Source: an optimization exercise on an open RTL-to-GDS flow (aim: small area, a short achievable clock period and few clock cycles per item). Production flows keep margins and buffers that such runs may drop.
Only simulation tests tie the RTL to the original design; equivalence was not proved.
The series may have gaps, and a smaller design here may also do less where the tests do not look.

## run.sh

```bash
#!/bin/bash
# synth_recipe.tcl (not shown) runs the flow's synth.tcl, then flattens the netlist and writes it again
# the make line also repeats each setting of config.mk as NAME=value (left out here)
make -C /OpenROAD-flow-scripts/flow DESIGN_CONFIG=/design/flow/config.mk WORK_HOME=/design/flow/orfs CLKGATE_MAP_FILE= SYNTH_SCRIPT=/design/flow/synth_recipe.tcl finish
```

## config.mk

```make
export PLATFORM = sky130hd
export DESIGN_NAME = spiral
export DESIGN_NICKNAME = spiral
export VERILOG_FILES = /design/flow/design.v
export SDC_FILE = /design/flow/constraint.sdc
export NUM_CORES = 4
export LEC_CHECK = 0
export CAP_MARGIN = 20
export CORE_MARGIN = 2
export CORE_UTILIZATION = 50
export SETUP_SLACK_MARGIN = 0.8
export SLEW_MARGIN = 20
```

## constraint.sdc

```tcl
create_clock -name core_clock -period 7.0 [get_ports {clk}]
set_input_delay 1.4000 -clock core_clock [delete_from_list [all_inputs] [get_ports {clk}]]
set_output_delay 1.4000 -clock core_clock [all_outputs]
set_load 0.01 [all_outputs]
```

## design.v

```verilog
module spiral #(
  parameter DATA_WIDTH = 8,
  parameter R_WIDTH  = 3,
  parameter C_WIDTH  = 3
)
(
  input  logic                  clk,
  input  logic                  rstn,
  input  logic [R_WIDTH-1:0]    row,  
  input  logic [C_WIDTH-1:0]    col,  
  input  logic [DATA_WIDTH-1:0] data_in,
  input  logic                  data_in_valid,
  output logic                  data_in_rdy,
  output logic [DATA_WIDTH-1:0] data_out,
  output logic                  data_out_valid,
  input  logic                  data_out_rdy
);
  parameter MAX_R   = (1 << R_WIDTH);
  parameter MAX_C   = (1 << C_WIDTH);
  logic [R_WIDTH + C_WIDTH-1 :0] total_count, total_count_nxt;
  typedef enum {IDLE, WR_ROW, WR_COL, L2R, U2D, R2L, D2U} st_type;
  st_type state, next_state;
  logic [DATA_WIDTH-1:0] matrix_data[0:MAX_R-1][0:MAX_C-1];
  logic [DATA_WIDTH-1:0] matrix_data_nxt[0:MAX_R-1][0:MAX_C-1];
  logic [R_WIDTH-1:0] wr_addr_r, rd_addr_r, wr_addr_r_nxt, rd_addr_r_nxt;
  logic [C_WIDTH-1:0] wr_addr_c, rd_addr_c, wr_addr_c_nxt, rd_addr_c_nxt; 
  logic [R_WIDTH-1:0] row_reg, row_reg_nxt;
  logic [C_WIDTH-1:0] col_reg, col_reg_nxt;
  logic [R_WIDTH-1:0] row_reg_st, row_reg_st_nxt;
  logic [C_WIDTH-1:0] col_reg_st, col_reg_st_nxt;
  logic data_out_valid_nxt;
  always_ff @(posedge clk or negedge rstn)
  begin
    if (!rstn) begin
      data_in_rdy       <= '0;
      data_out_valid    <= '0;
      total_count       <= '0;
      for (int i =0; i < MAX_R; i++) begin
        for(int j =0; j < MAX_C; j++) begin
          matrix_data[i][j] <= '0;
        end
      end
      state             <= IDLE;
      wr_addr_r         <= '0;
      wr_addr_c         <= '0;
      rd_addr_r         <= '0;
      rd_addr_c         <= '0;
      row_reg           <= '0;
      col_reg           <= '0;
      row_reg_st        <= '0;
      col_reg_st        <= '0;
    end
    else  begin
      data_in_rdy       <= (next_state == IDLE || next_state == WR_ROW || next_state == WR_COL);
      data_out_valid    <= data_out_valid_nxt;
      total_count       <= total_count_nxt;
      for (int i =0; i < MAX_R; i++) begin
        for(int j =0; j < MAX_C; j++) begin
          matrix_data[i][j] <= matrix_data_nxt[i][j];
        end
      end
      state             <= next_state;
      wr_addr_r         <= wr_addr_r_nxt;
      wr_addr_c         <= wr_addr_c_nxt;
      rd_addr_r         <= rd_addr_r_nxt;
      rd_addr_c         <= rd_addr_c_nxt;
      row_reg           <= row_reg_nxt;
      col_reg           <= col_reg_nxt;
      row_reg_st        <= row_reg_st_nxt;
      col_reg_st        <= col_reg_st_nxt;
    end
  end
  assign data_out = matrix_data[rd_addr_r][rd_addr_c];
  always_comb begin
    for (int i =0; i < MAX_R; i++) begin
      for(int j =0; j < MAX_C; j++) begin
        matrix_data_nxt[i][j] = matrix_data[i][j];
      end
    end
    if (data_in_valid && data_in_rdy) begin
      matrix_data_nxt[wr_addr_r][wr_addr_c] = data_in;
    end
    next_state          =  state;
    wr_addr_r_nxt       =  wr_addr_r;
    wr_addr_c_nxt       =  wr_addr_c;
    rd_addr_r_nxt       =  rd_addr_r;
    rd_addr_c_nxt       =  rd_addr_c;
    total_count_nxt     =  total_count;
    row_reg_nxt         =  row_reg;
    col_reg_nxt         =  col_reg;
    row_reg_st_nxt      =  row_reg_st;
    col_reg_st_nxt      =  col_reg_st;
    data_out_valid_nxt  =  data_out_valid;
    case (state)
      IDLE: begin 
        if (data_in_valid && data_in_rdy) begin
          next_state                            =  WR_COL;
          wr_addr_c_nxt                         = wr_addr_c + 1'b1; 
          total_count_nxt                       = total_count + 1'b1;
          row_reg_nxt                           = row;
          col_reg_nxt                           = col;
        end
        if (data_in_valid && data_in_rdy && (wr_addr_c + 1'b1) == col) begin
          next_state                            = WR_ROW;
          wr_addr_c_nxt                         = '0;
          wr_addr_r_nxt                         = wr_addr_r + 1'b1;
        end
        if (data_in_valid && data_in_rdy && ((wr_addr_r + 1'b1) == row) && ((wr_addr_c + 1'b1) == col)) begin
          next_state                            = L2R;
          total_count_nxt                       = total_count;
          row_reg_st_nxt                        = row_reg_st + 1'b1;
          data_out_valid_nxt                    = '1;
          wr_addr_c_nxt                         = '0;
          wr_addr_r_nxt                         = '0;
        end
      end
      WR_COL: begin
        if(data_in_valid && data_in_rdy && ((wr_addr_c + 1'b1) == col) && ((wr_addr_r+ 1'b1) == row)) begin
          next_state                            = L2R;
          row_reg_st_nxt                        = row_reg_st + 1'b1;
          data_out_valid_nxt                    = '1;
          wr_addr_c_nxt                         = '0;
          wr_addr_r_nxt                         = '0;
        end
        else if(data_in_valid && data_in_rdy && ((wr_addr_c + 1'b1) == col)) begin
          next_state                            = WR_ROW;
          wr_addr_c_nxt                         = '0;
          wr_addr_r_nxt                         = wr_addr_r + 1'b1;
          total_count_nxt                       = total_count + 1'b1;
        end
        else if (data_in_valid && data_in_rdy) begin
          next_state                            = WR_COL;
          wr_addr_c_nxt                         = wr_addr_c + 1'b1;
          total_count_nxt                       = total_count + 1'b1;
        end
      end
      WR_ROW: begin
        if(data_in_valid && data_in_rdy && ((wr_addr_r + 1'b1) == row) && (wr_addr_c + 1'b1) == col) begin
          next_state                            = L2R;
          data_out_valid_nxt                    = '1;
          row_reg_st_nxt                        = row_reg_st + 1'b1;
          wr_addr_c_nxt                         = '0;
          wr_addr_r_nxt                         = '0;
        end
        else if (data_in_valid && data_in_rdy && (wr_addr_c + 1'b1) == col) begin
          next_state                            = WR_ROW;
          wr_addr_c_nxt                         = '0;
          wr_addr_r_nxt                         = wr_addr_r + 1'b1;
          total_count_nxt                       = total_count + 1'b1;
        end
        else if (data_in_valid && data_in_rdy) begin
          next_state                            = WR_COL;
          wr_addr_c_nxt                         = wr_addr_c + 1'b1;
          total_count_nxt                       = total_count + 1'b1;
        end
      end    
      L2R: begin
        if (data_out_valid && data_out_rdy && ((rd_addr_c + 1'b1) == col_reg)) begin
          next_state                            = U2D;
          col_reg_nxt                           = col_reg - 1'b1;
          rd_addr_r_nxt                         = rd_addr_r + 1'b1;
          total_count_nxt                       = total_count - 1'b1;
        end
        else if (data_out_valid && data_out_rdy) begin
          rd_addr_c_nxt                         = rd_addr_c + 1'b1;
          total_count_nxt                       = total_count - 1'b1;
        end
        if ( total_count == '0 && data_out_rdy) begin
          next_state                            = IDLE;
          rd_addr_r_nxt                         = '0;
          rd_addr_c_nxt                         = '0;
          data_out_valid_nxt                    = '0;
          col_reg_st_nxt                        = '0;
          row_reg_st_nxt                        = '0;
          total_count_nxt                       = '0;
        end
      end
      U2D: begin
        if (data_out_valid && data_out_rdy && ((rd_addr_r + 1'b1) == row_reg)) begin
          next_state                            = R2L;
          row_reg_nxt                           = row_reg - 1'b1;
          rd_addr_c_nxt                         = rd_addr_c - 1'b1;
          total_count_nxt                       = total_count - 1'b1;
        end
        else if (data_out_valid && data_out_rdy) begin
          rd_addr_r_nxt                         = rd_addr_r + 1'b1;
          total_count_nxt                       = total_count - 1'b1;
        end
        if ( total_count == '0 && data_out_rdy) begin
          next_state      = IDLE;
          rd_addr_r_nxt                         = '0;
          rd_addr_c_nxt                         = '0;
          data_out_valid_nxt                    = '0;
          col_reg_st_nxt                        = '0;
          row_reg_st_nxt                        = '0;
          total_count_nxt                       = '0;
        end
      end
      R2L: begin
        if (data_out_valid && data_out_rdy && ((rd_addr_c) == col_reg_st)) begin
          next_state                            = D2U;
          col_reg_st_nxt                        = col_reg_st + 1'b1;
          rd_addr_r_nxt                         = rd_addr_r - 1'b1;
          total_count_nxt                       = total_count - 1'b1;
        end
        else if (data_out_valid && data_out_rdy) begin
          rd_addr_c_nxt                         = rd_addr_c - 1'b1;
          total_count_nxt                       = total_count - 1'b1;
        end
        if ( total_count == '0 && data_out_rdy) begin
          next_state      = IDLE;
          rd_addr_r_nxt                         = '0;
          rd_addr_c_nxt                         = '0;
          data_out_valid_nxt                    = '0;
          col_reg_st_nxt                        = '0;
          row_reg_st_nxt                        = '0;
          total_count_nxt                       = '0;
        end
      end
      D2U: begin
        if (data_out_valid && data_out_rdy && ((rd_addr_r) == row_reg_st)) begin
          next_state                            = L2R;
          row_reg_st_nxt                        = row_reg_st + 1'b1;
          rd_addr_c_nxt                         = rd_addr_c + 1'b1;
          total_count_nxt                       = total_count - 1'b1;
        end
        else if (data_out_valid && data_out_rdy) begin
          rd_addr_r_nxt                         = rd_addr_r - 1'b1;
          total_count_nxt                       = total_count - 1'b1;
        end
        if ( total_count == '0 && data_out_rdy) begin
          next_state      = IDLE;
          rd_addr_r_nxt                         = '0;
          rd_addr_c_nxt                         = '0;
          data_out_valid_nxt                    = '0;
          col_reg_st_nxt                        = '0;
          row_reg_st_nxt                        = '0;
          total_count_nxt                       = '0;
        end
      end
    endcase
  end
endmodule
```

Run 1, port wiring:
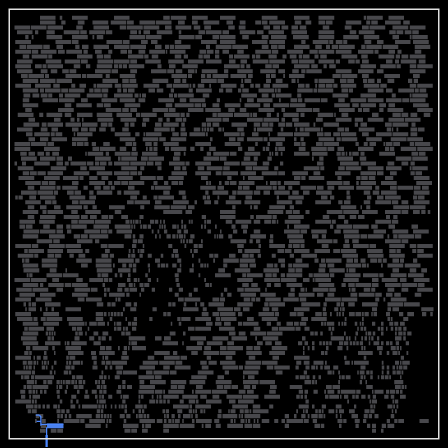
blue -> data_in_rdy  # bits 1, direction output, end cells 1, wire 28.9 µm
num ports: 28
IO buf count: 27

Run 1, sizing map:
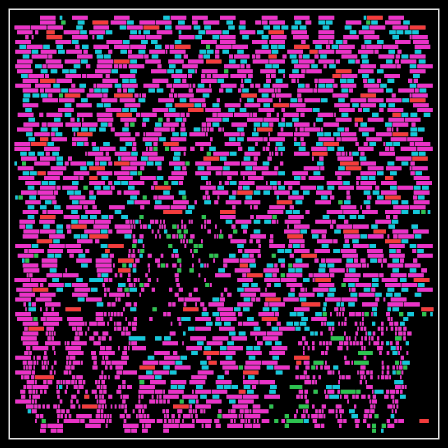
green -> x3 and x4  # cells 87, share 3.6%
cyan -> x2  # cells 590, share 25%
red -> x6 and larger  # cells 87, share 3.6%
magenta -> x1 and smaller  # cells 1621, share 68%
fin area: 31000 µm²
Layout area overhead: 11.8%
Setup WS post-layout: 0.863 ns
Signal buffers: 102

==> flow_metrics.py, run 1 <==
metrics = {
    "yosys": {
        "synth_xor_area_share_pct": 0.902,
        "syn_inst": 2347,
        "synth_area_per_cell_um2": 11.8,
        "synth.most_common_cell": "dfrtp_1",
        "ys_seq_area_share_pct": 51.9,
        "syn_nets": 2384,
        "ys_ff_latch": 576,
        "yosys-top-cells-count": "dfrtp_1, mux2_2, a22oi_1",
        "synth_adder_area_share_pct": 0.857,
        "ys_top_cells_by_area": "dfrtp_1, mux2_2, a22oi_1, clkbuf_1, nor2_1",
        "async_flop_share_pct": 100,
        "synth-edff-count": 0,
        "ys.flop_type": "dfrtp_1",
        "synth-simple-area-share_pct": 9.58,
        "synth_top_area_cell": "dfrtp_1",
        "synth_top_area_share_pct": 51.9,
    },
    "global_route": {
        "grtUsageTotal_pct": 38.6,
        "antenna_found_initial": 4,
        "use_met3_pct": 9.85,
        "grt.busiest_layer": "met2",
        "grt_pass1_vias": 20700,
        "overflow": 0,
        "grt_pass1_wl_um": 156000,
    },
    "clock_tree": {
        "root_buffer": "clkbuf_16",
        "clock-sinks": 576,
        "path_clk_slew_ns": 0.06,
        "hold_buffers": 0,
        "cts_tree": "built",
        "htreeDepth": 2,
        "cts_resized": 2,
        "clk_path_buf_depth": 3,
        "cts_buffers": 60,
        "post-cts-setup-buffers": 0,
        "clock_latency_ns": 0.65,
    },
    "layout": {
        "final_common_cell": "dfrtp_1",
        "reg_top3": "matrix_data: 512 flops, state: 32 flops, total_count: 5 flops",
        "clock_area_share_pct": 6.66,
        "multi_input_cells": 1561,
        "fillers": 4658,
        "inv_count": 34,
        "largest_class": "registers",
        "multi_input_area_um2": 12700,
        "regMostFlops": "matrix_data",
        "finalNonFillerCells": 3133,
        "nonClkBufAreaFrac_pct": 2.67,
        "fin_nets": 2372,
        "largest_register_ffs": 512,
    },
    "placed_design": {
        "dp.cells": 3018,
        "place_area_um2": 28900,
        "dp_hpwl_um": 75900,
        "place_congestion": 1.01,
    },
    "sta": {
        "fin_setup_tns_ns": 0,
        "max_freq_mhz": 163,
        "hold_viol": 0,
        "clock_skew_ns": 0.0358,
        "drv_slew": 0,
        "slew_headroom_pct": 16.8,
        "fin_crit_sh_pct": 87.7,
        "setup_viol_count_final": 0,
        "whs_ns": 0.376,
    },
    "drt": {
        "m1WireLength_um": 46200,
        "avgRoutedWirePerCell_um": 34.9,
        "wl_met3_um": 11500,
        "drtPass1Iterations": 5,
        "routed.top_layer": "met5",
        "drt_iter0_drc": 2839,
        "viasPerCell": 6.78,
        "remaining_drc_errors": 0,
    },
    "floorplan": {
        "core_um2": 55000,
    },
    "worst_setup_path": {
        "endpoint": "data_out[1]",
        "r2r-start": "wr_addr_c[0]",
        "cp_top_family": "simple AND/OR/NAND/NOR gates",
        "crit_chain": "nand2b_1, buf_4, nor2_1, a2111oi_0, nand3_1, nor4_1, nand4_1, mux2_2, clkdlybuf4s50_1",
        "critPathKind": "reg -> out",
        "required_ns": 5.60,
        "cp_slowest_cell": "a2111oi_0",
        "r2r_end": "matrix_data[21][3]",
        "worstPathBufferInverterCount": 2,
    },
    "status": {
        "outcome": "finished clean",
    },
    "hold_path": {
        "hold_class": "reg -> reg",
        "min_from": "state[3]",
        "min_to": "state[3]",
        "hold_depth": 0,
    },
}
Testbench counts for the RTL of run 1, summed over its fixed seeds: cycles 16,276, items 8,134.
Run 1, the whole layout, all layers:
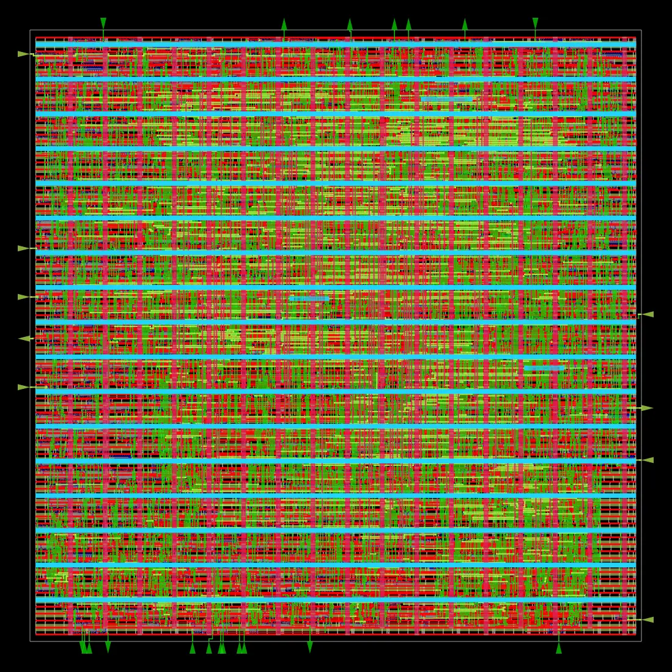
Die Y-Extent: 240 µm
die footprint: 57400 µm²
Rows: 86
Die Width: 240 µm
final core occ: 56.4%

Run 1, signal wires on met1:
Supply wires on this layer in gray.
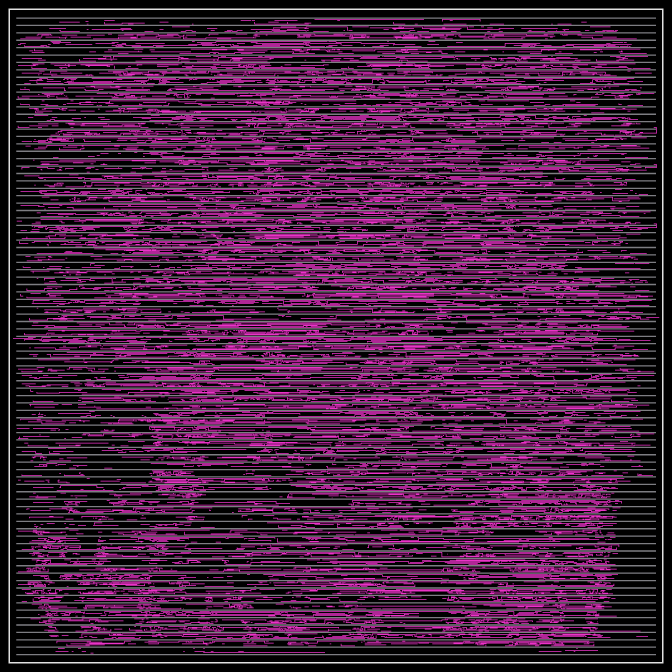
nets with wire on the layer = 2254
main direction = horizontal
share of all routed wire = 42%
routed wire length: 109000 µm
DR vias: 21200
GR Util met1: 55.3%

==> run 2: a larger rewrite; changed files in full <==
==> design.v <==
module spiral #(
  parameter DATA_WIDTH = 8,
  parameter R_WIDTH  = 3,
  parameter C_WIDTH  = 3
)
(
  input  logic                  clk,
  input  logic                  rstn,
  input  logic [R_WIDTH-1:0]    row,  
  input  logic [C_WIDTH-1:0]    col,  
  input  logic [DATA_WIDTH-1:0] data_in,
  input  logic                  data_in_valid,
  output logic                  data_in_rdy,
  output logic [DATA_WIDTH-1:0] data_out,
  output logic                  data_out_valid,
  input  logic                  data_out_rdy
);
  localparam int N = 7;
  logic [DATA_WIDTH-1:0] mem [0:N-1][0:N-1];
  logic [N-1:0]          full [0:N-1];
  logic [2:0] wi, wj;
  logic       wo;
  logic [2:0] wpi, wpj;           
  logic       wfire;
  logic       w_eor, w_eom;       
  logic [2:0] wi_n, wj_n;         
  logic       wo_n;
  logic [2:0] npi, npj;           
  logic       first_w;
  assign wpi   = wo ? 3'(6 - wi) : wi;
  assign wpj   = wo ? 3'(6 - wj) : wj;
  assign wfire = data_in_valid && data_in_rdy;
  assign w_eor = (wj == 3'(col - 3'd1));
  assign w_eom = w_eor && (wi == 3'(row - 3'd1));
  assign first_w = (wi == 3'd0) && (wj == 3'd0);
  always_comb begin
    wi_n = wi; wj_n = wj + 3'd1; wo_n = wo;
    if (w_eor) begin
      wj_n = 3'd0;
      wi_n = wi + 3'd1;
      if (w_eom) begin
        wi_n = 3'd0;
        wo_n = ~wo;
      end
    end
  end
  assign npi = wo_n ? 3'(6 - wi_n) : wi_n;
  assign npj = wo_n ? 3'(6 - wj_n) : wj_n;
  logic [1:0] qn;
  logic [5:0] q0, q1;
  localparam logic [1:0] D_R = 2'd0, D_D = 2'd1, D_L = 2'd2, D_U = 2'd3;
  logic       ract, ro;
  logic [2:0] ri, rj, rt, rb, rl, rr;
  logic [1:0] rdir;
  logic [2:0] rpi, rpj;
  logic       rfire, rdone, can_rd;
  assign can_rd = ract && full[rpi][rpj];
  assign rfire  = can_rd && (!data_out_valid || data_out_rdy);
  logic [2:0] ri_n, rj_n, rt_n, rb_n, rl_n, rr_n;
  logic [1:0] rdir_n;
  always_comb begin
    ri_n = ri; rj_n = rj; rt_n = rt; rb_n = rb; rl_n = rl; rr_n = rr;
    rdir_n = rdir; rdone = 1'b0;
    case (rdir)
      D_R: if (rj != rr) rj_n = rj + 3'd1;
           else begin
             rt_n = rt + 3'd1; rdone = (rt == rb); rdir_n = D_D; ri_n = ri + 3'd1;
           end
      D_D: if (ri != rb) ri_n = ri + 3'd1;
           else begin
             rr_n = rr - 3'd1; rdone = (rl == rr); rdir_n = D_L; rj_n = rj - 3'd1;
           end
      D_L: if (rj != rl) rj_n = rj - 3'd1;
           else begin
             rb_n = rb - 3'd1; rdone = (rb == rt); rdir_n = D_U; ri_n = ri - 3'd1;
           end
      default: if (ri != rt) ri_n = ri - 3'd1;
           else begin
             rl_n = rl + 3'd1; rdone = (rl == rr); rdir_n = D_R; rj_n = rj + 3'd1;
           end
    endcase
  end
  logic       rstart;
  logic [5:0] rshape;
  logic       qpop;
  always_comb begin
    rstart = 1'b0; rshape = q0; qpop = 1'b0;
    if (!ract || (rfire && rdone)) begin
      if (qn != 2'd0) begin
        rstart = 1'b1; qpop = 1'b1;
      end else if (wfire && first_w) begin
        rstart = 1'b1; rshape = {row, col};
      end
    end
  end
  always_ff @(posedge clk or negedge rstn) begin
    if (!rstn) begin
      wi <= '0; wj <= '0; wo <= 1'b0;
      data_in_rdy <= 1'b1;
      qn <= '0; q0 <= '0; q1 <= '0;
      ract <= 1'b0; ro <= 1'b0;
      ri <= '0; rj <= '0; rt <= '0; rb <= '0; rl <= '0; rr <= '0; rdir <= D_R;
      rpi <= '0; rpj <= '0;
      data_out_valid <= 1'b0;
      for (int i = 0; i < N; i++) full[i] <= '0;
    end else begin
      if (wfire) begin
        wi <= wi_n; wj <= wj_n; wo <= wo_n;
        data_in_rdy <= !full[npi][npj] && !((npi == wpi) && (npj == wpj));
      end else begin
        data_in_rdy <= !full[wpi][wpj];
      end
      begin
        logic push;
        push = wfire && first_w && !(rstart && qn == 2'd0);
        case ({push, qpop})
          2'b10: begin
            if (qn == 2'd0) q0 <= {row, col}; else q1 <= {row, col};
            qn <= qn + 2'd1;
          end
          2'b01: begin q0 <= q1; qn <= qn - 2'd1; end
          2'b11: begin
            if (qn == 2'd1) q0 <= {row, col};
            else begin q0 <= q1; q1 <= {row, col}; end
          end
          default: ;
        endcase
      end
      if (rstart) begin
        ract <= 1'b1;
        ro   <= ract ? ~ro : ro;
        ri <= '0; rj <= '0; rt <= '0; rl <= '0; rdir <= D_R;
        rb <= rshape[5:3] - 3'd1;
        rr <= rshape[2:0] - 3'd1;
        rpi <= (ract ? ~ro : ro) ? 3'd6 : 3'd0;
        rpj <= (ract ? ~ro : ro) ? 3'd6 : 3'd0;
      end else if (rfire) begin
        if (rdone) begin
          ract <= 1'b0;
          ro   <= ~ro;
        end
        ri <= ri_n; rj <= rj_n; rt <= rt_n; rb <= rb_n; rl <= rl_n; rr <= rr_n;
        rdir <= rdir_n;
        rpi <= ro ? 3'(6 - ri_n) : ri_n;
        rpj <= ro ? 3'(6 - rj_n) : rj_n;
      end
      if (rfire) data_out_valid <= 1'b1;
      else if (data_out_rdy) data_out_valid <= 1'b0;
      for (int i = 0; i < N; i++)
        for (int j = 0; j < N; j++) begin
          if (wfire && wpi == 3'(i) && wpj == 3'(j)) full[i][j] <= 1'b1;
          else if (rfire && rpi == 3'(i) && rpj == 3'(j)) full[i][j] <= 1'b0;
        end
    end
  end
  always_ff @(posedge clk) begin
    for (int i = 0; i < N; i++)
      for (int j = 0; j < N; j++)
        if (wfire && wpi == 3'(i) && wpj == 3'(j)) mem[i][j] <= data_in;
    if (rfire) data_out <= mem[rpi][rpj];
  end
endmodule
Run 2, the whole layout, all layers:
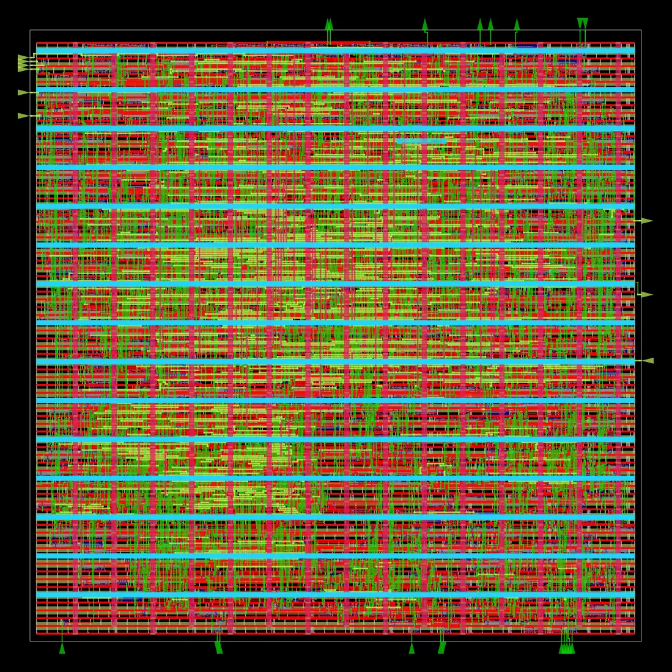
Rows: 76
fin area: 24600 µm²
Die Y-Extent: 214 µm
Die Width: 214 µm

Run 2, placed cells, one color a class:
Bar = 50 µm.
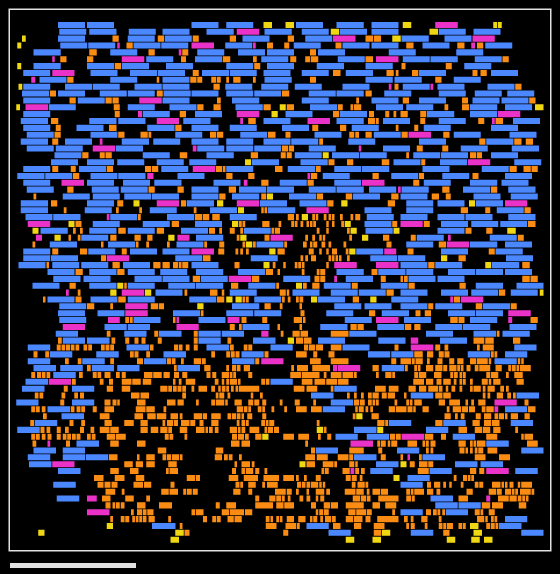
blue -> registers  # cells 498
orange -> remaining logic cells  # cells 1120
yellow -> remaining buffers and delay cells  # cells 72
magenta -> clock drivers and dummy loads  # cells 90
final core occ: 57.0%
Seq area share: 58.7%
Core ar.: 43300 µm²

==> flow_metrics.py, run 2 <==
metrics = {
    "status": {
        "outcome": "finished clean",
    },
    "global_route": {
        "antenna_found_initial": 1,
        "grt.busiest_layer": "met1",
        "grt_pass1_vias": 15000,
        "overflow": 0,
        "grt_pass1_wl_um": 108000,
        "grtUsageTotal_pct": 32.8,
        "use_met3_pct": 9.36,
        "grt_util_met1_pct": 50.0,
    },
    "sta": {
        "slew_headroom_pct": 17.7,
        "fin_setup_tns_ns": 0,
        "drv_slew": 0,
        "whs_ns": 0.482,
        "clock_skew_ns": 0.0234,
        "setup_viol_count_final": 0,
        "tightestPinTransition_ns": 1.23,
        "setup_ws_ns": 1.47,
        "max_freq_mhz": 181,
        "fin_crit_sh_pct": 79.0,
        "hold_viol": 0,
    },
    "yosys": {
        "ys_ff_latch": 498,
        "yosys-top-cells-count": "edfxtp_1, nor2_1, a22oi_1",
        "synth.most_common_cell": "edfxtp_1",
        "async_flop_share_pct": 19.7,
        "synth_top_area_share_pct": 54.5,
        "synth-simple-area-share_pct": 8.99,
        "synth_adder_area_share_pct": 2.92,
        "syn_nets": 1741,
        "synth_top_area_cell": "edfxtp_1",
        "synth_xor_area_share_pct": 2.23,
        "syn_inst": 1674,
        "synth_cell_type_count": 86,
        "synth-edff-count": 400,
        "synth_top_family_by_area": "compound AO/OA/AOI/OAI gates",
        "ys.flop_type": "edfxtp_1",
        "ys_top_cells_by_area": "edfxtp_1, dfrtp_1, a22oi_1, o21ai_0, nor2_1",
        "synth_area_per_cell_um2": 13.2,
        "ys_seq_area_share_pct": 65.6,
    },
    "layout": {
        "multi_input_area_um2": 7230,
        "reg_top3": "mem: 392 flops, full: 49 flops, data_out: 8 flops",
        "regMostFlops": "mem",
        "largest_register_ffs": 392,
        "num-nonclk-buffers": 72,
        "largest_class": "registers",
        "multi_input_cells": 1079,
        "clock_area_share_pct": 6.09,
        "fin_nets": 1809,
        "fillers": 3598,
        "nonClkBufAreaFrac_pct": 2.29,
        "synthToLayoutAreaGrowth_pct": 11.8,
        "inv_count": 41,
        "finalNonFillerCells": 2365,
        "final_common_cell": "edfxtp_1",
    },
    "hold_path": {
        "min_from": "q1[3]",
        "hold_class": "reg -> reg",
        "hold_depth": 2,
        "min_to": "q1[3]",
    },
    "drt": {
        "wl_met3_um": 10000,
        "drtPass1Iterations": 6,
        "drt_iter0_drc": 2674,
        "viasPerCell": 6.75,
        "routed.top_layer": "met5",
        "avgRoutedWirePerCell_um": 31.8,
        "m1WireLength_um": 31900,
        "vias": 16000,
        "remaining_drc_errors": 0,
        "wl_um": 75200,
    },
    "clock_tree": {
        "cts_resized": 0,
        "cts_tree": "built",
        "cts_buffers": 50,
        "clk_path_buf_depth": 3,
        "path_clk_slew_ns": 0.06,
        "clock-sinks": 498,
        "clock_latency_ns": 0.60,
        "post-cts-setup-buffers": 0,
        "hold_buffers": 0,
        "root_buffer": "clkbuf_16",
        "htreeDepth": 2,
    },
    "worst_setup_path": {
        "worstPathBufferInverterCount": 2,
        "r2r-start": "rpi[0]",
        "cpMostUsedCell": "ha_1",
        "critPathLaunch": "rpi[0]",
        "cp_top_family": "simple AND/OR/NAND/NOR gates",
        "endpoint": "data_out[2]",
        "required_ns": 7.33,
        "critPathKind": "reg -> reg",
        "r2r_end": "data_out[2]",
        "cp_slowest_cell": "dfrtp_1",
        "crit_chain": "inv_1, ha_1, ha_1, ha_1, fa_1, a21o_1, a21oi_1, xnor2_1, nand2_1, nor2_1, buf_4, a221oi_1, nand4_1, or4_1",
    },
    "placed_design": {
        "dp_hpwl_um": 50900,
        "place_area_um2": 23100,
        "io_buffers": 27,
        "dp.cells": 2273,
        "place_congestion": 0.991,
    },
    "floorplan": {
        "dieArea_um2": 45800,
        "io_pins": 28,
    },
}
Testbench counts for the RTL of run 2, summed over its fixed seeds: cycles 9,614, items 8,134.
## Run 3: files that changed since run 2, shown whole
==> design.v <==
module spiral #(
  parameter DATA_WIDTH = 8,
  parameter R_WIDTH  = 3,
  parameter C_WIDTH  = 3
)
(
  input  logic                  clk,
  input  logic                  rstn,
  input  logic [R_WIDTH-1:0]    row,  
  input  logic [C_WIDTH-1:0]    col,  
  input  logic [DATA_WIDTH-1:0] data_in,
  input  logic                  data_in_valid,
  output logic                  data_in_rdy,
  output logic [DATA_WIDTH-1:0] data_out,
  output logic                  data_out_valid,
  input  logic                  data_out_rdy
);
  localparam int N = 7;
  function automatic logic [N-1:0] dec(input logic [2:0] x);
    dec = '0;
    for (int k = 0; k < N; k++) if (x == 3'(k)) dec[k] = 1'b1;
  endfunction
  function automatic logic [N-1:0] rev(input logic [N-1:0] x);
    for (int k = 0; k < N; k++) rev[k] = x[N-1-k];
  endfunction
  function automatic logic [N-1:0] phys(input logic [2:0] x, input logic o);
    phys = o ? rev(dec(x)) : dec(x);
  endfunction
  logic [DATA_WIDTH-1:0] mem  [0:N-1][0:N-1];
  logic [N*N-1:0]        full;             
  logic [N-1:0] col0, col6;
  always_comb
    for (int i = 0; i < N; i++) begin
      col0[i] = full[i*N];
      col6[i] = full[i*N + N-1];
    end
  function automatic logic full_at(input logic [N-1:0] r, input logic [N-1:0] c,
                                   input logic [N*N-1:0] f);
    logic [N-1:0] hit;
    for (int i = 0; i < N; i++) hit[i] = r[i] && |(f[i*N +: N] & c);
    full_at = |hit;
  endfunction
  function automatic logic same(input logic [N-1:0] r0, input logic [N-1:0] c0,
                                input logic [N-1:0] r1, input logic [N-1:0] c1);
    same = |(r0 & r1) && |(c0 & c1);
  endfunction
  logic [2:0]   wi, wj;         
  logic         wo;             
  logic [N-1:0] wrow, wcol;     
  logic         wfire, w_eor, w_eom, first_w;
  assign wfire   = data_in_valid && data_in_rdy;
  assign w_eor   = (wj == 3'(col - 3'd1));
  assign w_eom   = w_eor && (wi == 3'(row - 3'd1));
  assign first_w = (wi == 3'd0) && (wj == 3'd0);
  logic [N-1:0] a_col, b_row, b_col, c_rc;
  assign a_col = wo ? (wcol >> 1) : (wcol << 1);
  assign b_row = wo ? (wrow >> 1) : (wrow << 1);
  assign b_col = wo ? 7'b1000000 : 7'b0000001;
  assign c_rc  = wo ? 7'b0000001 : 7'b1000000;
  localparam logic [1:0] D_R = 2'd0, D_D = 2'd1, D_L = 2'd2, D_U = 2'd3;
  logic         ract, ro, rok;
  logic [2:0]   ri, rj, rt, rb, rl, rr;
  logic [1:0]   rdir;
  logic [N-1:0] rrow, rcol;
  logic         rfire, rdone;
  assign rfire = rok && (!data_out_valid || data_out_rdy);
  logic [2:0] ri_n, rj_n, rt_n, rb_n, rl_n, rr_n;
  logic [1:0] rdir_n;
  always_comb begin
    ri_n = ri; rj_n = rj; rt_n = rt; rb_n = rb; rl_n = rl; rr_n = rr;
    rdir_n = rdir; rdone = 1'b0;
    case (rdir)
      D_R: if (rj != rr) rj_n = rj + 3'd1;
           else begin
             rt_n = rt + 3'd1; rdone = (rt == rb); rdir_n = D_D; ri_n = ri + 3'd1;
           end
      D_D: if (ri != rb) ri_n = ri + 3'd1;
           else begin
             rr_n = rr - 3'd1; rdone = (rl == rr); rdir_n = D_L; rj_n = rj - 3'd1;
           end
      D_L: if (rj != rl) rj_n = rj - 3'd1;
           else begin
             rb_n = rb - 3'd1; rdone = (rb == rt); rdir_n = D_U; ri_n = ri - 3'd1;
           end
      default: if (ri != rt) ri_n = ri - 3'd1;
           else begin
             rl_n = rl + 3'd1; rdone = (rl == rr); rdir_n = D_R; rj_n = rj + 3'd1;
           end
    endcase
  end
  logic [N-1:0] adv_row, adv_col;
  assign adv_row = phys(ri_n, ro);
  assign adv_col = phys(rj_n, ro);
  logic [1:0] qn;
  logic [5:0] q0, q1;
  logic       rfree, start_ok, qpop, bypass;
  logic [5:0] rshape;
  logic [2:0] st_rb, st_rr;
  logic       ro_s;           
  logic [N-1:0] s_rc;         
  assign rfree    = !ract || (rfire && rdone);
  assign start_ok = (qn != 2'd0) || (wfire && first_w);
  assign qpop     = rfree && (qn != 2'd0);
  assign bypass   = rfree && (qn == 2'd0) && wfire && first_w;
  assign rshape   = (qn != 2'd0) ? q0 : {row, col};
  assign st_rb    = rshape[5:3] - 3'd1;
  assign st_rr    = rshape[2:0] - 3'd1;
  assign ro_s     = ract ? ~ro : ro;
  assign s_rc     = ro_s ? 7'b1000000 : 7'b0000001;
  function automatic logic rclr(input logic [N-1:0] r, input logic [N-1:0] c);
    rclr = rfire && same(rrow, rcol, r, c);
  endfunction
  logic w_f_cur, w_f_a, w_f_b, w_f_c, w_busy_n;
  assign w_f_cur = !data_in_rdy && !rclr(wrow, wcol);
  assign w_f_a   = full_at(wrow, a_col, full) && !rclr(wrow, a_col);
  assign w_f_b   = |(b_row & (wo ? col6 : col0)) && !rclr(b_row, b_col);
  assign w_f_c   = (full_at(c_rc, c_rc, full) && !rclr(c_rc, c_rc)) ||
                   same(wrow, wcol, c_rc, c_rc);
  always_comb begin
    if (!wfire)      w_busy_n = w_f_cur;
    else if (!w_eor) w_busy_n = w_f_a;
    else if (!w_eom) w_busy_n = w_f_b;
    else             w_busy_n = w_f_c;
  end
  logic r_f_cur, r_f_adv, r_f_s;
  logic r_wcur, r_wadv, r_ws;
  assign r_wcur  = same(wrow, wcol, rrow, rcol);
  assign r_wadv  = same(wrow, wcol, adv_row, adv_col);
  assign r_ws    = same(wrow, wcol, s_rc, s_rc);
  assign r_f_adv = full_at(adv_row, adv_col, full);
  assign r_f_s   = full_at(s_rc, s_rc, full);
  always_ff @(posedge clk or negedge rstn) begin
    if (!rstn) begin
      wi <= '0; wj <= '0; wo <= 1'b0;
      wrow <= 7'b0000001; wcol <= 7'b0000001;
      data_in_rdy <= 1'b1;
      qn <= '0; q0 <= '0; q1 <= '0;
      ract <= 1'b0; ro <= 1'b0; rok <= 1'b0;
      ri <= '0; rj <= '0; rt <= '0; rb <= '0; rl <= '0; rr <= '0; rdir <= D_R;
      rrow <= '0; rcol <= '0;
      data_out_valid <= 1'b0;
      full <= '0;
    end else begin
      data_in_rdy <= !w_busy_n;
      if (wfire) begin
        if (!w_eor) begin
          wj <= wj + 3'd1; wcol <= a_col;
        end else if (!w_eom) begin
          wi <= wi + 3'd1; wj <= 3'd0; wrow <= b_row; wcol <= b_col;
        end else begin
          wi <= 3'd0; wj <= 3'd0; wo <= ~wo; wrow <= c_rc; wcol <= c_rc;
        end
      end
      begin
        logic push;
        push = wfire && first_w && !bypass;
        case ({push, qpop})
          2'b10: begin
            if (qn == 2'd0) q0 <= {row, col}; else q1 <= {row, col};
            qn <= qn + 2'd1;
          end
          2'b01: begin q0 <= q1; qn <= qn - 2'd1; end
          2'b11: begin
            if (qn == 2'd1) q0 <= {row, col};
            else begin q0 <= q1; q1 <= {row, col}; end
          end
          default: ;
        endcase
      end
      if (!ract) begin
        if (start_ok) begin
          ract <= 1'b1;
          ri <= '0; rj <= '0; rt <= '0; rl <= '0; rdir <= D_R;
          rb <= st_rb; rr <= st_rr;
          rrow <= s_rc; rcol <= s_rc;
          rok <= r_f_s || (wfire && r_ws);
        end
      end else if (rfire) begin
        if (rdone) begin
          ro <= ~ro;
          ract <= start_ok;
          ri <= '0; rj <= '0; rt <= '0; rl <= '0; rdir <= D_R;
          rb <= st_rb; rr <= st_rr;
          rrow <= s_rc; rcol <= s_rc;
          rok <= start_ok && (r_f_s || (wfire && r_ws));
        end else begin
          ri <= ri_n; rj <= rj_n; rt <= rt_n; rb <= rb_n; rl <= rl_n; rr <= rr_n;
          rdir <= rdir_n;
          rrow <= adv_row; rcol <= adv_col;
          rok <= r_f_adv || (wfire && r_wadv);
        end
      end else begin
        rok <= rok || (wfire && r_wcur);
      end
      if (rfire) data_out_valid <= 1'b1;
      else if (data_out_rdy) data_out_valid <= 1'b0;
      for (int i = 0; i < N; i++)
        for (int j = 0; j < N; j++) begin
          if (wfire && wrow[i] && wcol[j]) full[i*N+j] <= 1'b1;
          else if (rfire && rrow[i] && rcol[j]) full[i*N+j] <= 1'b0;
        end
    end
  end
  logic [DATA_WIDTH-1:0] rdata;
  always_comb begin
    rdata = '0;
    for (int i = 0; i < N; i++)
      for (int j = 0; j < N; j++)
        if (rrow[i] && rcol[j]) rdata = rdata | mem[i][j];
  end
  always_ff @(posedge clk) begin
    for (int i = 0; i < N; i++)
      for (int j = 0; j < N; j++)
        if (wfire && wrow[i] && wcol[j]) mem[i][j] <= data_in;
    if (rfire) data_out <= rdata;
  end
endmodule
==> config.mk <==
export PLATFORM = sky130hd
export DESIGN_NAME = spiral
export DESIGN_NICKNAME = spiral
export VERILOG_FILES = /design/flow/design.v
export SDC_FILE = /design/flow/constraint.sdc
export NUM_CORES = 4
export LEC_CHECK = 0
export ABC_CLOCK_PERIOD_IN_PS = 3000
export CAP_MARGIN = 20
export CORE_MARGIN = 2
export CORE_UTILIZATION = 55
export SETUP_SLACK_MARGIN = 4.0
export SLEW_MARGIN = 20
Run 3, placed cells, one color a class:
Bar = 50 µm.
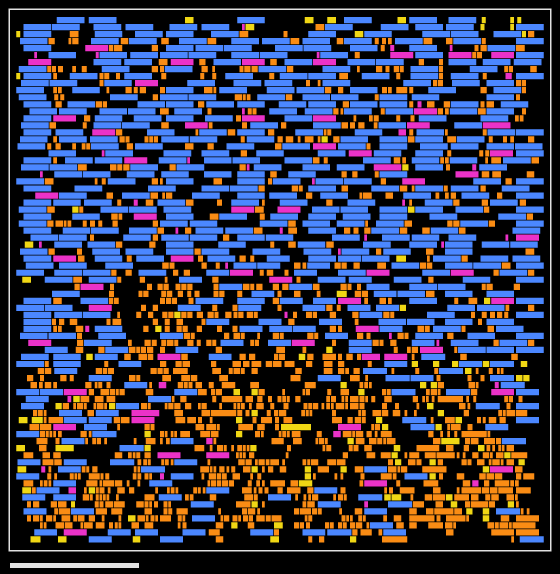
blue -> registers  # cells 523
orange -> remaining logic cells  # cells 1174
magenta -> clock drivers and dummy loads  # cells 97
yellow -> remaining buffers and delay cells  # cells 100
Rows: 75
final core occ: 62.9%
Seq area share: 57.6%
fin area: 26300 µm²

Run 3, sizing map:
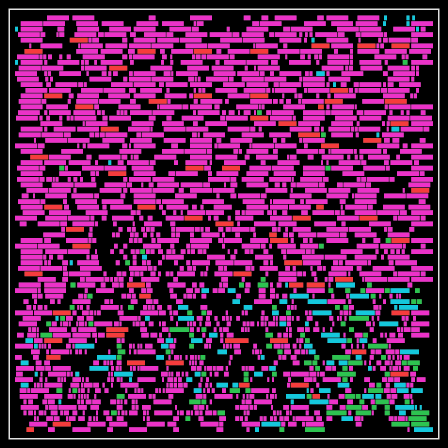
green -> x3 and x4  # cells 103, share 5.4%
red -> x6 and larger  # cells 67, share 3.5%
cyan -> x2  # cells 95, share 5.0%
magenta -> x1 and smaller  # cells 1629, share 86%
Setup WS post-layout: 3.30 ns
Layout area overhead: 13.3%

==> flow_metrics.py, run 3 <==
metrics = {
    "global_route": {
        "grtUsageTotal_pct": 38.1,
        "antenna_found_initial": 2,
        "grt.busiest_layer": "met2",
        "grt_pass1_vias": 16500,
        "overflow": 0,
        "use_met3_pct": 12.4,
    },
    "sta": {
        "fin_setup_tns_ns": 0,
        "max_freq_mhz": 270,
        "slew_headroom_pct": 24.1,
        "clock_skew_ns": 0.0330,
        "drv_slew": 0,
        "hold_viol": 0,
        "setup_viol_count_final": 0,
        "tightestPinTransition_ns": 1.14,
    },
    "yosys": {
        "ys_ff_latch": 523,
        "synth-edff-count": 400,
        "async_flop_share_pct": 23.5,
        "syn_nets": 1879,
        "synth_top_area_share_pct": 51.8,
        "ys.flop_type": "edfxtp_1",
        "synth_xor_area_share_pct": 1.63,
        "synth_area_per_cell_um2": 12.6,
        "synth_top_family_by_area": "compound AO/OA/AOI/OAI gates",
        "yosys-top-cells-count": "edfxtp_1, nand3_1, nand2_1",
        "synth.most_common_cell": "edfxtp_1",
        "ys_seq_area_share_pct": 65.1,
        "syn_inst": 1836,
        "synth_top_area_cell": "edfxtp_1",
        "ys_top_cells_by_area": "edfxtp_1, dfrtp_1, a22oi_1, nand3_1, nand2_1",
    },
    "layout": {
        "clock_area_share_pct": 6.21,
        "nonClkBufAreaFrac_pct": 3.22,
        "multi_input_cells": 1128,
        "largest_class": "registers",
        "num-nonclk-buffers": 100,
        "multi_input_area_um2": 7780,
        "finalNonFillerCells": 2435,
        "final_common_cell": "edfxtp_1",
        "regMostFlops": "mem",
        "fillers": 3222,
    },
    "floorplan": {
        "die_h_um": 209,
        "dieArea_um2": 43800,
        "core_um2": 41800,
    },
    "drt": {
        "drt_iter0_drc": 2985,
        "routed.top_layer": "met5",
        "viasPerCell": 7.28,
        "m1WireLength_um": 32900,
        "avgRoutedWirePerCell_um": 34.3,
        "wl_um": 83500,
        "vias": 17700,
        "remaining_drc_errors": 0,
    },
    "clock_tree": {
        "clk_path_buf_depth": 3,
        "cts_resized": 50,
        "path_clk_slew_ns": 0.07,
        "cts_tree": "built",
        "root_buffer": "clkbuf_16",
        "cts_buffers": 53,
        "clock_latency_ns": 0.63,
    },
    "placed_design": {
        "place_area_um2": 23800,
        "place_congestion": 0.948,
        "io_buffers": 27,
        "dp.cells": 2291,
        "dp_hpwl_um": 49600,
    },
    "hold_path": {
        "hold_class": "reg -> reg",
        "min_to": "qn[1]",
    },
    "worst_setup_path": {
        "r2r-start": "rj[0]",
        "crit_chain": "xor2_2, or4b_4, a41oi_4, o41a_1, buf_12, xnor2_4, mux2_4, a221o_1, o21ba_2, o31a_1, o31ai_2, a41oi_2",
        "required_ns": 7.49,
        "cp_top_family": "compound AO/OA/AOI/OAI gates",
        "endpoint": "rok",
        "r2r_end": "rok",
        "critPathLaunch": "rj[0]",
        "cp_slowest_cell": "or4b_4",
        "worstPathBufferInverterCount": 1,
    },
    "status": {
        "outcome": "finished clean",
    },
}
Testbench counts for the RTL of run 3, summed over its fixed seeds: cycles 9,507, items 8,134.
==> run 4: a larger rewrite; changed files in full <==
==> design.v <==
module spiral #(
  parameter DATA_WIDTH = 8,
  parameter R_WIDTH  = 3,
  parameter C_WIDTH  = 3
)
(
  input  logic                  clk,
  input  logic                  rstn,
  input  logic [R_WIDTH-1:0]    row,  
  input  logic [C_WIDTH-1:0]    col,  
  input  logic [DATA_WIDTH-1:0] data_in,
  input  logic                  data_in_valid,
  output logic                  data_in_rdy,
  output logic [DATA_WIDTH-1:0] data_out,
  output logic                  data_out_valid,
  input  logic                  data_out_rdy
);
  localparam int N = 7;
  localparam logic [N-1:0] LO = 7'b0000001;    
  localparam logic [N-1:0] HI = 7'b1000000;    
  function automatic logic [N-1:0] rev(input logic [N-1:0] x);
    for (int k = 0; k < N; k++) rev[k] = x[N-1-k];
  endfunction
  function automatic logic [N-1:0] dec1(input logic [2:0] x);
    dec1 = '0;
    for (int k = 0; k < N; k++) if (x == 3'(k + 1)) dec1[k] = 1'b1;
  endfunction
  logic [DATA_WIDTH-1:0] mem [0:N-1][0:N-1];
  logic [N*N-1:0]        full;
  function automatic logic full_at(input logic [N-1:0] r, input logic [N-1:0] c,
                                   input logic [N*N-1:0] f);
    logic [N-1:0] hit;
    for (int i = 0; i < N; i++) hit[i] = r[i] && |(f[i*N +: N] & c);
    full_at = |hit;
  endfunction
  function automatic logic same(input logic [N-1:0] r0, input logic [N-1:0] c0,
                                input logic [N-1:0] r1, input logic [N-1:0] c1);
    same = |(r0 & r1) && |(c0 & c1);
  endfunction
  logic [N-1:0] wrow, wcol;
  logic         wo;
  logic         wfire, w_eor, w_eom, first_w;
  assign wfire   = data_in_valid && data_in_rdy;
  logic eor_q, lr_q;
  assign first_w = wo ? (wrow[N-1] && wcol[N-1]) : (wrow[0] && wcol[0]);
  assign w_eor   = first_w ? (col == 3'd1) : eor_q;
  assign w_eom   = w_eor && (first_w ? (row == 3'd1) : lr_q);
  logic [N-1:0] a_col, b_row, b_col, c_rc;
  assign a_col = wo ? (wcol >> 1) : (wcol << 1);
  assign b_row = wo ? (wrow >> 1) : (wrow << 1);
  logic a_eor, b_lr;        
  assign a_eor = |((wo ? rev(a_col) : a_col) & dec1(col));
  assign b_lr  = |((wo ? rev(b_row) : b_row) & dec1(row));
  assign b_col = wo ? HI : LO;
  assign c_rc  = wo ? LO : HI;
  localparam logic [1:0] D_R = 2'd0, D_D = 2'd1, D_L = 2'd2, D_U = 2'd3;
  logic         ract, ro, rok;
  logic [N-1:0] rrow, rcol;
  logic [1:0]   rdir;
  logic [2:0]   cnt, hn, vn;    
  logic         rfire, seg_end, rdone;
  assign rfire   = rok && (!data_out_valid || data_out_rdy);
  assign seg_end = (cnt == 3'd1);
  assign rdone   = seg_end && (rdir[0] ? (hn == 3'd0) : (vn == 3'd0));
  logic [1:0]   ndir;
  logic [N-1:0] adv_row, adv_col;
  always_comb begin
    ndir = seg_end ? rdir + 2'd1 : rdir;
    adv_row = rrow; adv_col = rcol;
    case (ndir)
      D_R: adv_col = ro ? (rcol >> 1) : (rcol << 1);
      D_D: adv_row = ro ? (rrow >> 1) : (rrow << 1);
      D_L: adv_col = ro ? (rcol << 1) : (rcol >> 1);
      default: adv_row = ro ? (rrow << 1) : (rrow >> 1);
    endcase
  end
  logic [5:0] qs [0:1];
  logic         ro_s;
  logic [N-1:0] s_rc;
  logic         start_ok;
  logic [5:0]   rshape;
  assign ro_s     = ract ? ~ro : ro;
  assign s_rc     = ro_s ? HI : LO;
  logic rc_cur, rc_a, rc_b, rc_c;      
  assign rc_cur = rfire && same(rrow, rcol, wrow, wcol);
  assign rc_a   = rfire && same(rrow, rcol, wrow, a_col);
  assign rc_b   = rfire && same(rrow, rcol, b_row, b_col);
  assign rc_c   = rfire && same(rrow, rcol, c_rc, c_rc);
  logic fcol_lo, fcol_hi;
  logic w_f_a, w_f_b, w_f_c, w_busy_n;
  assign w_f_a = full_at(wrow, a_col, full) && !rc_a;
  assign w_f_b = full_at(b_row, b_col, full) && !rc_b;
  assign w_f_c = (full_at(c_rc, c_rc, full) && !rc_c) || same(wrow, wcol, c_rc, c_rc);
  always_comb begin
    if (!wfire)      w_busy_n = !data_in_rdy && !rc_cur;
    else if (!w_eor) w_busy_n = w_f_a;
    else if (!w_eom) w_busy_n = w_f_b;
    else             w_busy_n = w_f_c;
  end
  logic r_f_adv, r_f_s;
  assign r_f_adv = full_at(adv_row, adv_col, full) || (wfire && same(wrow, wcol, adv_row, adv_col));
  logic r_full_s;
  assign r_full_s = full_at(s_rc, s_rc, full);
  assign r_f_s    = r_full_s || (wfire && same(wrow, wcol, s_rc, s_rc));
  assign start_ok = r_f_s;
  assign rshape   = r_full_s ? qs[ro_s] : {row, col};
  always_ff @(posedge clk or negedge rstn) begin
    if (!rstn) begin
      wrow <= LO; wcol <= LO; wo <= 1'b0;
      eor_q <= 1'b0; lr_q <= 1'b0;
      data_in_rdy <= 1'b1;
      qs[0] <= '0; qs[1] <= '0;
      ract <= 1'b0; ro <= 1'b0; rok <= 1'b0;
      rrow <= '0; rcol <= '0; rdir <= D_R;
      cnt <= '0; hn <= '0; vn <= '0;
      data_out_valid <= 1'b0;
      full <= '0;
    end else begin
      data_in_rdy <= !w_busy_n;
      if (wfire) begin
        if (!w_eor) begin
          wcol <= a_col;
          eor_q <= a_eor;
          if (first_w) lr_q <= (row == 3'd1);
        end else if (!w_eom) begin
          wrow <= b_row; wcol <= b_col;
          eor_q <= (col == 3'd1);
          lr_q <= b_lr;
        end else begin
          wrow <= c_rc; wcol <= c_rc; wo <= ~wo;
        end
      end
      if (wfire && first_w) qs[wo] <= {row, col};
      if (!ract || (rfire && rdone)) begin
        if (ract) ro <= ~ro;
        ract <= start_ok;
        rdir <= D_R;
        cnt  <= rshape[2:0];
        hn   <= rshape[2:0] - 3'd1;
        vn   <= rshape[5:3] - 3'd1;
        rrow <= s_rc; rcol <= s_rc;
        rok  <= start_ok;
      end else if (rfire) begin
        rdir <= ndir;
        if (seg_end) begin
          if (rdir[0]) begin cnt <= hn; hn <= hn - 3'd1; end
          else         begin cnt <= vn; vn <= vn - 3'd1; end
        end else cnt <= cnt - 3'd1;
        rrow <= adv_row; rcol <= adv_col;
        rok  <= r_f_adv;
      end else begin
        rok <= rok || (wfire && same(wrow, wcol, rrow, rcol));
      end
      if (rfire) data_out_valid <= 1'b1;
      else if (data_out_rdy) data_out_valid <= 1'b0;
      for (int i = 0; i < N; i++)
        for (int j = 0; j < N; j++) begin
          if (wfire && wrow[i] && wcol[j]) full[i*N+j] <= 1'b1;
          else if (rfire && rrow[i] && rcol[j]) full[i*N+j] <= 1'b0;
        end
    end
  end
  logic [DATA_WIDTH-1:0] colv [0:N-1];
  logic [DATA_WIDTH-1:0] rdata;
  always_comb begin
    for (int j = 0; j < N; j++) begin
      colv[j] = '0;
      for (int i = 0; i < N; i++) colv[j] = colv[j] | (mem[i][j] & {DATA_WIDTH{rrow[i]}});
    end
    rdata = '0;
    for (int j = 0; j < N; j++) rdata = rdata | (colv[j] & {DATA_WIDTH{rcol[j]}});
  end
  always_ff @(posedge clk) begin
    for (int i = 0; i < N; i++)
      for (int j = 0; j < N; j++)
        if (wfire && wrow[i] && wcol[j]) mem[i][j] <= data_in;
    if (rfire) data_out <= rdata;
  end
endmodule
==> config.mk <==
export PLATFORM = sky130hd
export DESIGN_NAME = spiral
export DESIGN_NICKNAME = spiral
export VERILOG_FILES = /design/flow/design.v
export SDC_FILE = /design/flow/constraint.sdc
export NUM_CORES = 4
export LEC_CHECK = 0
export CAP_MARGIN = 20
export CORE_MARGIN = 2
export CORE_UTILIZATION = 50
export SETUP_SLACK_MARGIN = 4.0
export SLEW_MARGIN = 20
Run 4, sizing map:
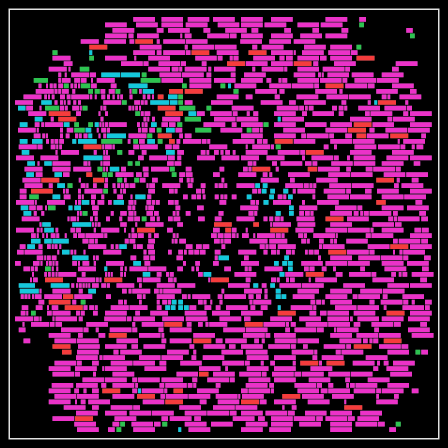
green -> x3 and x4  # cells 64, share 4.1%
cyan -> x2  # cells 96, share 6.2%
red -> x6 and larger  # cells 69, share 4.5%
magenta -> x1 and smaller  # cells 1321, share 85%
Signal buffers: 77
Setup WS post-layout: 4.00 ns
Layout area overhead: 12.9%
fin area: 23900 µm²

Run 4, cell outlines without signal wires:
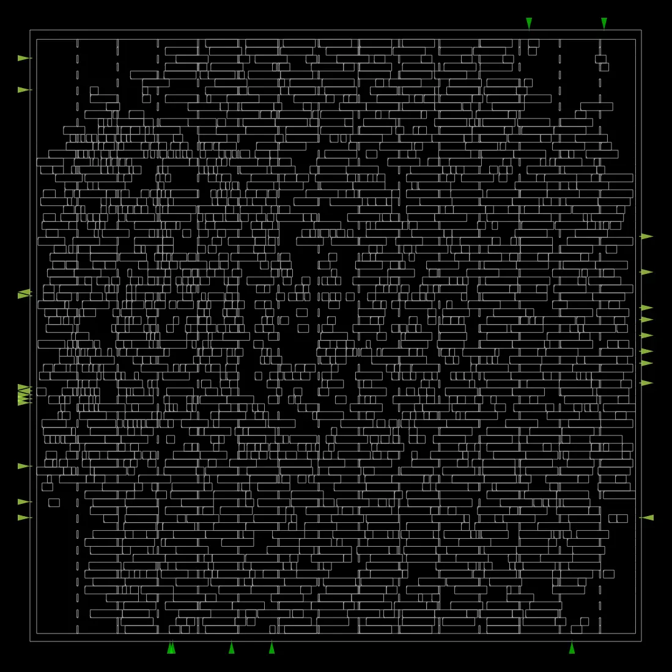
Core ar.: 41900 µm²
n_taps: 539
number of sequential cells: 508

==> flow_metrics.py, run 4 <==
metrics = {
    "placed_design": {
        "dp_hpwl_um": 37300,
        "place_congestion": 0.970,
        "place_area_um2": 22000,
        "io_buffers": 27,
        "dp.cells": 1984,
    },
    "sta": {
        "setup_viol_count_final": 0,
        "slew_headroom_pct": 35.1,
        "clock_skew_ns": 0.0255,
        "fin_setup_tns_ns": 0,
        "fin_crit_sh_pct": 42.9,
        "drv_slew": 0,
        "tightestPinTransition_ns": 0.974,
        "hold_viol": 0,
    },
    "global_route": {
        "overflow": 0,
        "grt.busiest_layer": "met2",
        "grtUsageTotal_pct": 28.7,
        "antenna_found_initial": 1,
        "use_met3_pct": 5.86,
        "grt_pass1_vias": 13900,
    },
    "layout": {
        "multi_input_area_um2": 6170,
        "finalNonFillerCells": 2089,
        "fillers": 3339,
        "diodes": 0,
        "seq_share_pct": 61.5,
        "final_common_cell": "edfxtp_1",
        "largest_class": "registers",
        "regMostFlops": "mem",
        "utilization_pct": 57.1,
        "clock_area_share_pct": 6.71,
        "multi_input_cells": 857,
    },
    "floorplan": {
        "fp-row-count": 75,
        "die_h_um": 210,
        "dieArea_um2": 44100,
    },
    "clock_tree": {
        "path_clk_slew_ns": 0.06,
        "cts_buffers": 51,
        "clk_path_buf_depth": 3,
        "cts_tree": "built",
        "clock_latency_ns": 0.59,
        "cts_resized": 31,
        "root_buffer": "clkbuf_16",
    },
    "yosys": {
        "synth_top_area_share_pct": 56.6,
        "async_flop_share_pct": 21.3,
        "ys.flop_type": "edfxtp_1",
        "synth-edff-count": 400,
        "syn_inst": 1503,
        "yosys-top-cells-count": "edfxtp_1, a22oi_1, nand3_1",
        "synth_xor_area_share_pct": 0.366,
        "synth_area_per_cell_um2": 14.1,
        "synth_top_family_by_area": "compound AO/OA/AOI/OAI gates",
        "synth_top_area_cell": "edfxtp_1",
        "synth.most_common_cell": "edfxtp_1",
        "ys_seq_area_share_pct": 69.4,
        "ys_ff_latch": 508,
        "ys_top_cells_by_area": "edfxtp_1, dfrtp_1, a22oi_1, a222oi_1, nand3_1",
    },
    "worst_setup_path": {
        "required_ns": 7.46,
        "critPathLaunch": "data_in_valid",
        "worstPathBufferInverterCount": 1,
        "crit_chain": "clkdlybuf4s50_1, nand2_1, nor3_2, mux2_2",
        "cp_slowest_cell": "nor3_2",
        "r2r-start": "cnt[1]",
        "endpoint": "qs[1][3]",
        "cp_top_family": "simple AND/OR/NAND/NOR gates",
    },
    "status": {
        "outcome": "finished clean",
    },
    "drt": {
        "viasPerCell": 6.97,
        "avgRoutedWirePerCell_um": 30.2,
        "wl_um": 63000,
        "m1WireLength_um": 26000,
        "remaining_drc_errors": 0,
        "vias": 14600,
        "routed.top_layer": "met4",
    },
    "hold_path": {
        "min_to": "qs[1][5]",
        "hold_class": "reg -> reg",
        "hold_depth": 1,
    },
}
Testbench counts for the RTL of run 4, summed over its fixed seeds: cycles 9,507, items 8,134.
==> run 4 -> run 5 <==
--- a/design.v
+++ b/design.v
@@ -61,7 +61,7 @@
   logic         rfire, seg_end, rdone;
   assign rfire   = rok && (!data_out_valid || data_out_rdy);
   assign seg_end = (cnt == 3'd1);
-  assign rdone   = seg_end && (rdir[0] ? (hn == 3'd0) : (vn == 3'd0));
+  assign rdone   = seg_end && (rdir[0] ? (hn == 3'd1) : (vn == 3'd1));
   logic [1:0]   ndir;
   logic [N-1:0] adv_row, adv_col;
   always_comb begin
@@ -109,10 +109,7 @@
       wrow <= LO; wcol <= LO; wo <= 1'b0;
       eor_q <= 1'b0; lr_q <= 1'b0;
       data_in_rdy <= 1'b1;
-      qs[0] <= '0; qs[1] <= '0;
       ract <= 1'b0; ro <= 1'b0; rok <= 1'b0;
-      rrow <= '0; rcol <= '0; rdir <= D_R;
-      cnt <= '0; hn <= '0; vn <= '0;
       data_out_valid <= 1'b0;
       full <= '0;
     end else begin
@@ -130,23 +127,11 @@
           wrow <= c_rc; wcol <= c_rc; wo <= ~wo;
         end
       end
-      if (wfire && first_w) qs[wo] <= {row, col};
       if (!ract || (rfire && rdone)) begin
         if (ract) ro <= ~ro;
         ract <= start_ok;
-        rdir <= D_R;
-        cnt  <= rshape[2:0];
-        hn   <= rshape[2:0] - 3'd1;
-        vn   <= rshape[5:3] - 3'd1;
-        rrow <= s_rc; rcol <= s_rc;
         rok  <= start_ok;
       end else if (rfire) begin
-        rdir <= ndir;
-        if (seg_end) begin
-          if (rdir[0]) begin cnt <= hn; hn <= hn - 3'd1; end
-          else         begin cnt <= vn; vn <= vn - 3'd1; end
-        end else cnt <= cnt - 3'd1;
-        rrow <= adv_row; rcol <= adv_col;
         rok  <= r_f_adv;
       end else begin
         rok <= rok || (wfire && same(wrow, wcol, rrow, rcol));
@@ -158,6 +143,23 @@
           if (wfire && wrow[i] && wcol[j]) full[i*N+j] <= 1'b1;
           else if (rfire && rrow[i] && rcol[j]) full[i*N+j] <= 1'b0;
         end
+    end
+  end
+  always_ff @(posedge clk) begin
+    if (wfire && first_w) qs[wo] <= {row, col};
+    if (!ract || (rfire && rdone)) begin
+      rdir <= D_R;
+      cnt  <= rshape[2:0];
+      hn   <= rshape[2:0];
+      vn   <= rshape[5:3];
+      rrow <= s_rc; rcol <= s_rc;
+    end else if (rfire) begin
+      rdir <= ndir;
+      if (seg_end) begin
+        if (rdir[0]) begin cnt <= hn - 3'd1; hn <= hn - 3'd1; end
+        else         begin cnt <= vn - 3'd1; vn <= vn - 3'd1; end
+      end else cnt <= cnt - 3'd1;
+      rrow <= adv_row; rcol <= adv_col;
     end
   end
   logic [DATA_WIDTH-1:0] colv [0:N-1];
--- a/config.mk
+++ b/config.mk
@@ -8,5 +8,5 @@
 export CAP_MARGIN = 20
 export CORE_MARGIN = 2
 export CORE_UTILIZATION = 50
-export SETUP_SLACK_MARGIN = 4.0
+export SETUP_SLACK_MARGIN = 4.5
 export SLEW_MARGIN = 20
Run 5, cell outlines without signal wires:
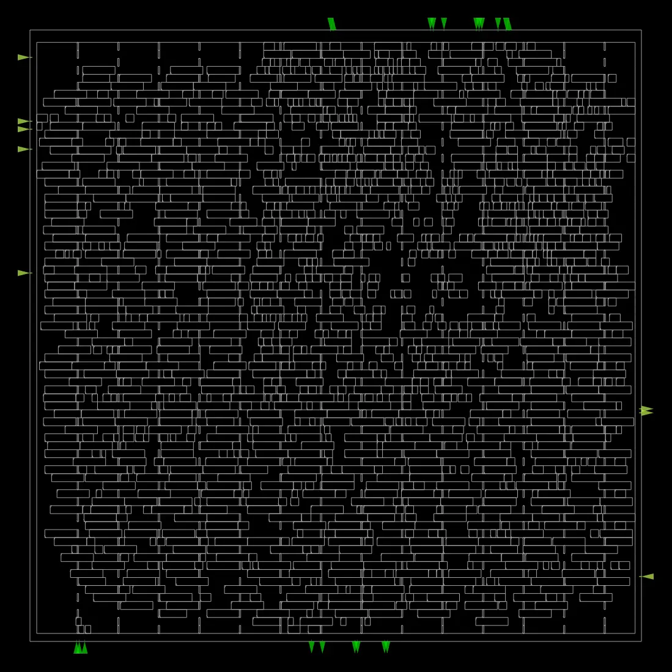
Seq area share: 59.9%
fin cells: 2086
FILL cells: 3138
Rows: 74
final core occ: 60.6%

Run 5, signal wires on met1:
Supply wires on this layer in gray.
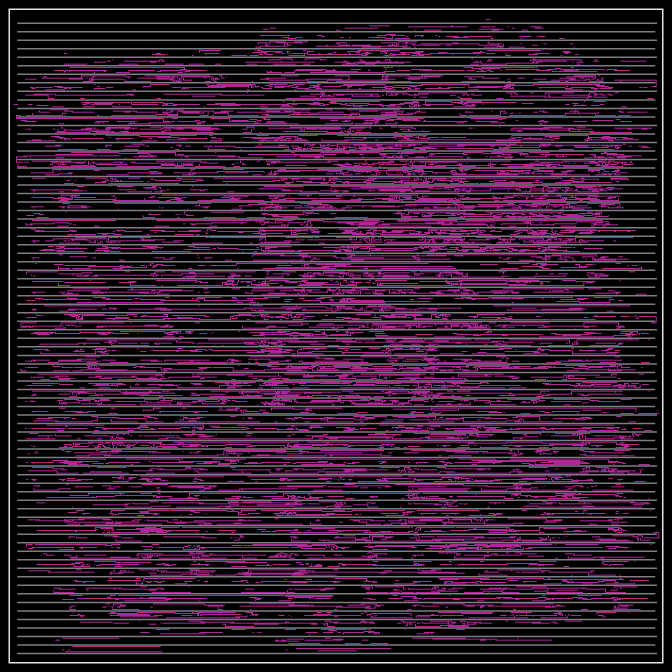
share of all routed wire = 41%
main direction = horizontal
wire length on this layer = 26.0 mm
longest straight run = 72.7 µm
GR Util met1: 40.2%
DR vias: 14200
routed wire length: 64000 µm

==> flow_metrics.py, run 5 <==
metrics = {
    "status": {
        "outcome": "finished clean",
    },
    "drt": {
        "avgRoutedWirePerCell_um": 30.7,
        "m1WireLength_um": 26000,
        "remaining_drc_errors": 0,
        "viasPerCell": 6.82,
    },
    "yosys": {
        "synth_area_per_cell_um2": 14.6,
        "synth.most_common_cell": "edfxtp_1",
        "ys_seq_area_share_pct": 71.4,
        "syn_area_um2": 20900,
        "async_flop_share_pct": 14.0,
        "synth_top_family_by_area": "compound AO/OA/AOI/OAI gates",
        "ys.flop_type": "edfxtp_1",
        "ys_top_cells_by_area": "edfxtp_1, dfrtp_1, a22oi_1, a222oi_1, nand3_1",
        "synth_top_area_cell": "edfxtp_1",
        "synth_top_area_share_pct": 62.6,
        "yosysWarnings": 3,
        "yosys-top-cells-count": "edfxtp_1, a22oi_1, nand3_1",
        "synth-edff-count": 435,
        "synth_xor_area_share_pct": 0.762,
        "syn_inst": 1429,
    },
    "layout": {
        "synthToLayoutAreaGrowth_pct": 19.2,
        "seq_cell_count": 508,
        "largest_class": "registers",
        "regMostFlops": "mem",
        "fin_area_um2": 24900,
        "num-nonclk-buffers": 140,
        "diodes": 0,
        "final_common_cell": "edfxtp_1",
        "clock_area_share_pct": 7.53,
        "multi_input_area_um2": 5880,
    },
    "worst_setup_path": {
        "required_ns": 7.49,
        "cpMostUsedCell": "a31oi_1",
        "worstPathBufferInverterCount": 1,
        "r2r-start": "ro",
        "endpoint": "rok",
        "crit_chain": "xor2_4, buf_4, mux2i_2, a221oi_4, a222oi_1, a31oi_1, nor4_2, a31oi_1",
        "cp_slowest_cell": "dfrtp_2",
        "cp_top_family": "compound AO/OA/AOI/OAI gates",
    },
    "global_route": {
        "grt.busiest_layer": "met2",
        "antenna_found_initial": 1,
        "overflow": 0,
        "use_met3_pct": 6.13,
        "grtUsageTotal_pct": 28.5,
        "grt_pass1_vias": 13300,
    },
    "floorplan": {
        "core_um2": 41000,
        "tap_cells": 532,
        "dieArea_um2": 43400,
    },
    "clock_tree": {
        "cts_buffers": 54,
        "root_buffer": "clkbuf_16",
        "clock_latency_ns": 0.61,
        "cts_resized": 152,
        "path_clk_slew_ns": 0.07,
        "cts_tree": "built",
        "clk_path_buf_depth": 3,
    },
    "hold_path": {
        "hold_depth": 1,
        "min_to": "eor_q",
        "hold_class": "reg -> reg",
    },
    "placed_design": {
        "dp.cells": 1896,
        "io_buffers": 27,
        "dp_hpwl_um": 35200,
    },
    "sta": {
        "drv_slew": 0,
        "slew_headroom_pct": 33.9,
        "fin_crit_sh_pct": 38.6,
        "setup_ws_ns": 4.30,
        "tightestPinTransition_ns": 0.991,
        "clock_skew_ns": 0.0222,
        "setup_viol_count_final": 0,
        "fin_setup_tns_ns": 0,
    },
}
Testbench counts for the RTL of run 5, summed over its fixed seeds: cycles 9,507, items 8,134.
==> run 5 -> run 6 <==
--- a/design.v
+++ b/design.v
@@ -40,6 +40,7 @@
   logic [N-1:0] wrow, wcol;
   logic         wo;
   logic         wfire, w_eor, w_eom, first_w;
+  logic         up;             
   assign wfire   = data_in_valid && data_in_rdy;
   logic eor_q, lr_q;
   assign first_w = wo ? (wrow[N-1] && wcol[N-1]) : (wrow[0] && wcol[0]);
@@ -92,13 +93,23 @@
   assign w_f_b = full_at(b_row, b_col, full) && !rc_b;
   assign w_f_c = (full_at(c_rc, c_rc, full) && !rc_c) || same(wrow, wcol, c_rc, c_rc);
   always_comb begin
-    if (!wfire)      w_busy_n = !data_in_rdy && !rc_cur;
+    if (!wfire)      w_busy_n = !data_in_rdy && up && !rc_cur;
     else if (!w_eor) w_busy_n = w_f_a;
     else if (!w_eom) w_busy_n = w_f_b;
     else             w_busy_n = w_f_c;
   end
+  logic [N-1:0] frow, fcol;
+  always_comb
+    for (int k = 0; k < N; k++) begin
+      frow[k] = 1'b0; fcol[k] = 1'b0;
+      for (int i = 0; i < N; i++) begin
+        frow[k] = frow[k] | (rrow[i] && full[i*N + k]);
+        fcol[k] = fcol[k] | (rcol[i] && full[k*N + i]);
+      end
+    end
   logic r_f_adv, r_f_s;
-  assign r_f_adv = full_at(adv_row, adv_col, full) || (wfire && same(wrow, wcol, adv_row, adv_col));
+  assign r_f_adv = (ndir[0] ? |(fcol & adv_row) : |(frow & adv_col)) ||
+                   (wfire && same(wrow, wcol, adv_row, adv_col));
   logic r_full_s;
   assign r_full_s = full_at(s_rc, s_rc, full);
   assign r_f_s    = r_full_s || (wfire && same(wrow, wcol, s_rc, s_rc));
@@ -108,12 +119,14 @@
     if (!rstn) begin
       wrow <= LO; wcol <= LO; wo <= 1'b0;
       eor_q <= 1'b0; lr_q <= 1'b0;
-      data_in_rdy <= 1'b1;
+      data_in_rdy <= 1'b0;
+      up <= 1'b0;
       ract <= 1'b0; ro <= 1'b0; rok <= 1'b0;
       data_out_valid <= 1'b0;
       full <= '0;
     end else begin
       data_in_rdy <= !w_busy_n;
+      up <= 1'b1;
       if (wfire) begin
         if (!w_eor) begin
           wcol <= a_col;
Run 6, port wiring:
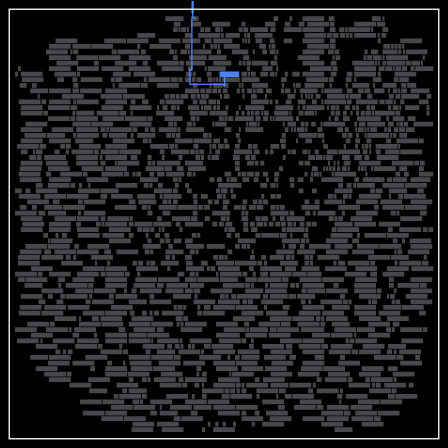
blue -> data_in_rdy  # bits 1, direction output, end cells 1, wire 66.3 µm

Run 6, cell outlines without signal wires:
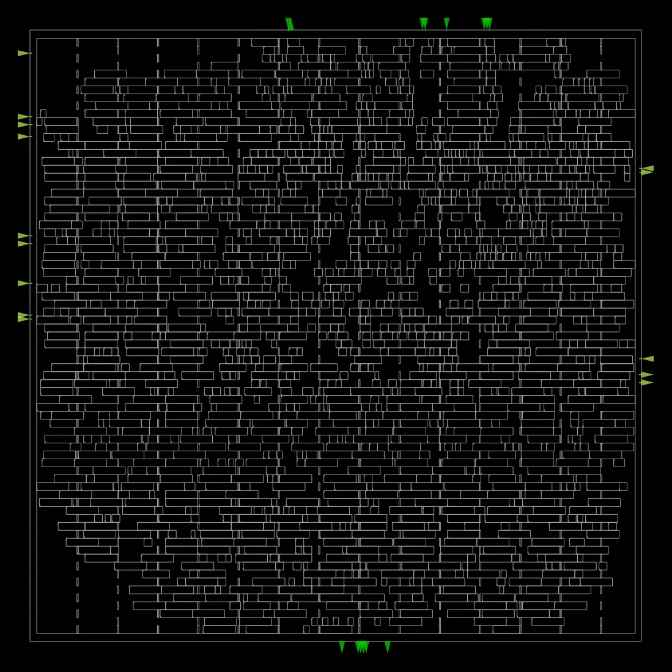
Rows: 75
final core occ: 58.8%

==> flow_metrics.py, run 6 <==
metrics = {
    "status": {
        "outcome": "finished clean",
    },
    "layout": {
        "seq_cell_count": 509,
        "multi_input_area_share_pct": 24.5,
        "final_common_cell": "edfxtp_1",
        "diodes": 0,
        "largest_class": "registers",
        "multi_input_area_um2": 6020,
        "finalNonFillerCells": 2097,
        "fillers": 3268,
        "seq_share_pct": 60.6,
        "clock_area_share_pct": 6.85,
        "num-nonclk-buffers": 109,
    },
    "sta": {
        "fin_crit_sh_pct": 38.1,
        "drv_slew": 0,
        "fin_setup_tns_ns": 0,
        "clock_skew_ns": 0.0150,
        "setup_ws_ns": 4.33,
        "slew_headroom_pct": 33.2,
        "tightestPinTransition_ns": 1.00,
        "setup_viol_count_final": 0,
    },
    "drt": {
        "avgRoutedWirePerCell_um": 31.2,
        "m1WireLength_um": 26900,
        "viasPerCell": 6.88,
        "vias": 14400,
        "wl_um": 65400,
    },
    "global_route": {
        "grt_max_degree": 67,
        "antenna_found_initial": 0,
        "use_met3_pct": 5.52,
        "grt.busiest_layer": "met2",
        "grtUsageTotal_pct": 29.9,
        "overflow": 0,
        "grt_util_met1_pct": 44.2,
    },
    "yosys": {
        "synth_top_area_share_pct": 61.8,
        "synth_adder_area_share_pct": 0.355,
        "ys_top_cells_by_area": "edfxtp_1, dfrtp_1, a22oi_1, a222oi_1, nand3_1",
        "ys_seq_area_share_pct": 70.5,
        "yosys-top-cells-count": "edfxtp_1, a22oi_1, nand3_1",
        "synth_top_area_cell": "edfxtp_1",
        "synth_top_family_by_area": "compound AO/OA/AOI/OAI gates",
        "async_flop_share_pct": 14.1,
        "synth-edff-count": 435,
        "synth.most_common_cell": "edfxtp_1",
        "syn_area_um2": 21100,
        "ys.flop_type": "edfxtp_1",
        "synth_area_per_cell_um2": 14.3,
        "yosysWarnings": 3,
        "synth_xor_area_share_pct": 0.669,
    },
    "clock_tree": {
        "cts_buffers": 51,
        "clk_path_buf_depth": 3,
        "htreeDepth": 2,
        "cts_tree": "built",
        "root_buffer": "clkbuf_16",
        "path_clk_slew_ns": 0.06,
        "cts_resized": 116,
    },
    "worst_setup_path": {
        "r2r-start": "rrow[2]",
        "endpoint": "data_out[4]",
        "slowest_delay_ns": 0.84,
        "cp_top_family": "compound AO/OA/AOI/OAI gates",
        "cp_slowest_cell": "a222oi_1",
        "worstPathBufferInverterCount": 2,
        "crit_chain": "buf_6, buf_6, a22oi_1, nand3_1, a222oi_1, nand3_1",
        "required_ns": 7.31,
    },
    "hold_path": {
        "min_to": "eor_q",
        "hold_depth": 1,
        "hold_class": "reg -> reg",
    },
    "floorplan": {
        "dieArea_um2": 43900,
        "tap_cells": 539,
        "core_um2": 41900,
    },
    "placed_design": {
        "dp_hpwl_um": 37200,
        "io_buffers": 27,
        "dp.cells": 1952,
        "place_area_um2": 22000,
    },
}
Testbench counts for the RTL of run 6, summed over its fixed seeds: cycles 9,515, items 8,134.
==> run 6 -> run 7 <==
--- a/config.mk
+++ b/config.mk
@@ -7,6 +7,6 @@
 export LEC_CHECK = 0
 export CAP_MARGIN = 20
 export CORE_MARGIN = 2
-export CORE_UTILIZATION = 50
+export CORE_UTILIZATION = 65
 export SETUP_SLACK_MARGIN = 4.5
 export SLEW_MARGIN = 20
Run 7, cell outlines without signal wires:
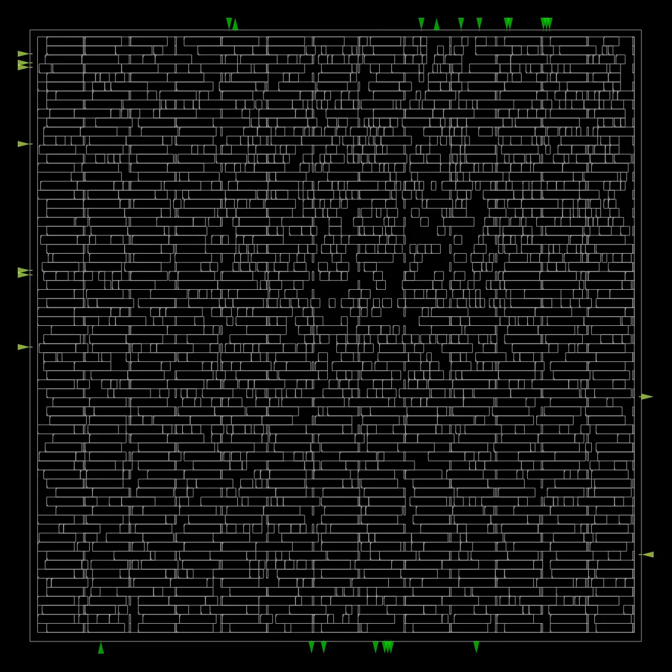
Seq area share: 60.6%
number of sequential cells: 509
Rows: 66
final core occ: 76.3%
FILL cells: 1938

Run 7, signal wires on met1:
Supply wires on this layer in gray.
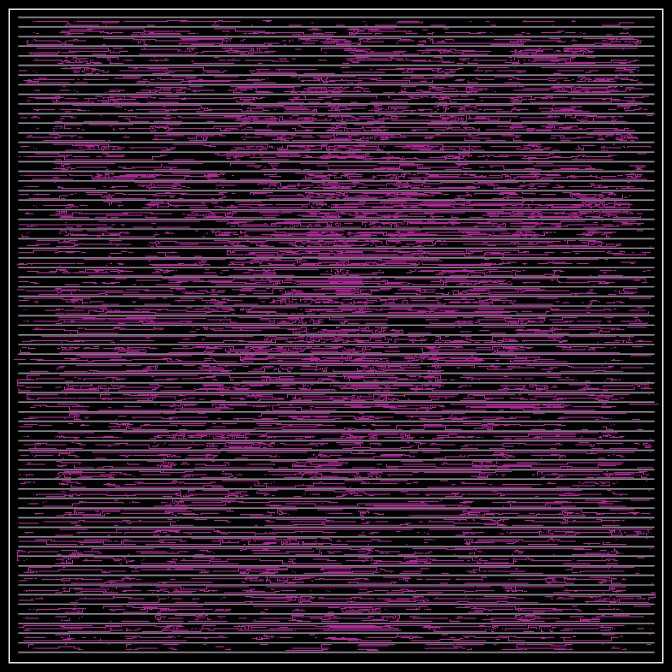
share of all routed wire = 37%
wire length on this layer = 23.4 mm
nets with wire on the layer = 1484
routed wire length: 62600 µm
GR Util met1: 54.0%
DR vias: 14700

==> flow_metrics.py, run 7 <==
metrics = {
    "yosys": {
        "ys_top_cells_by_area": "edfxtp_1, dfrtp_1, a22oi_1, a222oi_1, nand3_1",
        "async_flop_share_pct": 14.1,
        "synth_compound_area_share_pct": 16.4,
        "synth_top_family_by_area": "compound AO/OA/AOI/OAI gates",
        "synth-simple-area-share_pct": 7.74,
        "yosys-top-cells-count": "edfxtp_1, a22oi_1, nand3_1",
        "synth_xor_area_share_pct": 0.669,
        "synth_top_area_share_pct": 61.8,
        "ys_seq_area_share_pct": 70.5,
        "synth_top_area_cell": "edfxtp_1",
        "synth_adder_area_share_pct": 0.355,
        "syn_nets": 1504,
        "synth_area_per_cell_um2": 14.3,
        "syn_area_um2": 21100,
        "yosysWarnings": 3,
        "synth.most_common_cell": "edfxtp_1",
        "ys.flop_type": "edfxtp_1",
        "synth_mux_area_share_pct": 1.62,
        "synth-edff-count": 435,
        "synth_cell_type_count": 60,
    },
    "layout": {
        "seq_area_um2": 14900,
        "num-nonclk-buffers": 124,
        "multi_input_area_um2": 6030,
        "fin_area_um2": 24600,
        "diodes": 1,
        "clock_area_share_pct": 6.75,
        "largest_class": "registers",
        "finalNonFillerCells": 2013,
        "synthToLayoutAreaGrowth_pct": 16.5,
        "inv_count": 20,
        "final_common_cell": "edfxtp_1",
        "fin_nets": 1553,
        "multi_input_area_share_pct": 24.5,
    },
    "clock_tree": {
        "cts_tree": "built",
        "cts_buffers": 50,
        "path_clk_slew_ns": 0.06,
        "clk_path_buf_depth": 3,
        "root_buffer": "clkbuf_16",
        "cts_resized": 121,
        "htreeDepth": 2,
    },
    "drt": {
        "dr_wl_met2_um": 27900,
        "ant_nets": 0,
        "routed.top_layer": "met4",
        "viasPerCell": 7.31,
        "avgRoutedWirePerCell_um": 31.1,
        "wl_met3_um": 8480,
        "m1WireLength_um": 23400,
    },
    "worst_setup_path": {
        "slowest_delay_ns": 0.77,
        "crit_arrival_ns": 2.91,
        "reg2reg_depth": 6,
        "crit_chain": "buf_4, buf_8, a22oi_1, nand3_1, a222oi_1, nand3_1",
        "cpMostUsedCell": "nand3_1",
        "endpoint": "data_out[2]",
        "cp_top_family": "compound AO/OA/AOI/OAI gates",
        "r2r_end": "data_out[2]",
        "critPathLaunch": "rrow[3]",
        "required_ns": 7.26,
        "critPathKind": "reg -> reg",
        "worstPathBufferInverterCount": 2,
        "critPathMaxFanout": 47,
        "r2r-start": "rrow[3]",
        "cp_slowest_cell": "a222oi_1",
    },
    "global_route": {
        "grtUsageTotal_pct": 37.5,
        "grt.busiest_layer": "met2",
        "antenna_found_initial": 0,
        "use_met3_pct": 9.25,
        "overflow": 0,
        "grt_max_degree": 73,
        "grt_pass1_vias": 13900,
    },
    "placed_design": {
        "place_area_um2": 21900,
        "dp.cells": 1855,
        "dp_hpwl_um": 35100,
        "io_buffers": 27,
        "dp_slack_ns": 3.11,
    },
    "status": {
        "outcome": "finished clean",
    },
    "sta": {
        "hold_viol": 0,
        "tightestPinTransition_ns": 1.03,
        "clock_skew_ns": 0.0319,
        "drv_slew": 0,
        "whs_ns": 0.531,
        "fin_crit_sh_pct": 37.7,
        "setup_viol_count_final": 0,
        "slew_headroom_pct": 31.1,
        "setup_ws_ns": 4.36,
        "max_freq_mhz": 379,
        "fin_setup_tns_ns": 0,
    },
    "floorplan": {
        "core_um2": 32300,
        "dieArea_um2": 34000,
        "tap_cells": 442,
    },
    "flow_run": {
        "cap_violations": 0,
    },
    "hold_path": {
        "min_to": "eor_q",
        "hold_depth": 1,
        "hold_class": "reg -> reg",
    },
}
==> run 7 -> run 8 <==
--- a/config.mk
+++ b/config.mk
@@ -7,6 +7,7 @@
 export LEC_CHECK = 0
 export CAP_MARGIN = 20
 export CORE_MARGIN = 2
-export CORE_UTILIZATION = 65
+export CORE_UTILIZATION = 50
+export CTS_BUF_LIST = sky130_fd_sc_hd__clkbuf_4 sky130_fd_sc_hd__clkbuf_8
 export SETUP_SLACK_MARGIN = 4.5
 export SLEW_MARGIN = 20
Run 8, signal wires on met1:
Supply wires on this layer in gray.
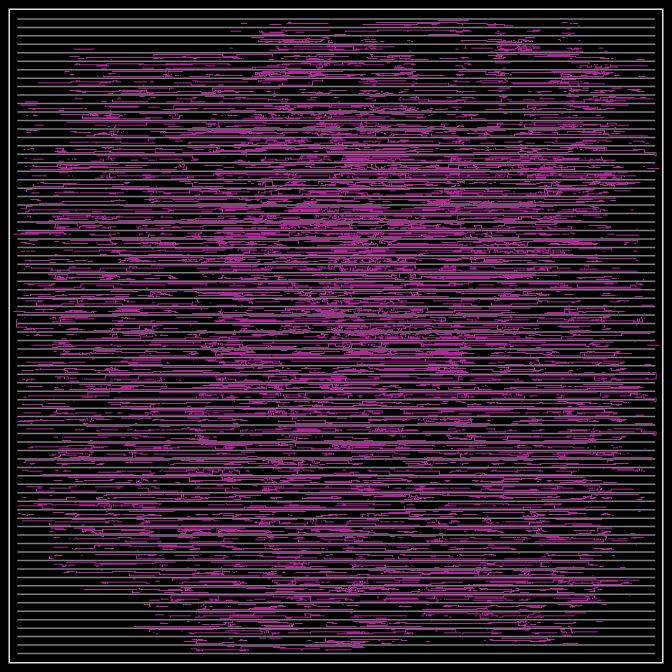
wire length on this layer = 27.3 mm
share of all routed wire = 42%
DR vias: 14600
routed wire length: 65700 µm

Run 8, placed cells, one color a class:
Bar = 50 µm.
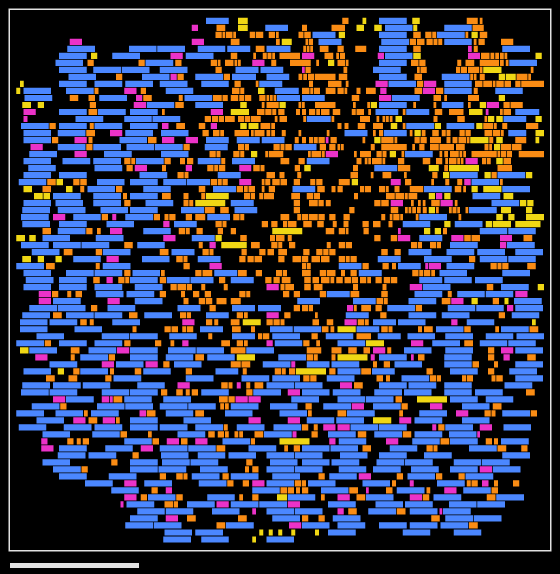
magenta -> clock drivers and dummy loads  # cells 137
blue -> registers  # cells 509
yellow -> remaining buffers and delay cells  # cells 111
orange -> remaining logic cells  # cells 844
final core occ: 58.4%
Rows: 75

==> flow_metrics.py, run 8 <==
metrics = {
    "status": {
        "outcome": "finished clean",
    },
    "layout": {
        "largest_class": "registers",
        "multi_input_area_share_pct": 24.6,
        "finalNonFillerCells": 2140,
        "seq_area_um2": 14900,
        "num-nonclk-buffers": 111,
        "fin_area_um2": 24500,
        "final_common_cell": "edfxtp_1",
        "clock_area_share_pct": 6.20,
        "fillers": 3329,
        "seq_share_pct": 61.0,
        "multi_input_area_um2": 6030,
        "synthToLayoutAreaGrowth_pct": 15.7,
        "inv_count": 20,
        "fin_nets": 1573,
        "seq_cell_count": 509,
        "diodes": 0,
    },
    "worst_setup_path": {
        "cp_top_family": "flip-flops",
        "r2r-start": "rrow[2]",
        "slowest_delay_ns": 0.43,
        "critPathLaunch": "data_out[7]",
        "endpoint": "data_out[7]",
        "critPathMaxFanout": 1,
        "crit_arrival_ns": 1.25,
        "required_ns": 5.60,
        "cp_slowest_cell": "edfxtp_1",
        "worstPathBufferInverterCount": 1,
        "reg2reg_depth": 6,
        "crit_chain": "buf_2",
        "critPathKind": "reg -> out",
        "r2r_end": "data_out[4]",
    },
    "sta": {
        "max_freq_mhz": 377,
        "setup_viol_count_final": 0,
        "hold_viol": 0,
        "setup_ws_ns": 4.35,
        "fin_crit_sh_pct": 37.8,
        "whs_ns": 0.531,
        "tightestPinTransition_ns": 1.02,
        "drv_slew": 0,
        "fin_setup_tns_ns": 0,
        "clock_skew_ns": 0.0257,
        "slew_headroom_pct": 31.8,
    },
    "drt": {
        "drtPass1Iterations": 10,
        "ant_nets": 0,
        "avgRoutedWirePerCell_um": 30.7,
        "viasPerCell": 6.80,
        "routed.top_layer": "met4",
        "m1WireLength_um": 27300,
        "dr_wl_met2_um": 29600,
        "wl_met3_um": 6470,
    },
    "yosys": {
        "synth_adder_area_share_pct": 0.355,
        "ys_seq_area_share_pct": 70.5,
        "synth_area_per_cell_um2": 14.3,
        "synth-simple-area-share_pct": 7.74,
        "synth_cell_type_count": 60,
        "synth.most_common_cell": "edfxtp_1",
        "synth_top_area_share_pct": 61.8,
        "yosys-top-cells-count": "edfxtp_1, a22oi_1, nand3_1",
        "ys.flop_type": "edfxtp_1",
        "yosysWarnings": 3,
        "async_flop_share_pct": 14.1,
        "synth_top_family_by_area": "compound AO/OA/AOI/OAI gates",
        "synth_top_area_cell": "edfxtp_1",
        "syn_nets": 1504,
        "ys_top_cells_by_area": "edfxtp_1, dfrtp_1, a22oi_1, a222oi_1, nand3_1",
        "synth_mux_area_share_pct": 1.62,
        "synth_xor_area_share_pct": 0.669,
        "syn_area_um2": 21100,
        "synth-edff-count": 435,
        "synth_compound_area_share_pct": 16.4,
    },
    "global_route": {
        "grt_pass1_vias": 14300,
        "grt_util_met1_pct": 43.5,
        "grt_max_degree": 67,
        "antenna_found_initial": 0,
        "overflow": 0,
        "use_met3_pct": 6.27,
        "grtUsageTotal_pct": 30.1,
        "grt.busiest_layer": "met2",
    },
    "placed_design": {
        "dp_slack_ns": 3.04,
        "dp_hpwl_um": 37200,
        "place_congestion": 0.939,
        "dp.cells": 1952,
        "io_buffers": 27,
        "place_area_um2": 22000,
    },
    "clock_tree": {
        "cts_tree": "built",
        "root_buffer": "clkbuf_8",
        "path_clk_slew_ns": 0.06,
        "cts_buffers": 83,
        "cts_resized": 114,
        "htreeDepth": 3,
        "clk_path_buf_depth": 3,
        "hold_buffers": 0,
    },
    "floorplan": {
        "tap_cells": 539,
        "core_um2": 41900,
        "dieArea_um2": 43900,
    },
    "hold_path": {
        "min_to": "lr_q",
        "hold_depth": 1,
    },
    "flow_run": {
        "cap_violations": 0,
    },
}
==> run 8 -> run 9 <==
--- a/design.v
+++ b/design.v
@@ -60,7 +60,11 @@
   logic [1:0]   rdir;
   logic [2:0]   cnt, hn, vn;    
   logic         rfire, seg_end, rdone;
-  assign rfire   = rok && (!data_out_valid || data_out_rdy);
+  logic r_wcur, byp, rav;
+  assign r_wcur  = ract && same(wrow, wcol, rrow, rcol);
+  assign byp     = !rok && wfire && r_wcur;
+  assign rav     = rok || byp;
+  assign rfire   = rav && (!data_out_valid || data_out_rdy);
   assign seg_end = (cnt == 3'd1);
   assign rdone   = seg_end && (rdir[0] ? (hn == 3'd1) : (vn == 3'd1));
   logic [1:0]   ndir;
@@ -91,7 +95,8 @@
   logic w_f_a, w_f_b, w_f_c, w_busy_n;
   assign w_f_a = full_at(wrow, a_col, full) && !rc_a;
   assign w_f_b = full_at(b_row, b_col, full) && !rc_b;
-  assign w_f_c = (full_at(c_rc, c_rc, full) && !rc_c) || same(wrow, wcol, c_rc, c_rc);
+  assign w_f_c = (full_at(c_rc, c_rc, full) && !rc_c) ||
+                 (same(wrow, wcol, c_rc, c_rc) && !(byp && rfire));
   always_comb begin
     if (!wfire)      w_busy_n = !data_in_rdy && up && !rc_cur;
     else if (!w_eor) w_busy_n = w_f_a;
@@ -147,14 +152,14 @@
       end else if (rfire) begin
         rok  <= r_f_adv;
       end else begin
-        rok <= rok || (wfire && same(wrow, wcol, rrow, rcol));
+        rok <= rav;
       end
       if (rfire) data_out_valid <= 1'b1;
       else if (data_out_rdy) data_out_valid <= 1'b0;
       for (int i = 0; i < N; i++)
         for (int j = 0; j < N; j++) begin
-          if (wfire && wrow[i] && wcol[j]) full[i*N+j] <= 1'b1;
-          else if (rfire && rrow[i] && rcol[j]) full[i*N+j] <= 1'b0;
+          if (rfire && rrow[i] && rcol[j]) full[i*N+j] <= 1'b0;
+          else if (wfire && wrow[i] && wcol[j]) full[i*N+j] <= 1'b1;
         end
     end
   end
@@ -189,6 +194,6 @@
     for (int i = 0; i < N; i++)
       for (int j = 0; j < N; j++)
         if (wfire && wrow[i] && wcol[j]) mem[i][j] <= data_in;
-    if (rfire) data_out <= rdata;
+    if (rfire) data_out <= rok ? rdata : data_in;
   end
 endmodule
--- a/config.mk
+++ b/config.mk
@@ -8,6 +8,5 @@
 export CAP_MARGIN = 20
 export CORE_MARGIN = 2
 export CORE_UTILIZATION = 50
-export CTS_BUF_LIST = sky130_fd_sc_hd__clkbuf_4 sky130_fd_sc_hd__clkbuf_8
 export SETUP_SLACK_MARGIN = 4.5
 export SLEW_MARGIN = 20
Run 9, port wiring:
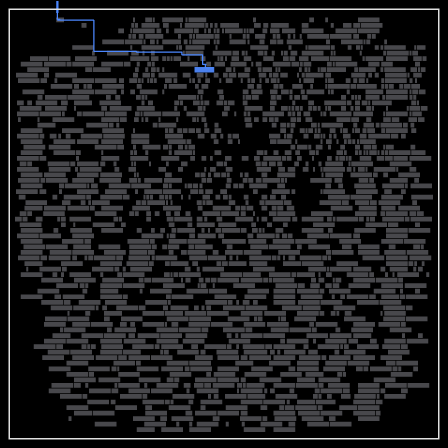
blue -> data_in_rdy  # bits 1, direction output, end cells 1, wire 106 µm

Run 9, placed cells, one color a class:
Bar = 50 µm.
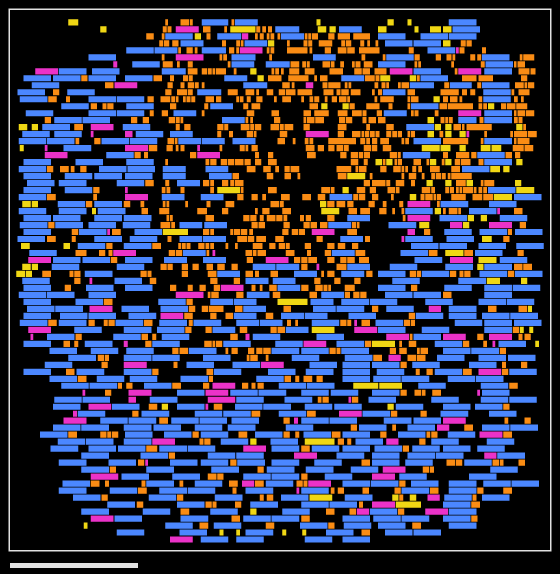
blue -> registers  # cells 509
yellow -> remaining buffers and delay cells  # cells 101
magenta -> clock drivers and dummy loads  # cells 95
orange -> remaining logic cells  # cells 855
Seq area share: 60.7%
final core occ: 58.7%
fin area: 24600 µm²

==> flow_metrics.py, run 9 <==
metrics = {
    "worst_setup_path": {
        "required_ns": 5.60,
        "cp_slowest_cell": "edfxtp_1",
        "crit_arrival_ns": 1.21,
        "cp_top_family": "flip-flops",
        "worstPathBufferInverterCount": 1,
        "critPathKind": "reg -> out",
        "crit_chain": "buf_2",
        "critPathMaxFanout": 1,
        "critPathLaunch": "data_out[5]",
        "r2r-start": "rrow[2]",
        "reg2reg_depth": 5,
    },
    "placed_design": {
        "dp_hpwl_um": 38100,
        "place_area_um2": 22000,
        "io_buffers": 27,
        "dp_slack_ns": 2.96,
        "dp.cells": 1956,
    },
    "sta": {
        "slew_headroom_pct": 32.5,
        "fin_setup_tns_ns": 0,
        "fin_crit_sh_pct": 37.3,
        "setup_viol_count_final": 0,
        "whs_ns": 0.551,
        "setup_ws_ns": 4.39,
        "tightestPinTransition_ns": 1.01,
        "max_freq_mhz": 383,
        "drv_slew": 0,
    },
    "yosys": {
        "synth_compound_area_share_pct": 16.2,
        "yosysWarnings": 3,
        "yosys-top-cells-count": "edfxtp_1, a22oi_1, a222oi_1",
        "syn_nets": 1516,
        "synth-simple-area-share_pct": 7.67,
        "synth_top_area_cell": "edfxtp_1",
        "synth_adder_area_share_pct": 0.353,
        "ys_top_cells_by_area": "edfxtp_1, dfrtp_1, a22oi_1, a222oi_1, nand3_1",
        "synth-edff-count": 435,
        "synth_area_per_cell_um2": 14.2,
        "ys.flop_type": "edfxtp_1",
        "synth_cell_type_count": 67,
        "synth.most_common_cell": "edfxtp_1",
        "async_flop_share_pct": 14.1,
        "syn_area_um2": 21300,
        "synth_top_family_by_area": "compound AO/OA/AOI/OAI gates",
        "synth_top_area_share_pct": 61.5,
        "synth_mux_area_share_pct": 2.02,
    },
    "status": {
        "outcome": "finished clean",
    },
    "drt": {
        "wl_met3_um": 7390,
        "drtPass1Iterations": 8,
        "wl_um": 68700,
        "m1WireLength_um": 28100,
        "dr_wl_met2_um": 30800,
        "avgRoutedWirePerCell_um": 32.7,
        "vias": 14800,
    },
    "layout": {
        "fillers": 3284,
        "clock_area_share_pct": 6.77,
        "multi_input_area_um2": 6150,
        "inv_count": 15,
        "seq_area_um2": 14900,
        "multi_input_area_share_pct": 25.0,
        "final_common_cell": "edfxtp_1",
        "finalNonFillerCells": 2099,
        "fin_nets": 1542,
        "diodes": 0,
        "seq_cell_count": 509,
    },
    "global_route": {
        "grt_pass1_vias": 13800,
        "grt_util_met1_pct": 44.9,
        "grt.busiest_layer": "met2",
        "antenna_found_initial": 1,
        "grtUsageTotal_pct": 30.5,
        "grt_max_degree": 73,
        "overflow": 0,
    },
    "clock_tree": {
        "path_clk_slew_ns": 0.07,
        "cts_tree": "built",
        "clk_path_buf_depth": 3,
        "cts_buffers": 51,
        "root_buffer": "clkbuf_16",
        "clock_latency_ns": 0.61,
        "htreeDepth": 2,
    },
    "floorplan": {
        "core_um2": 41900,
        "fp-row-count": 75,
        "dieArea_um2": 44200,
        "tap_cells": 539,
    },
    "hold_path": {
        "min_to": "lr_q",
        "hold_depth": 2,
    },
    "flow_run": {
        "cap_violations": 0,
    },
}
Testbench counts for the RTL of run 9, summed over its fixed seeds: cycles 9,408, items 8,134.
==> run 9 -> run 10 <==
--- a/config.mk
+++ b/config.mk
@@ -8,5 +8,6 @@
 export CAP_MARGIN = 20
 export CORE_MARGIN = 2
 export CORE_UTILIZATION = 50
+export CTS_BUF_LIST = sky130_fd_sc_hd__clkbuf_4 sky130_fd_sc_hd__clkbuf_8
 export SETUP_SLACK_MARGIN = 4.5
 export SLEW_MARGIN = 20
Run 10, port wiring:
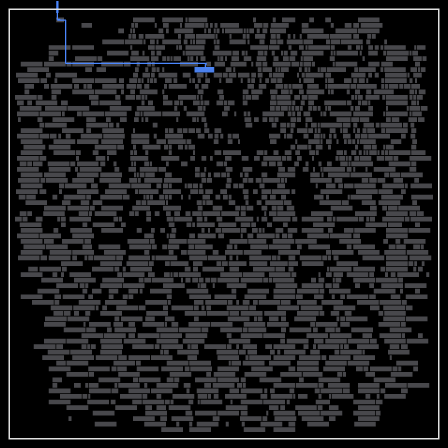
blue -> data_in_rdy  # bits 1, direction output, end cells 1, wire 106 µm

Run 10, signal wires on met1:
Supply wires on this layer in gray.
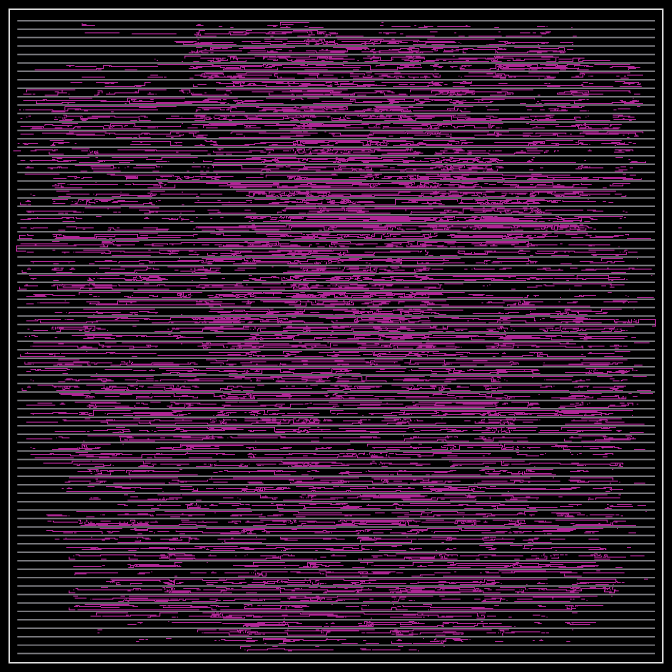
longest straight run = 62.6 µm
main direction = horizontal
GR Util met1: 44.1%
DR vias: 15000
routed wire length: 69800 µm

==> flow_metrics.py, run 10 <==
metrics = {
    "clock_tree": {
        "cts_buffers": 83,
        "clk_path_buf_depth": 3,
        "hold_buffers": 0,
        "htreeDepth": 3,
        "path_clk_slew_ns": 0.06,
        "clock_latency_ns": 0.67,
        "cts_tree": "built",
        "root_buffer": "clkbuf_8",
    },
    "worst_setup_path": {
        "r2r-start": "rrow[5]",
        "worstPathBufferInverterCount": 1,
        "cp_slowest_cell": "edfxtp_1",
        "reg2reg_depth": 6,
        "critPathLaunch": "data_out[0]",
        "critPathMaxFanout": 1,
        "required_ns": 5.60,
        "crit_arrival_ns": 1.27,
        "cp_top_family": "flip-flops",
    },
    "sta": {
        "fin_crit_sh_pct": 38.1,
        "fin_setup_tns_ns": 0,
        "slew_headroom_pct": 33.5,
        "rsz0062_at_grt": "true",
        "max_freq_mhz": 375,
        "setup_ws_ns": 4.33,
        "setup_viol_count_final": 0,
        "drv_slew": 0,
        "tightestPinTransition_ns": 0.997,
        "whs_ns": 0.551,
    },
    "layout": {
        "finalNonFillerCells": 2170,
        "fillers": 3270,
        "utilization_pct": 59.0,
        "inv_count": 14,
        "seq_area_um2": 14900,
        "fin_area_um2": 24800,
        "seq_share_pct": 60.3,
        "seq_cell_count": 509,
        "diodes": 0,
        "clock_area_share_pct": 6.44,
        "final_common_cell": "edfxtp_1",
        "fin_nets": 1591,
    },
    "yosys": {
        "syn_area_um2": 21300,
        "synth_top_family_by_area": "compound AO/OA/AOI/OAI gates",
        "async_flop_share_pct": 14.1,
        "synth_mux_area_share_pct": 2.02,
        "synth_top_area_cell": "edfxtp_1",
        "synth.most_common_cell": "edfxtp_1",
        "synth_top_area_share_pct": 61.5,
        "ys_top_cells_by_area": "edfxtp_1, dfrtp_1, a22oi_1, a222oi_1, nand3_1",
        "synth-edff-count": 435,
        "synth_adder_area_share_pct": 0.353,
        "synth_cell_type_count": 67,
        "syn_nets": 1516,
        "synth_area_per_cell_um2": 14.2,
        "ys.flop_type": "edfxtp_1",
        "yosysWarnings": 3,
        "synth_compound_area_share_pct": 16.2,
    },
    "drt": {
        "drtPass1Iterations": 10,
        "avgRoutedWirePerCell_um": 32.2,
        "dr_wl_met2_um": 31300,
        "m1WireLength_um": 27800,
        "wl_met3_um": 8510,
    },
    "global_route": {
        "antenna_found_initial": 0,
        "grtUsageTotal_pct": 31.0,
        "grt_max_degree": 73,
        "overflow": 0,
        "grt_pass1_vias": 14200,
        "grt.busiest_layer": "met2",
    },
    "floorplan": {
        "tap_cells": 539,
        "fp-row-count": 75,
        "core_um2": 41900,
    },
    "placed_design": {
        "place_area_um2": 22000,
        "dp_slack_ns": 2.96,
        "dp.cells": 1956,
        "io_buffers": 27,
    },
    "hold_path": {
        "min_to": "lr_q",
        "hold_depth": 2,
    },
    "status": {
        "outcome": "finished clean",
    },
    "flow_run": {
        "cap_violations": 0,
    },
}
==> run 10 -> run 11 <==
--- a/config.mk
+++ b/config.mk
@@ -9,5 +9,5 @@
 export CORE_MARGIN = 2
 export CORE_UTILIZATION = 50
 export CTS_BUF_LIST = sky130_fd_sc_hd__clkbuf_4 sky130_fd_sc_hd__clkbuf_8
-export SETUP_SLACK_MARGIN = 4.5
+export SETUP_SLACK_MARGIN = 4.8
 export SLEW_MARGIN = 20
Run 11, port wiring:
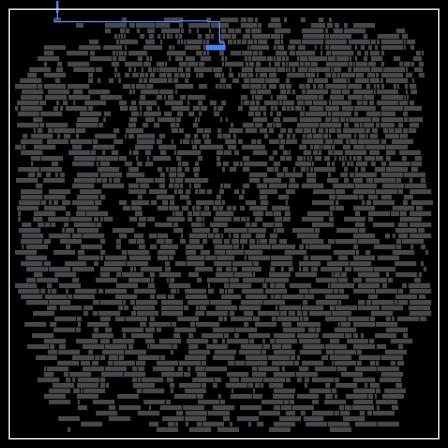
blue -> data_in_rdy  # bits 1, direction output, end cells 1, wire 102 µm

Run 11, the whole layout, all layers:
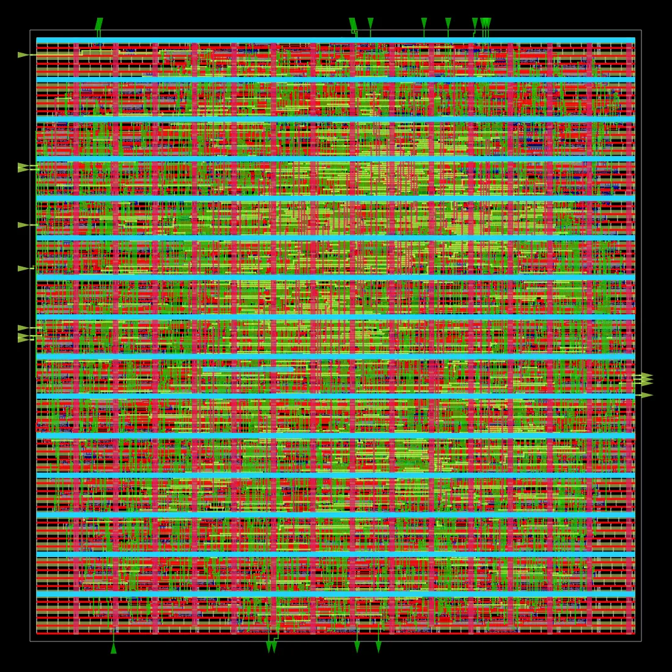
Die Y-Extent: 210 µm
final core occ: 62.9%
fin cells: 2228

==> flow_metrics.py, run 11 <==
metrics = {
    "flow_run": {
        "cap_violations": 0,
    },
    "clock_tree": {
        "path_clk_slew_ns": 0.08,
        "clk_path_buf_depth": 3,
        "root_buffer": "clkbuf_8",
        "post-cts-setup-buffers": 84,
        "hold_buffers": 0,
        "htreeDepth": 3,
    },
    "placed_design": {
        "dp_slack_ns": 2.83,
        "place_area_um2": 22200,
        "io_buffers": 27,
        "dp.cells": 1956,
    },
    "global_route": {
        "grt_pass1_vias": 15100,
        "grtUsageTotal_pct": 34.7,
        "grt_max_degree": 73,
        "overflow": 0,
        "grt_util_met1_pct": 48.9,
    },
    "floorplan": {
        "tap_cells": 539,
        "io_pins": 28,
        "core_um2": 41900,
        "fp-row-count": 75,
        "start_util_pct": 50.7,
    },
    "layout": {
        "fin_area_um2": 26400,
        "clock_area_share_pct": 6.22,
        "multi_input_cells": 841,
        "num-nonclk-buffers": 171,
        "seq_share_pct": 56.6,
        "seq_cell_count": 509,
        "largest_class": "registers",
        "inv_count": 15,
        "diodes": 2,
        "fin_nets": 1645,
        "multi_input_area_um2": 6840,
        "fillers": 3090,
        "seq_area_um2": 14900,
        "final_common_cell": "edfxtp_1",
    },
    "yosys": {
        "synth_top_area_share_pct": 61.5,
        "syn_area_um2": 21300,
        "ys_top_cells_by_area": "edfxtp_1, dfrtp_1, a22oi_1, a222oi_1, nand3_1",
        "ys.flop_type": "edfxtp_1",
        "async_flop_share_pct": 14.1,
        "synth_top_area_cell": "edfxtp_1",
        "syn_nets": 1516,
        "synth_adder_area_share_pct": 0.353,
        "synth_cell_type_count": 67,
        "synth-edff-count": 435,
        "synth.most_common_cell": "edfxtp_1",
        "yosysWarnings": 3,
        "synth_compound_area_share_pct": 16.2,
        "synth_area_per_cell_um2": 14.2,
        "synth_mux_area_share_pct": 2.02,
        "synth_top_family_by_area": "compound AO/OA/AOI/OAI gates",
    },
    "sta": {
        "drv_slew": 0,
        "whs_ns": 0.536,
        "setup_ws_ns": 4.32,
        "rsz0062_at_grt": "true",
        "slew_headroom_pct": 30.1,
        "fin_setup_tns_ns": 0,
        "clock_skew_ns": 0.0633,
        "tightestPinTransition_ns": 1.05,
        "max_freq_mhz": 373,
        "fin_crit_sh_pct": 38.3,
    },
    "worst_setup_path": {
        "critPathMaxFanout": 2,
        "cp_slowest_cell": "dfrtp_2",
        "cp_num_cells": 1,
        "r2r-start": "rrow[2]",
        "crit_arrival_ns": 1.28,
        "critPathLaunch": "data_in_rdy",
        "required_ns": 5.60,
        "cp_top_family": "flip-flops",
        "end_kind": "output port",
        "reg2reg_depth": 13,
        "worstPathBufferInverterCount": 1,
    },
    "drt": {
        "m1WireLength_um": 29400,
        "wl_met3_um": 9460,
        "drtPass1Iterations": 9,
        "wl_um": 76200,
        "vias": 15800,
        "dr_wl_met2_um": 34000,
    },
    "status": {
        "outcome": "finished clean",
    },
    "hold_path": {
        "hold_depth": 2,
        "hold_class": "reg -> reg",
        "min_to": "data_in_rdy",
    },
}
==> run 11 -> run 12 <==
--- a/config.mk
+++ b/config.mk
@@ -8,6 +8,5 @@
 export CAP_MARGIN = 20
 export CORE_MARGIN = 2
 export CORE_UTILIZATION = 50
-export CTS_BUF_LIST = sky130_fd_sc_hd__clkbuf_4 sky130_fd_sc_hd__clkbuf_8
-export SETUP_SLACK_MARGIN = 4.8
+export SETUP_SLACK_MARGIN = 4.3
 export SLEW_MARGIN = 20
Run 12, the whole layout, all layers:
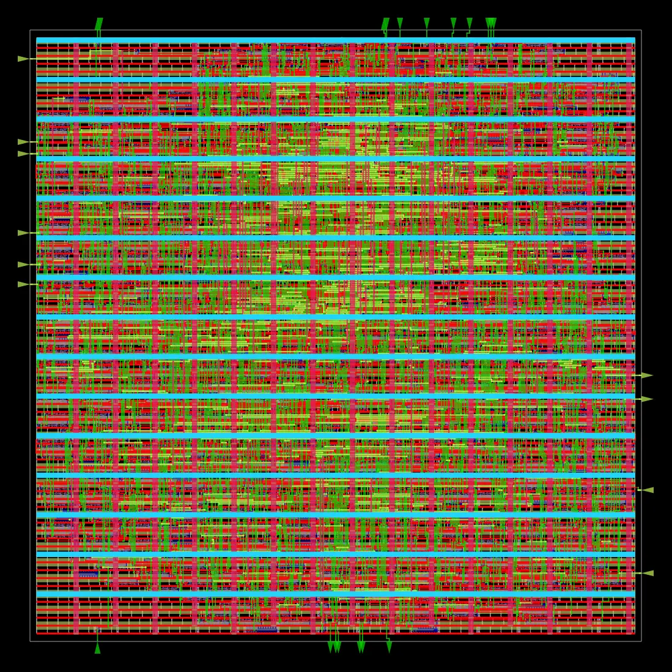
routed wire length: 66000 µm
die footprint: 44200 µm²

Run 12, cell outlines without signal wires:
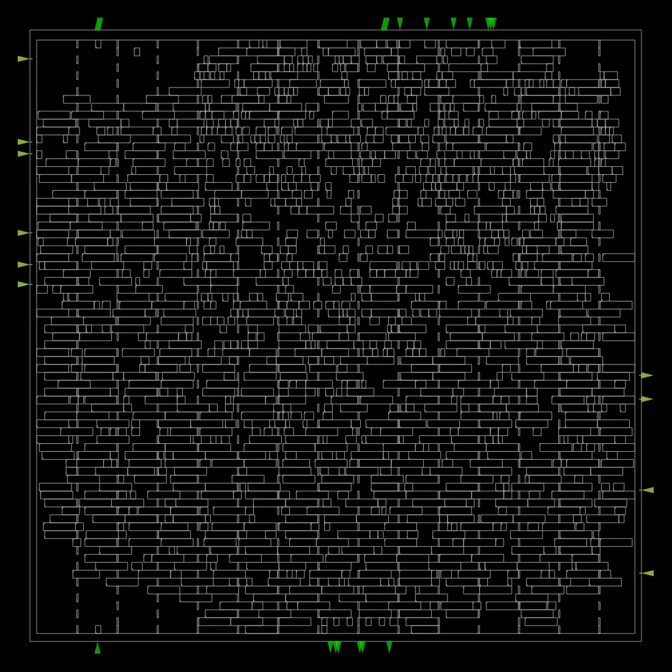
FILL cells: 3293
Seq area share: 62.2%
final core occ: 57.2%

==> flow_metrics.py, run 12 <==
metrics = {
    "placed_design": {
        "dp.cells": 1956,
    },
    "sta": {
        "setup_ws_ns": 4.34,
        "max_freq_mhz": 376,
        "clock_skew_ns": 0.0402,
        "drv_slew": 0,
    },
    "layout": {
        "seq_area_um2": 14900,
        "finalNonFillerCells": 2064,
        "seq_cell_count": 509,
        "largest_class": "registers",
        "multi_input_cells": 840,
        "fin_nets": 1506,
        "final_common_cell": "edfxtp_1",
        "diodes": 0,
    },
    "worst_setup_path": {
        "cp_num_cells": 1,
        "critPathLaunch": "data_out_valid",
        "required_ns": 5.60,
        "crit_arrival_ns": 1.26,
        "critPathMaxFanout": 2,
        "r2r-start": "rrow[0]",
    },
    "floorplan": {
        "fp-row-count": 75,
    },
    "clock_tree": {
        "post-cts-setup-buffers": 5,
        "clk_path_buf_depth": 3,
    },
    "yosys": {
        "syn_area_um2": 21300,
        "synth_cell_type_count": 67,
        "ys.flop_type": "edfxtp_1",
        "synth.most_common_cell": "edfxtp_1",
        "async_flop_share_pct": 14.1,
        "synth_compound_area_share_pct": 16.2,
        "synth_top_area_share_pct": 61.5,
        "synth_area_per_cell_um2": 14.2,
        "synth-edff-count": 435,
        "ys_top_cells_by_area": "edfxtp_1, dfrtp_1, a22oi_1, a222oi_1, nand3_1",
    },
    "hold_path": {
        "hold_depth": 2,
    },
    "drt": {
        "dr_wl_met2_um": 30000,
        "wl_met3_um": 6830,
        "m1WireLength_um": 26700,
    },
    "global_route": {
        "grt_pass1_vias": 13900,
        "grtUsageTotal_pct": 30.3,
    },
    "status": {
        "outcome": "finished clean",
    },
}
==> run 12 -> run 13 <==
--- a/config.mk
+++ b/config.mk
@@ -8,5 +8,7 @@
 export CAP_MARGIN = 20
 export CORE_MARGIN = 2
 export CORE_UTILIZATION = 50
-export SETUP_SLACK_MARGIN = 4.3
+export CTS_CLUSTER_DIAMETER = 80
+export CTS_CLUSTER_SIZE = 20
+export SETUP_SLACK_MARGIN = 4.5
 export SLEW_MARGIN = 20
Run 13, placed cells, one color a class:
Bar = 50 µm.
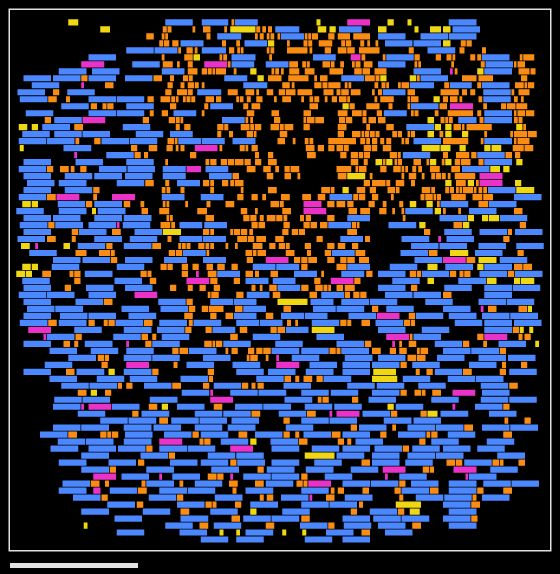
blue -> registers  # cells 509
orange -> remaining logic cells  # cells 853
magenta -> clock drivers and dummy loads  # cells 57
yellow -> remaining buffers and delay cells  # cells 99
final core occ: 56.6%
fin area: 23700 µm²
Seq area share: 62.9%

Run 13, signal wires on met1:
Supply wires on this layer in gray.
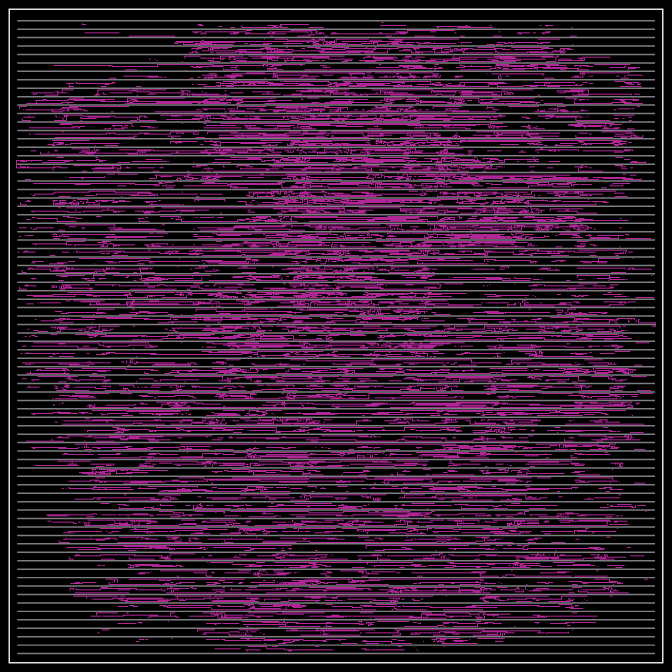
nets with wire on the layer = 1437
main direction = horizontal
wire length on this layer = 27.7 mm
share of all routed wire = 41%
longest straight run = 88.8 µm
GR Util met1: 43.1%
DR vias: 14500
routed wire length: 67100 µm

==> flow_metrics.py, run 13 <==
metrics = {
    "global_route": {
        "met2_usage_pct": 45.7,
        "grt.busiest_layer": "met2",
        "grt_pass1_vias": 13400,
        "grtUsageTotal_pct": 29.9,
        "overflow": 0,
        "use_met3_pct": 7.29,
        "antenna_found_initial": 0,
    },
    "layout": {
        "largest_class": "registers",
        "num-nonclk-buffers": 99,
        "finalNonFillerCells": 2057,
        "regMostFlops": "mem",
        "seq_cell_count": 509,
        "seq_area_um2": 14900,
        "final_common_cell": "edfxtp_1",
        "synthToLayoutAreaGrowth_pct": 11.7,
        "diodes": 0,
        "multi_input_area_um2": 6140,
        "inv_count": 13,
        "fillers": 3340,
        "fin_nets": 1518,
        "multi_input_cells": 840,
        "reg_top3": "mem: 392 flops, full: 49 flops, qs: 12 flops",
        "clock_area_share_pct": 3.94,
        "most-common-layout-cells": "edfxtp_1, a22oi_1, a222oi_1",
        "largest_register_ffs": 392,
    },
    "status": {
        "outcome": "finished clean",
    },
    "yosys": {
        "ys.flop_type": "edfxtp_1",
        "synth_cell_type_count": 67,
        "synth_compound_area_share_pct": 16.2,
        "synth-simple-area-share_pct": 7.67,
        "synth_adder_area_share_pct": 0.353,
        "synth_xor_area_share_pct": 0.648,
        "synth_mux_area_share_pct": 2.02,
        "syn_nets": 1516,
        "synth-edff-count": 435,
        "synth_area_per_cell_um2": 14.2,
        "ys_top_cells_by_area": "edfxtp_1, dfrtp_1, a22oi_1, a222oi_1, nand3_1",
        "synth_top_area_share_pct": 61.5,
        "synth.most_common_cell": "edfxtp_1",
        "synth_top_family_by_area": "compound AO/OA/AOI/OAI gates",
        "syn_area_um2": 21300,
        "async_flop_share_pct": 14.1,
    },
    "placed_design": {
        "place_congestion": 0.950,
        "dp.cells": 1956,
        "io_buffers": 27,
        "dp_slack_ns": 2.96,
    },
    "floorplan": {
        "io_pins": 28,
        "fp-row-count": 75,
        "start_util_pct": 50.7,
        "dieArea_um2": 44200,
        "core_um2": 41900,
    },
    "worst_setup_path": {
        "worstPathBufferInverterCount": 2,
        "crit_path_start_kind": "flip-flop",
        "cp_slowest_cell": "a222oi_1",
        "critPathMaxFanout": 47,
        "required_ns": 7.31,
        "reg2reg_depth": 6,
        "r2r-start": "rrow[5]",
        "cp_num_cells": 6,
        "critPathKind": "reg -> reg",
        "critPathLaunch": "rrow[5]",
        "crit_arrival_ns": 3.00,
        "rrSetupSlack_ns": 4.31,
    },
    "clock_tree": {
        "clk_path_buf_depth": 3,
        "cts_buffers": 31,
        "htreeDepth": 1,
        "post-cts-setup-buffers": 14,
        "path_clk_slew_ns": 0.09,
        "clock_latency_ns": 0.61,
        "cts_tree": "built",
        "clock-sinks": 509,
    },
    "sta": {
        "rsz0062_at_grt": "true",
        "finalCriticalPeriod_ns": 2.69,
        "fin_crit_sh_pct": 38.5,
        "drv_slew": 0,
        "max_freq_mhz": 371,
        "hold_viol": 0,
        "setup_ws_ns": 4.31,
        "whs_ns": 0.549,
        "clock_skew_ns": 0.0311,
    },
    "hold_path": {
        "min_from": "lr_q",
        "hold_depth": 2,
    },
    "drt": {
        "wl_met3_um": 7110,
        "avgRoutedWirePerCell_um": 32.6,
        "dr_wl_met2_um": 30400,
        "m1WireLength_um": 27700,
        "drtPass1Iterations": 7,
    },
}
==> run 13 -> run 14 <==
--- a/config.mk
+++ b/config.mk
@@ -10,5 +10,5 @@
 export CORE_UTILIZATION = 50
 export CTS_CLUSTER_DIAMETER = 80
 export CTS_CLUSTER_SIZE = 20
-export SETUP_SLACK_MARGIN = 4.5
+export SETUP_SLACK_MARGIN = 4.65
 export SLEW_MARGIN = 20
Run 14, signal wires on met1:
Supply wires on this layer in gray.
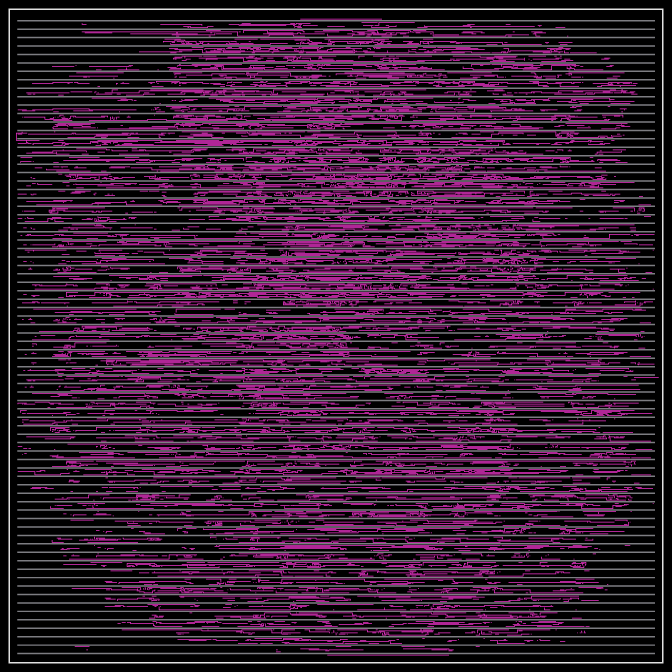
share of all routed wire = 39%
longest straight run = 84.2 µm
DR vias: 15500
GR Util met1: 45.9%
routed wire length: 75300 µm

Run 14, port wiring:
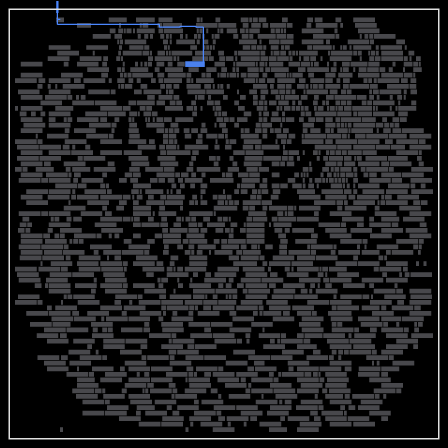
blue -> data_in_rdy  # bits 1, direction output, end cells 1, wire 99.1 µm

==> flow_metrics.py, run 14 <==
metrics = {
    "status": {
        "outcome": "finished clean",
    },
    "floorplan": {
        "io_pins": 28,
        "start_util_pct": 50.7,
        "core_um2": 41900,
    },
    "layout": {
        "fin_nets": 1614,
        "utilization_pct": 61.0,
        "seq_area_um2": 14900,
        "finalNonFillerCells": 2153,
        "multi_input_cells": 844,
        "diodes": 0,
        "regMostFlops": "mem",
        "most-common-layout-cells": "edfxtp_1, a22oi_1, buf_4",
        "reg_top3": "mem: 392 flops, full: 49 flops, qs: 12 flops",
    },
    "global_route": {
        "use_met3_pct": 7.46,
        "antenna_found_initial": 2,
        "grtUsageTotal_pct": 32.0,
        "overflow": 0,
        "grt.busiest_layer": "met2",
        "grt_pass1_vias": 14000,
    },
    "yosys": {
        "synth_compound_area_share_pct": 16.2,
        "synth_xor_area_share_pct": 0.648,
        "ys_top_cells_by_area": "edfxtp_1, dfrtp_1, a22oi_1, a222oi_1, nand3_1",
        "async_flop_share_pct": 14.1,
        "synth_area_per_cell_um2": 14.2,
        "synth_top_family_by_area": "compound AO/OA/AOI/OAI gates",
        "syn_area_um2": 21300,
        "synth_mux_area_share_pct": 2.02,
        "synth.most_common_cell": "edfxtp_1",
    },
    "sta": {
        "clock_skew_ns": 0.0156,
        "rsz0062_at_grt": "true",
        "finalCriticalPeriod_ns": 2.66,
        "max_freq_mhz": 376,
        "drv_slew": 0,
    },
    "clock_tree": {
        "clock-sinks": 509,
        "path_clk_slew_ns": 0.09,
        "post-cts-setup-buffers": 61,
        "htreeDepth": 1,
        "cts_buffers": 30,
        "clk_path_buf_depth": 3,
        "cts_tree": "built",
    },
    "hold_path": {
        "hold_depth": 2,
        "min_from": "lr_q",
    },
    "worst_setup_path": {
        "critPathKind": "reg -> out",
        "crit_arrival_ns": 1.26,
        "critPathLaunch": "data_out[5]",
        "cp_num_cells": 1,
        "critPathMaxFanout": 1,
        "required_ns": 5.60,
        "worstPathBufferInverterCount": 1,
        "cp_slowest_cell": "edfxtp_1",
    },
    "placed_design": {
        "dp.cells": 1958,
        "dp_slack_ns": 2.89,
    },
    "drt": {
        "drtPass1Iterations": 10,
        "wl_met3_um": 9120,
    },
}

==> what the ideal ports hide <==
How much do the figures lean on ideal ports? The routed layouts below were timed once more, with nothing changed but the port constraints.
Step 1: set_driving_cell puts a clkbuf_16 on clk and a buf_2 on each other input, an assumption about the parent block.
Step 2 also shifts input and output timing later by t, the mid clock arrival at the registers, as if the neighbouring blocks saw the same clock.
a / b / c = ideal / step 1 / step 2; a / b = the first two.
run	t, ns	slack for setup (ns)	hold slack, ns	worst register clock-pin slew, ns	pins driven straight from the clock port
run 1	0.693	0.863 / 0.800 / 1.493	0.376 / 0.376 / 0.376	0.07 / 0.07	1
run 2	0.643	1.472 / 1.472 / 1.258	0.482 / 0.482 / 0.482	0.06 / 0.06	1
run 3	0.669	3.296 / 3.296 / 3.265	0.479 / 0.479 / 0.479	0.07 / 0.07	1
run 4	0.636	3.998 / 4.017 / 3.391	0.507 / 0.507 / 0.507	0.07 / 0.07	1
run 5	0.657	4.301 / 4.267 / 3.820	0.507 / 0.507 / 0.507	0.07 / 0.07	1
run 6	0.656	4.333 / 4.333 / 3.850	0.532 / 0.532 / 0.532	0.07 / 0.07	1
run 7	0.613	4.358 / 4.358 / 3.915	0.531 / 0.531 / 0.531	0.07 / 0.07	1
run 8	0.689	4.351 / 4.300 / 3.876	0.531 / 0.531 / 0.531	0.07 / 0.07	1
run 9	0.651	4.389 / 4.334 / 3.840	0.551 / 0.551 / 0.551	0.07 / 0.07	1
run 10	0.694	4.332 / 4.282 / 3.847	0.551 / 0.551 / 0.551	0.07 / 0.07	1
run 11	0.715	4.322 / 4.264 / 3.849	0.536 / 0.536 / 0.536	0.08 / 0.08	1
run 12	0.659	4.339 / 4.282 / 3.785	0.540 / 0.540 / 0.540	0.06 / 0.06	1
run 13	0.653	4.308 / 4.308 / 3.785	0.549 / 0.549 / 0.549	0.09 / 0.09	1
run 14	0.673	4.339 / 4.280 / 3.911	0.555 / 0.555 / 0.555	0.09 / 0.09	1
After both steps setup and hold are still met in every run listed. For run 4, which loses most, drivers alone change the setup slack by +0.019 ns; drivers and shift together by -0.607 ns.
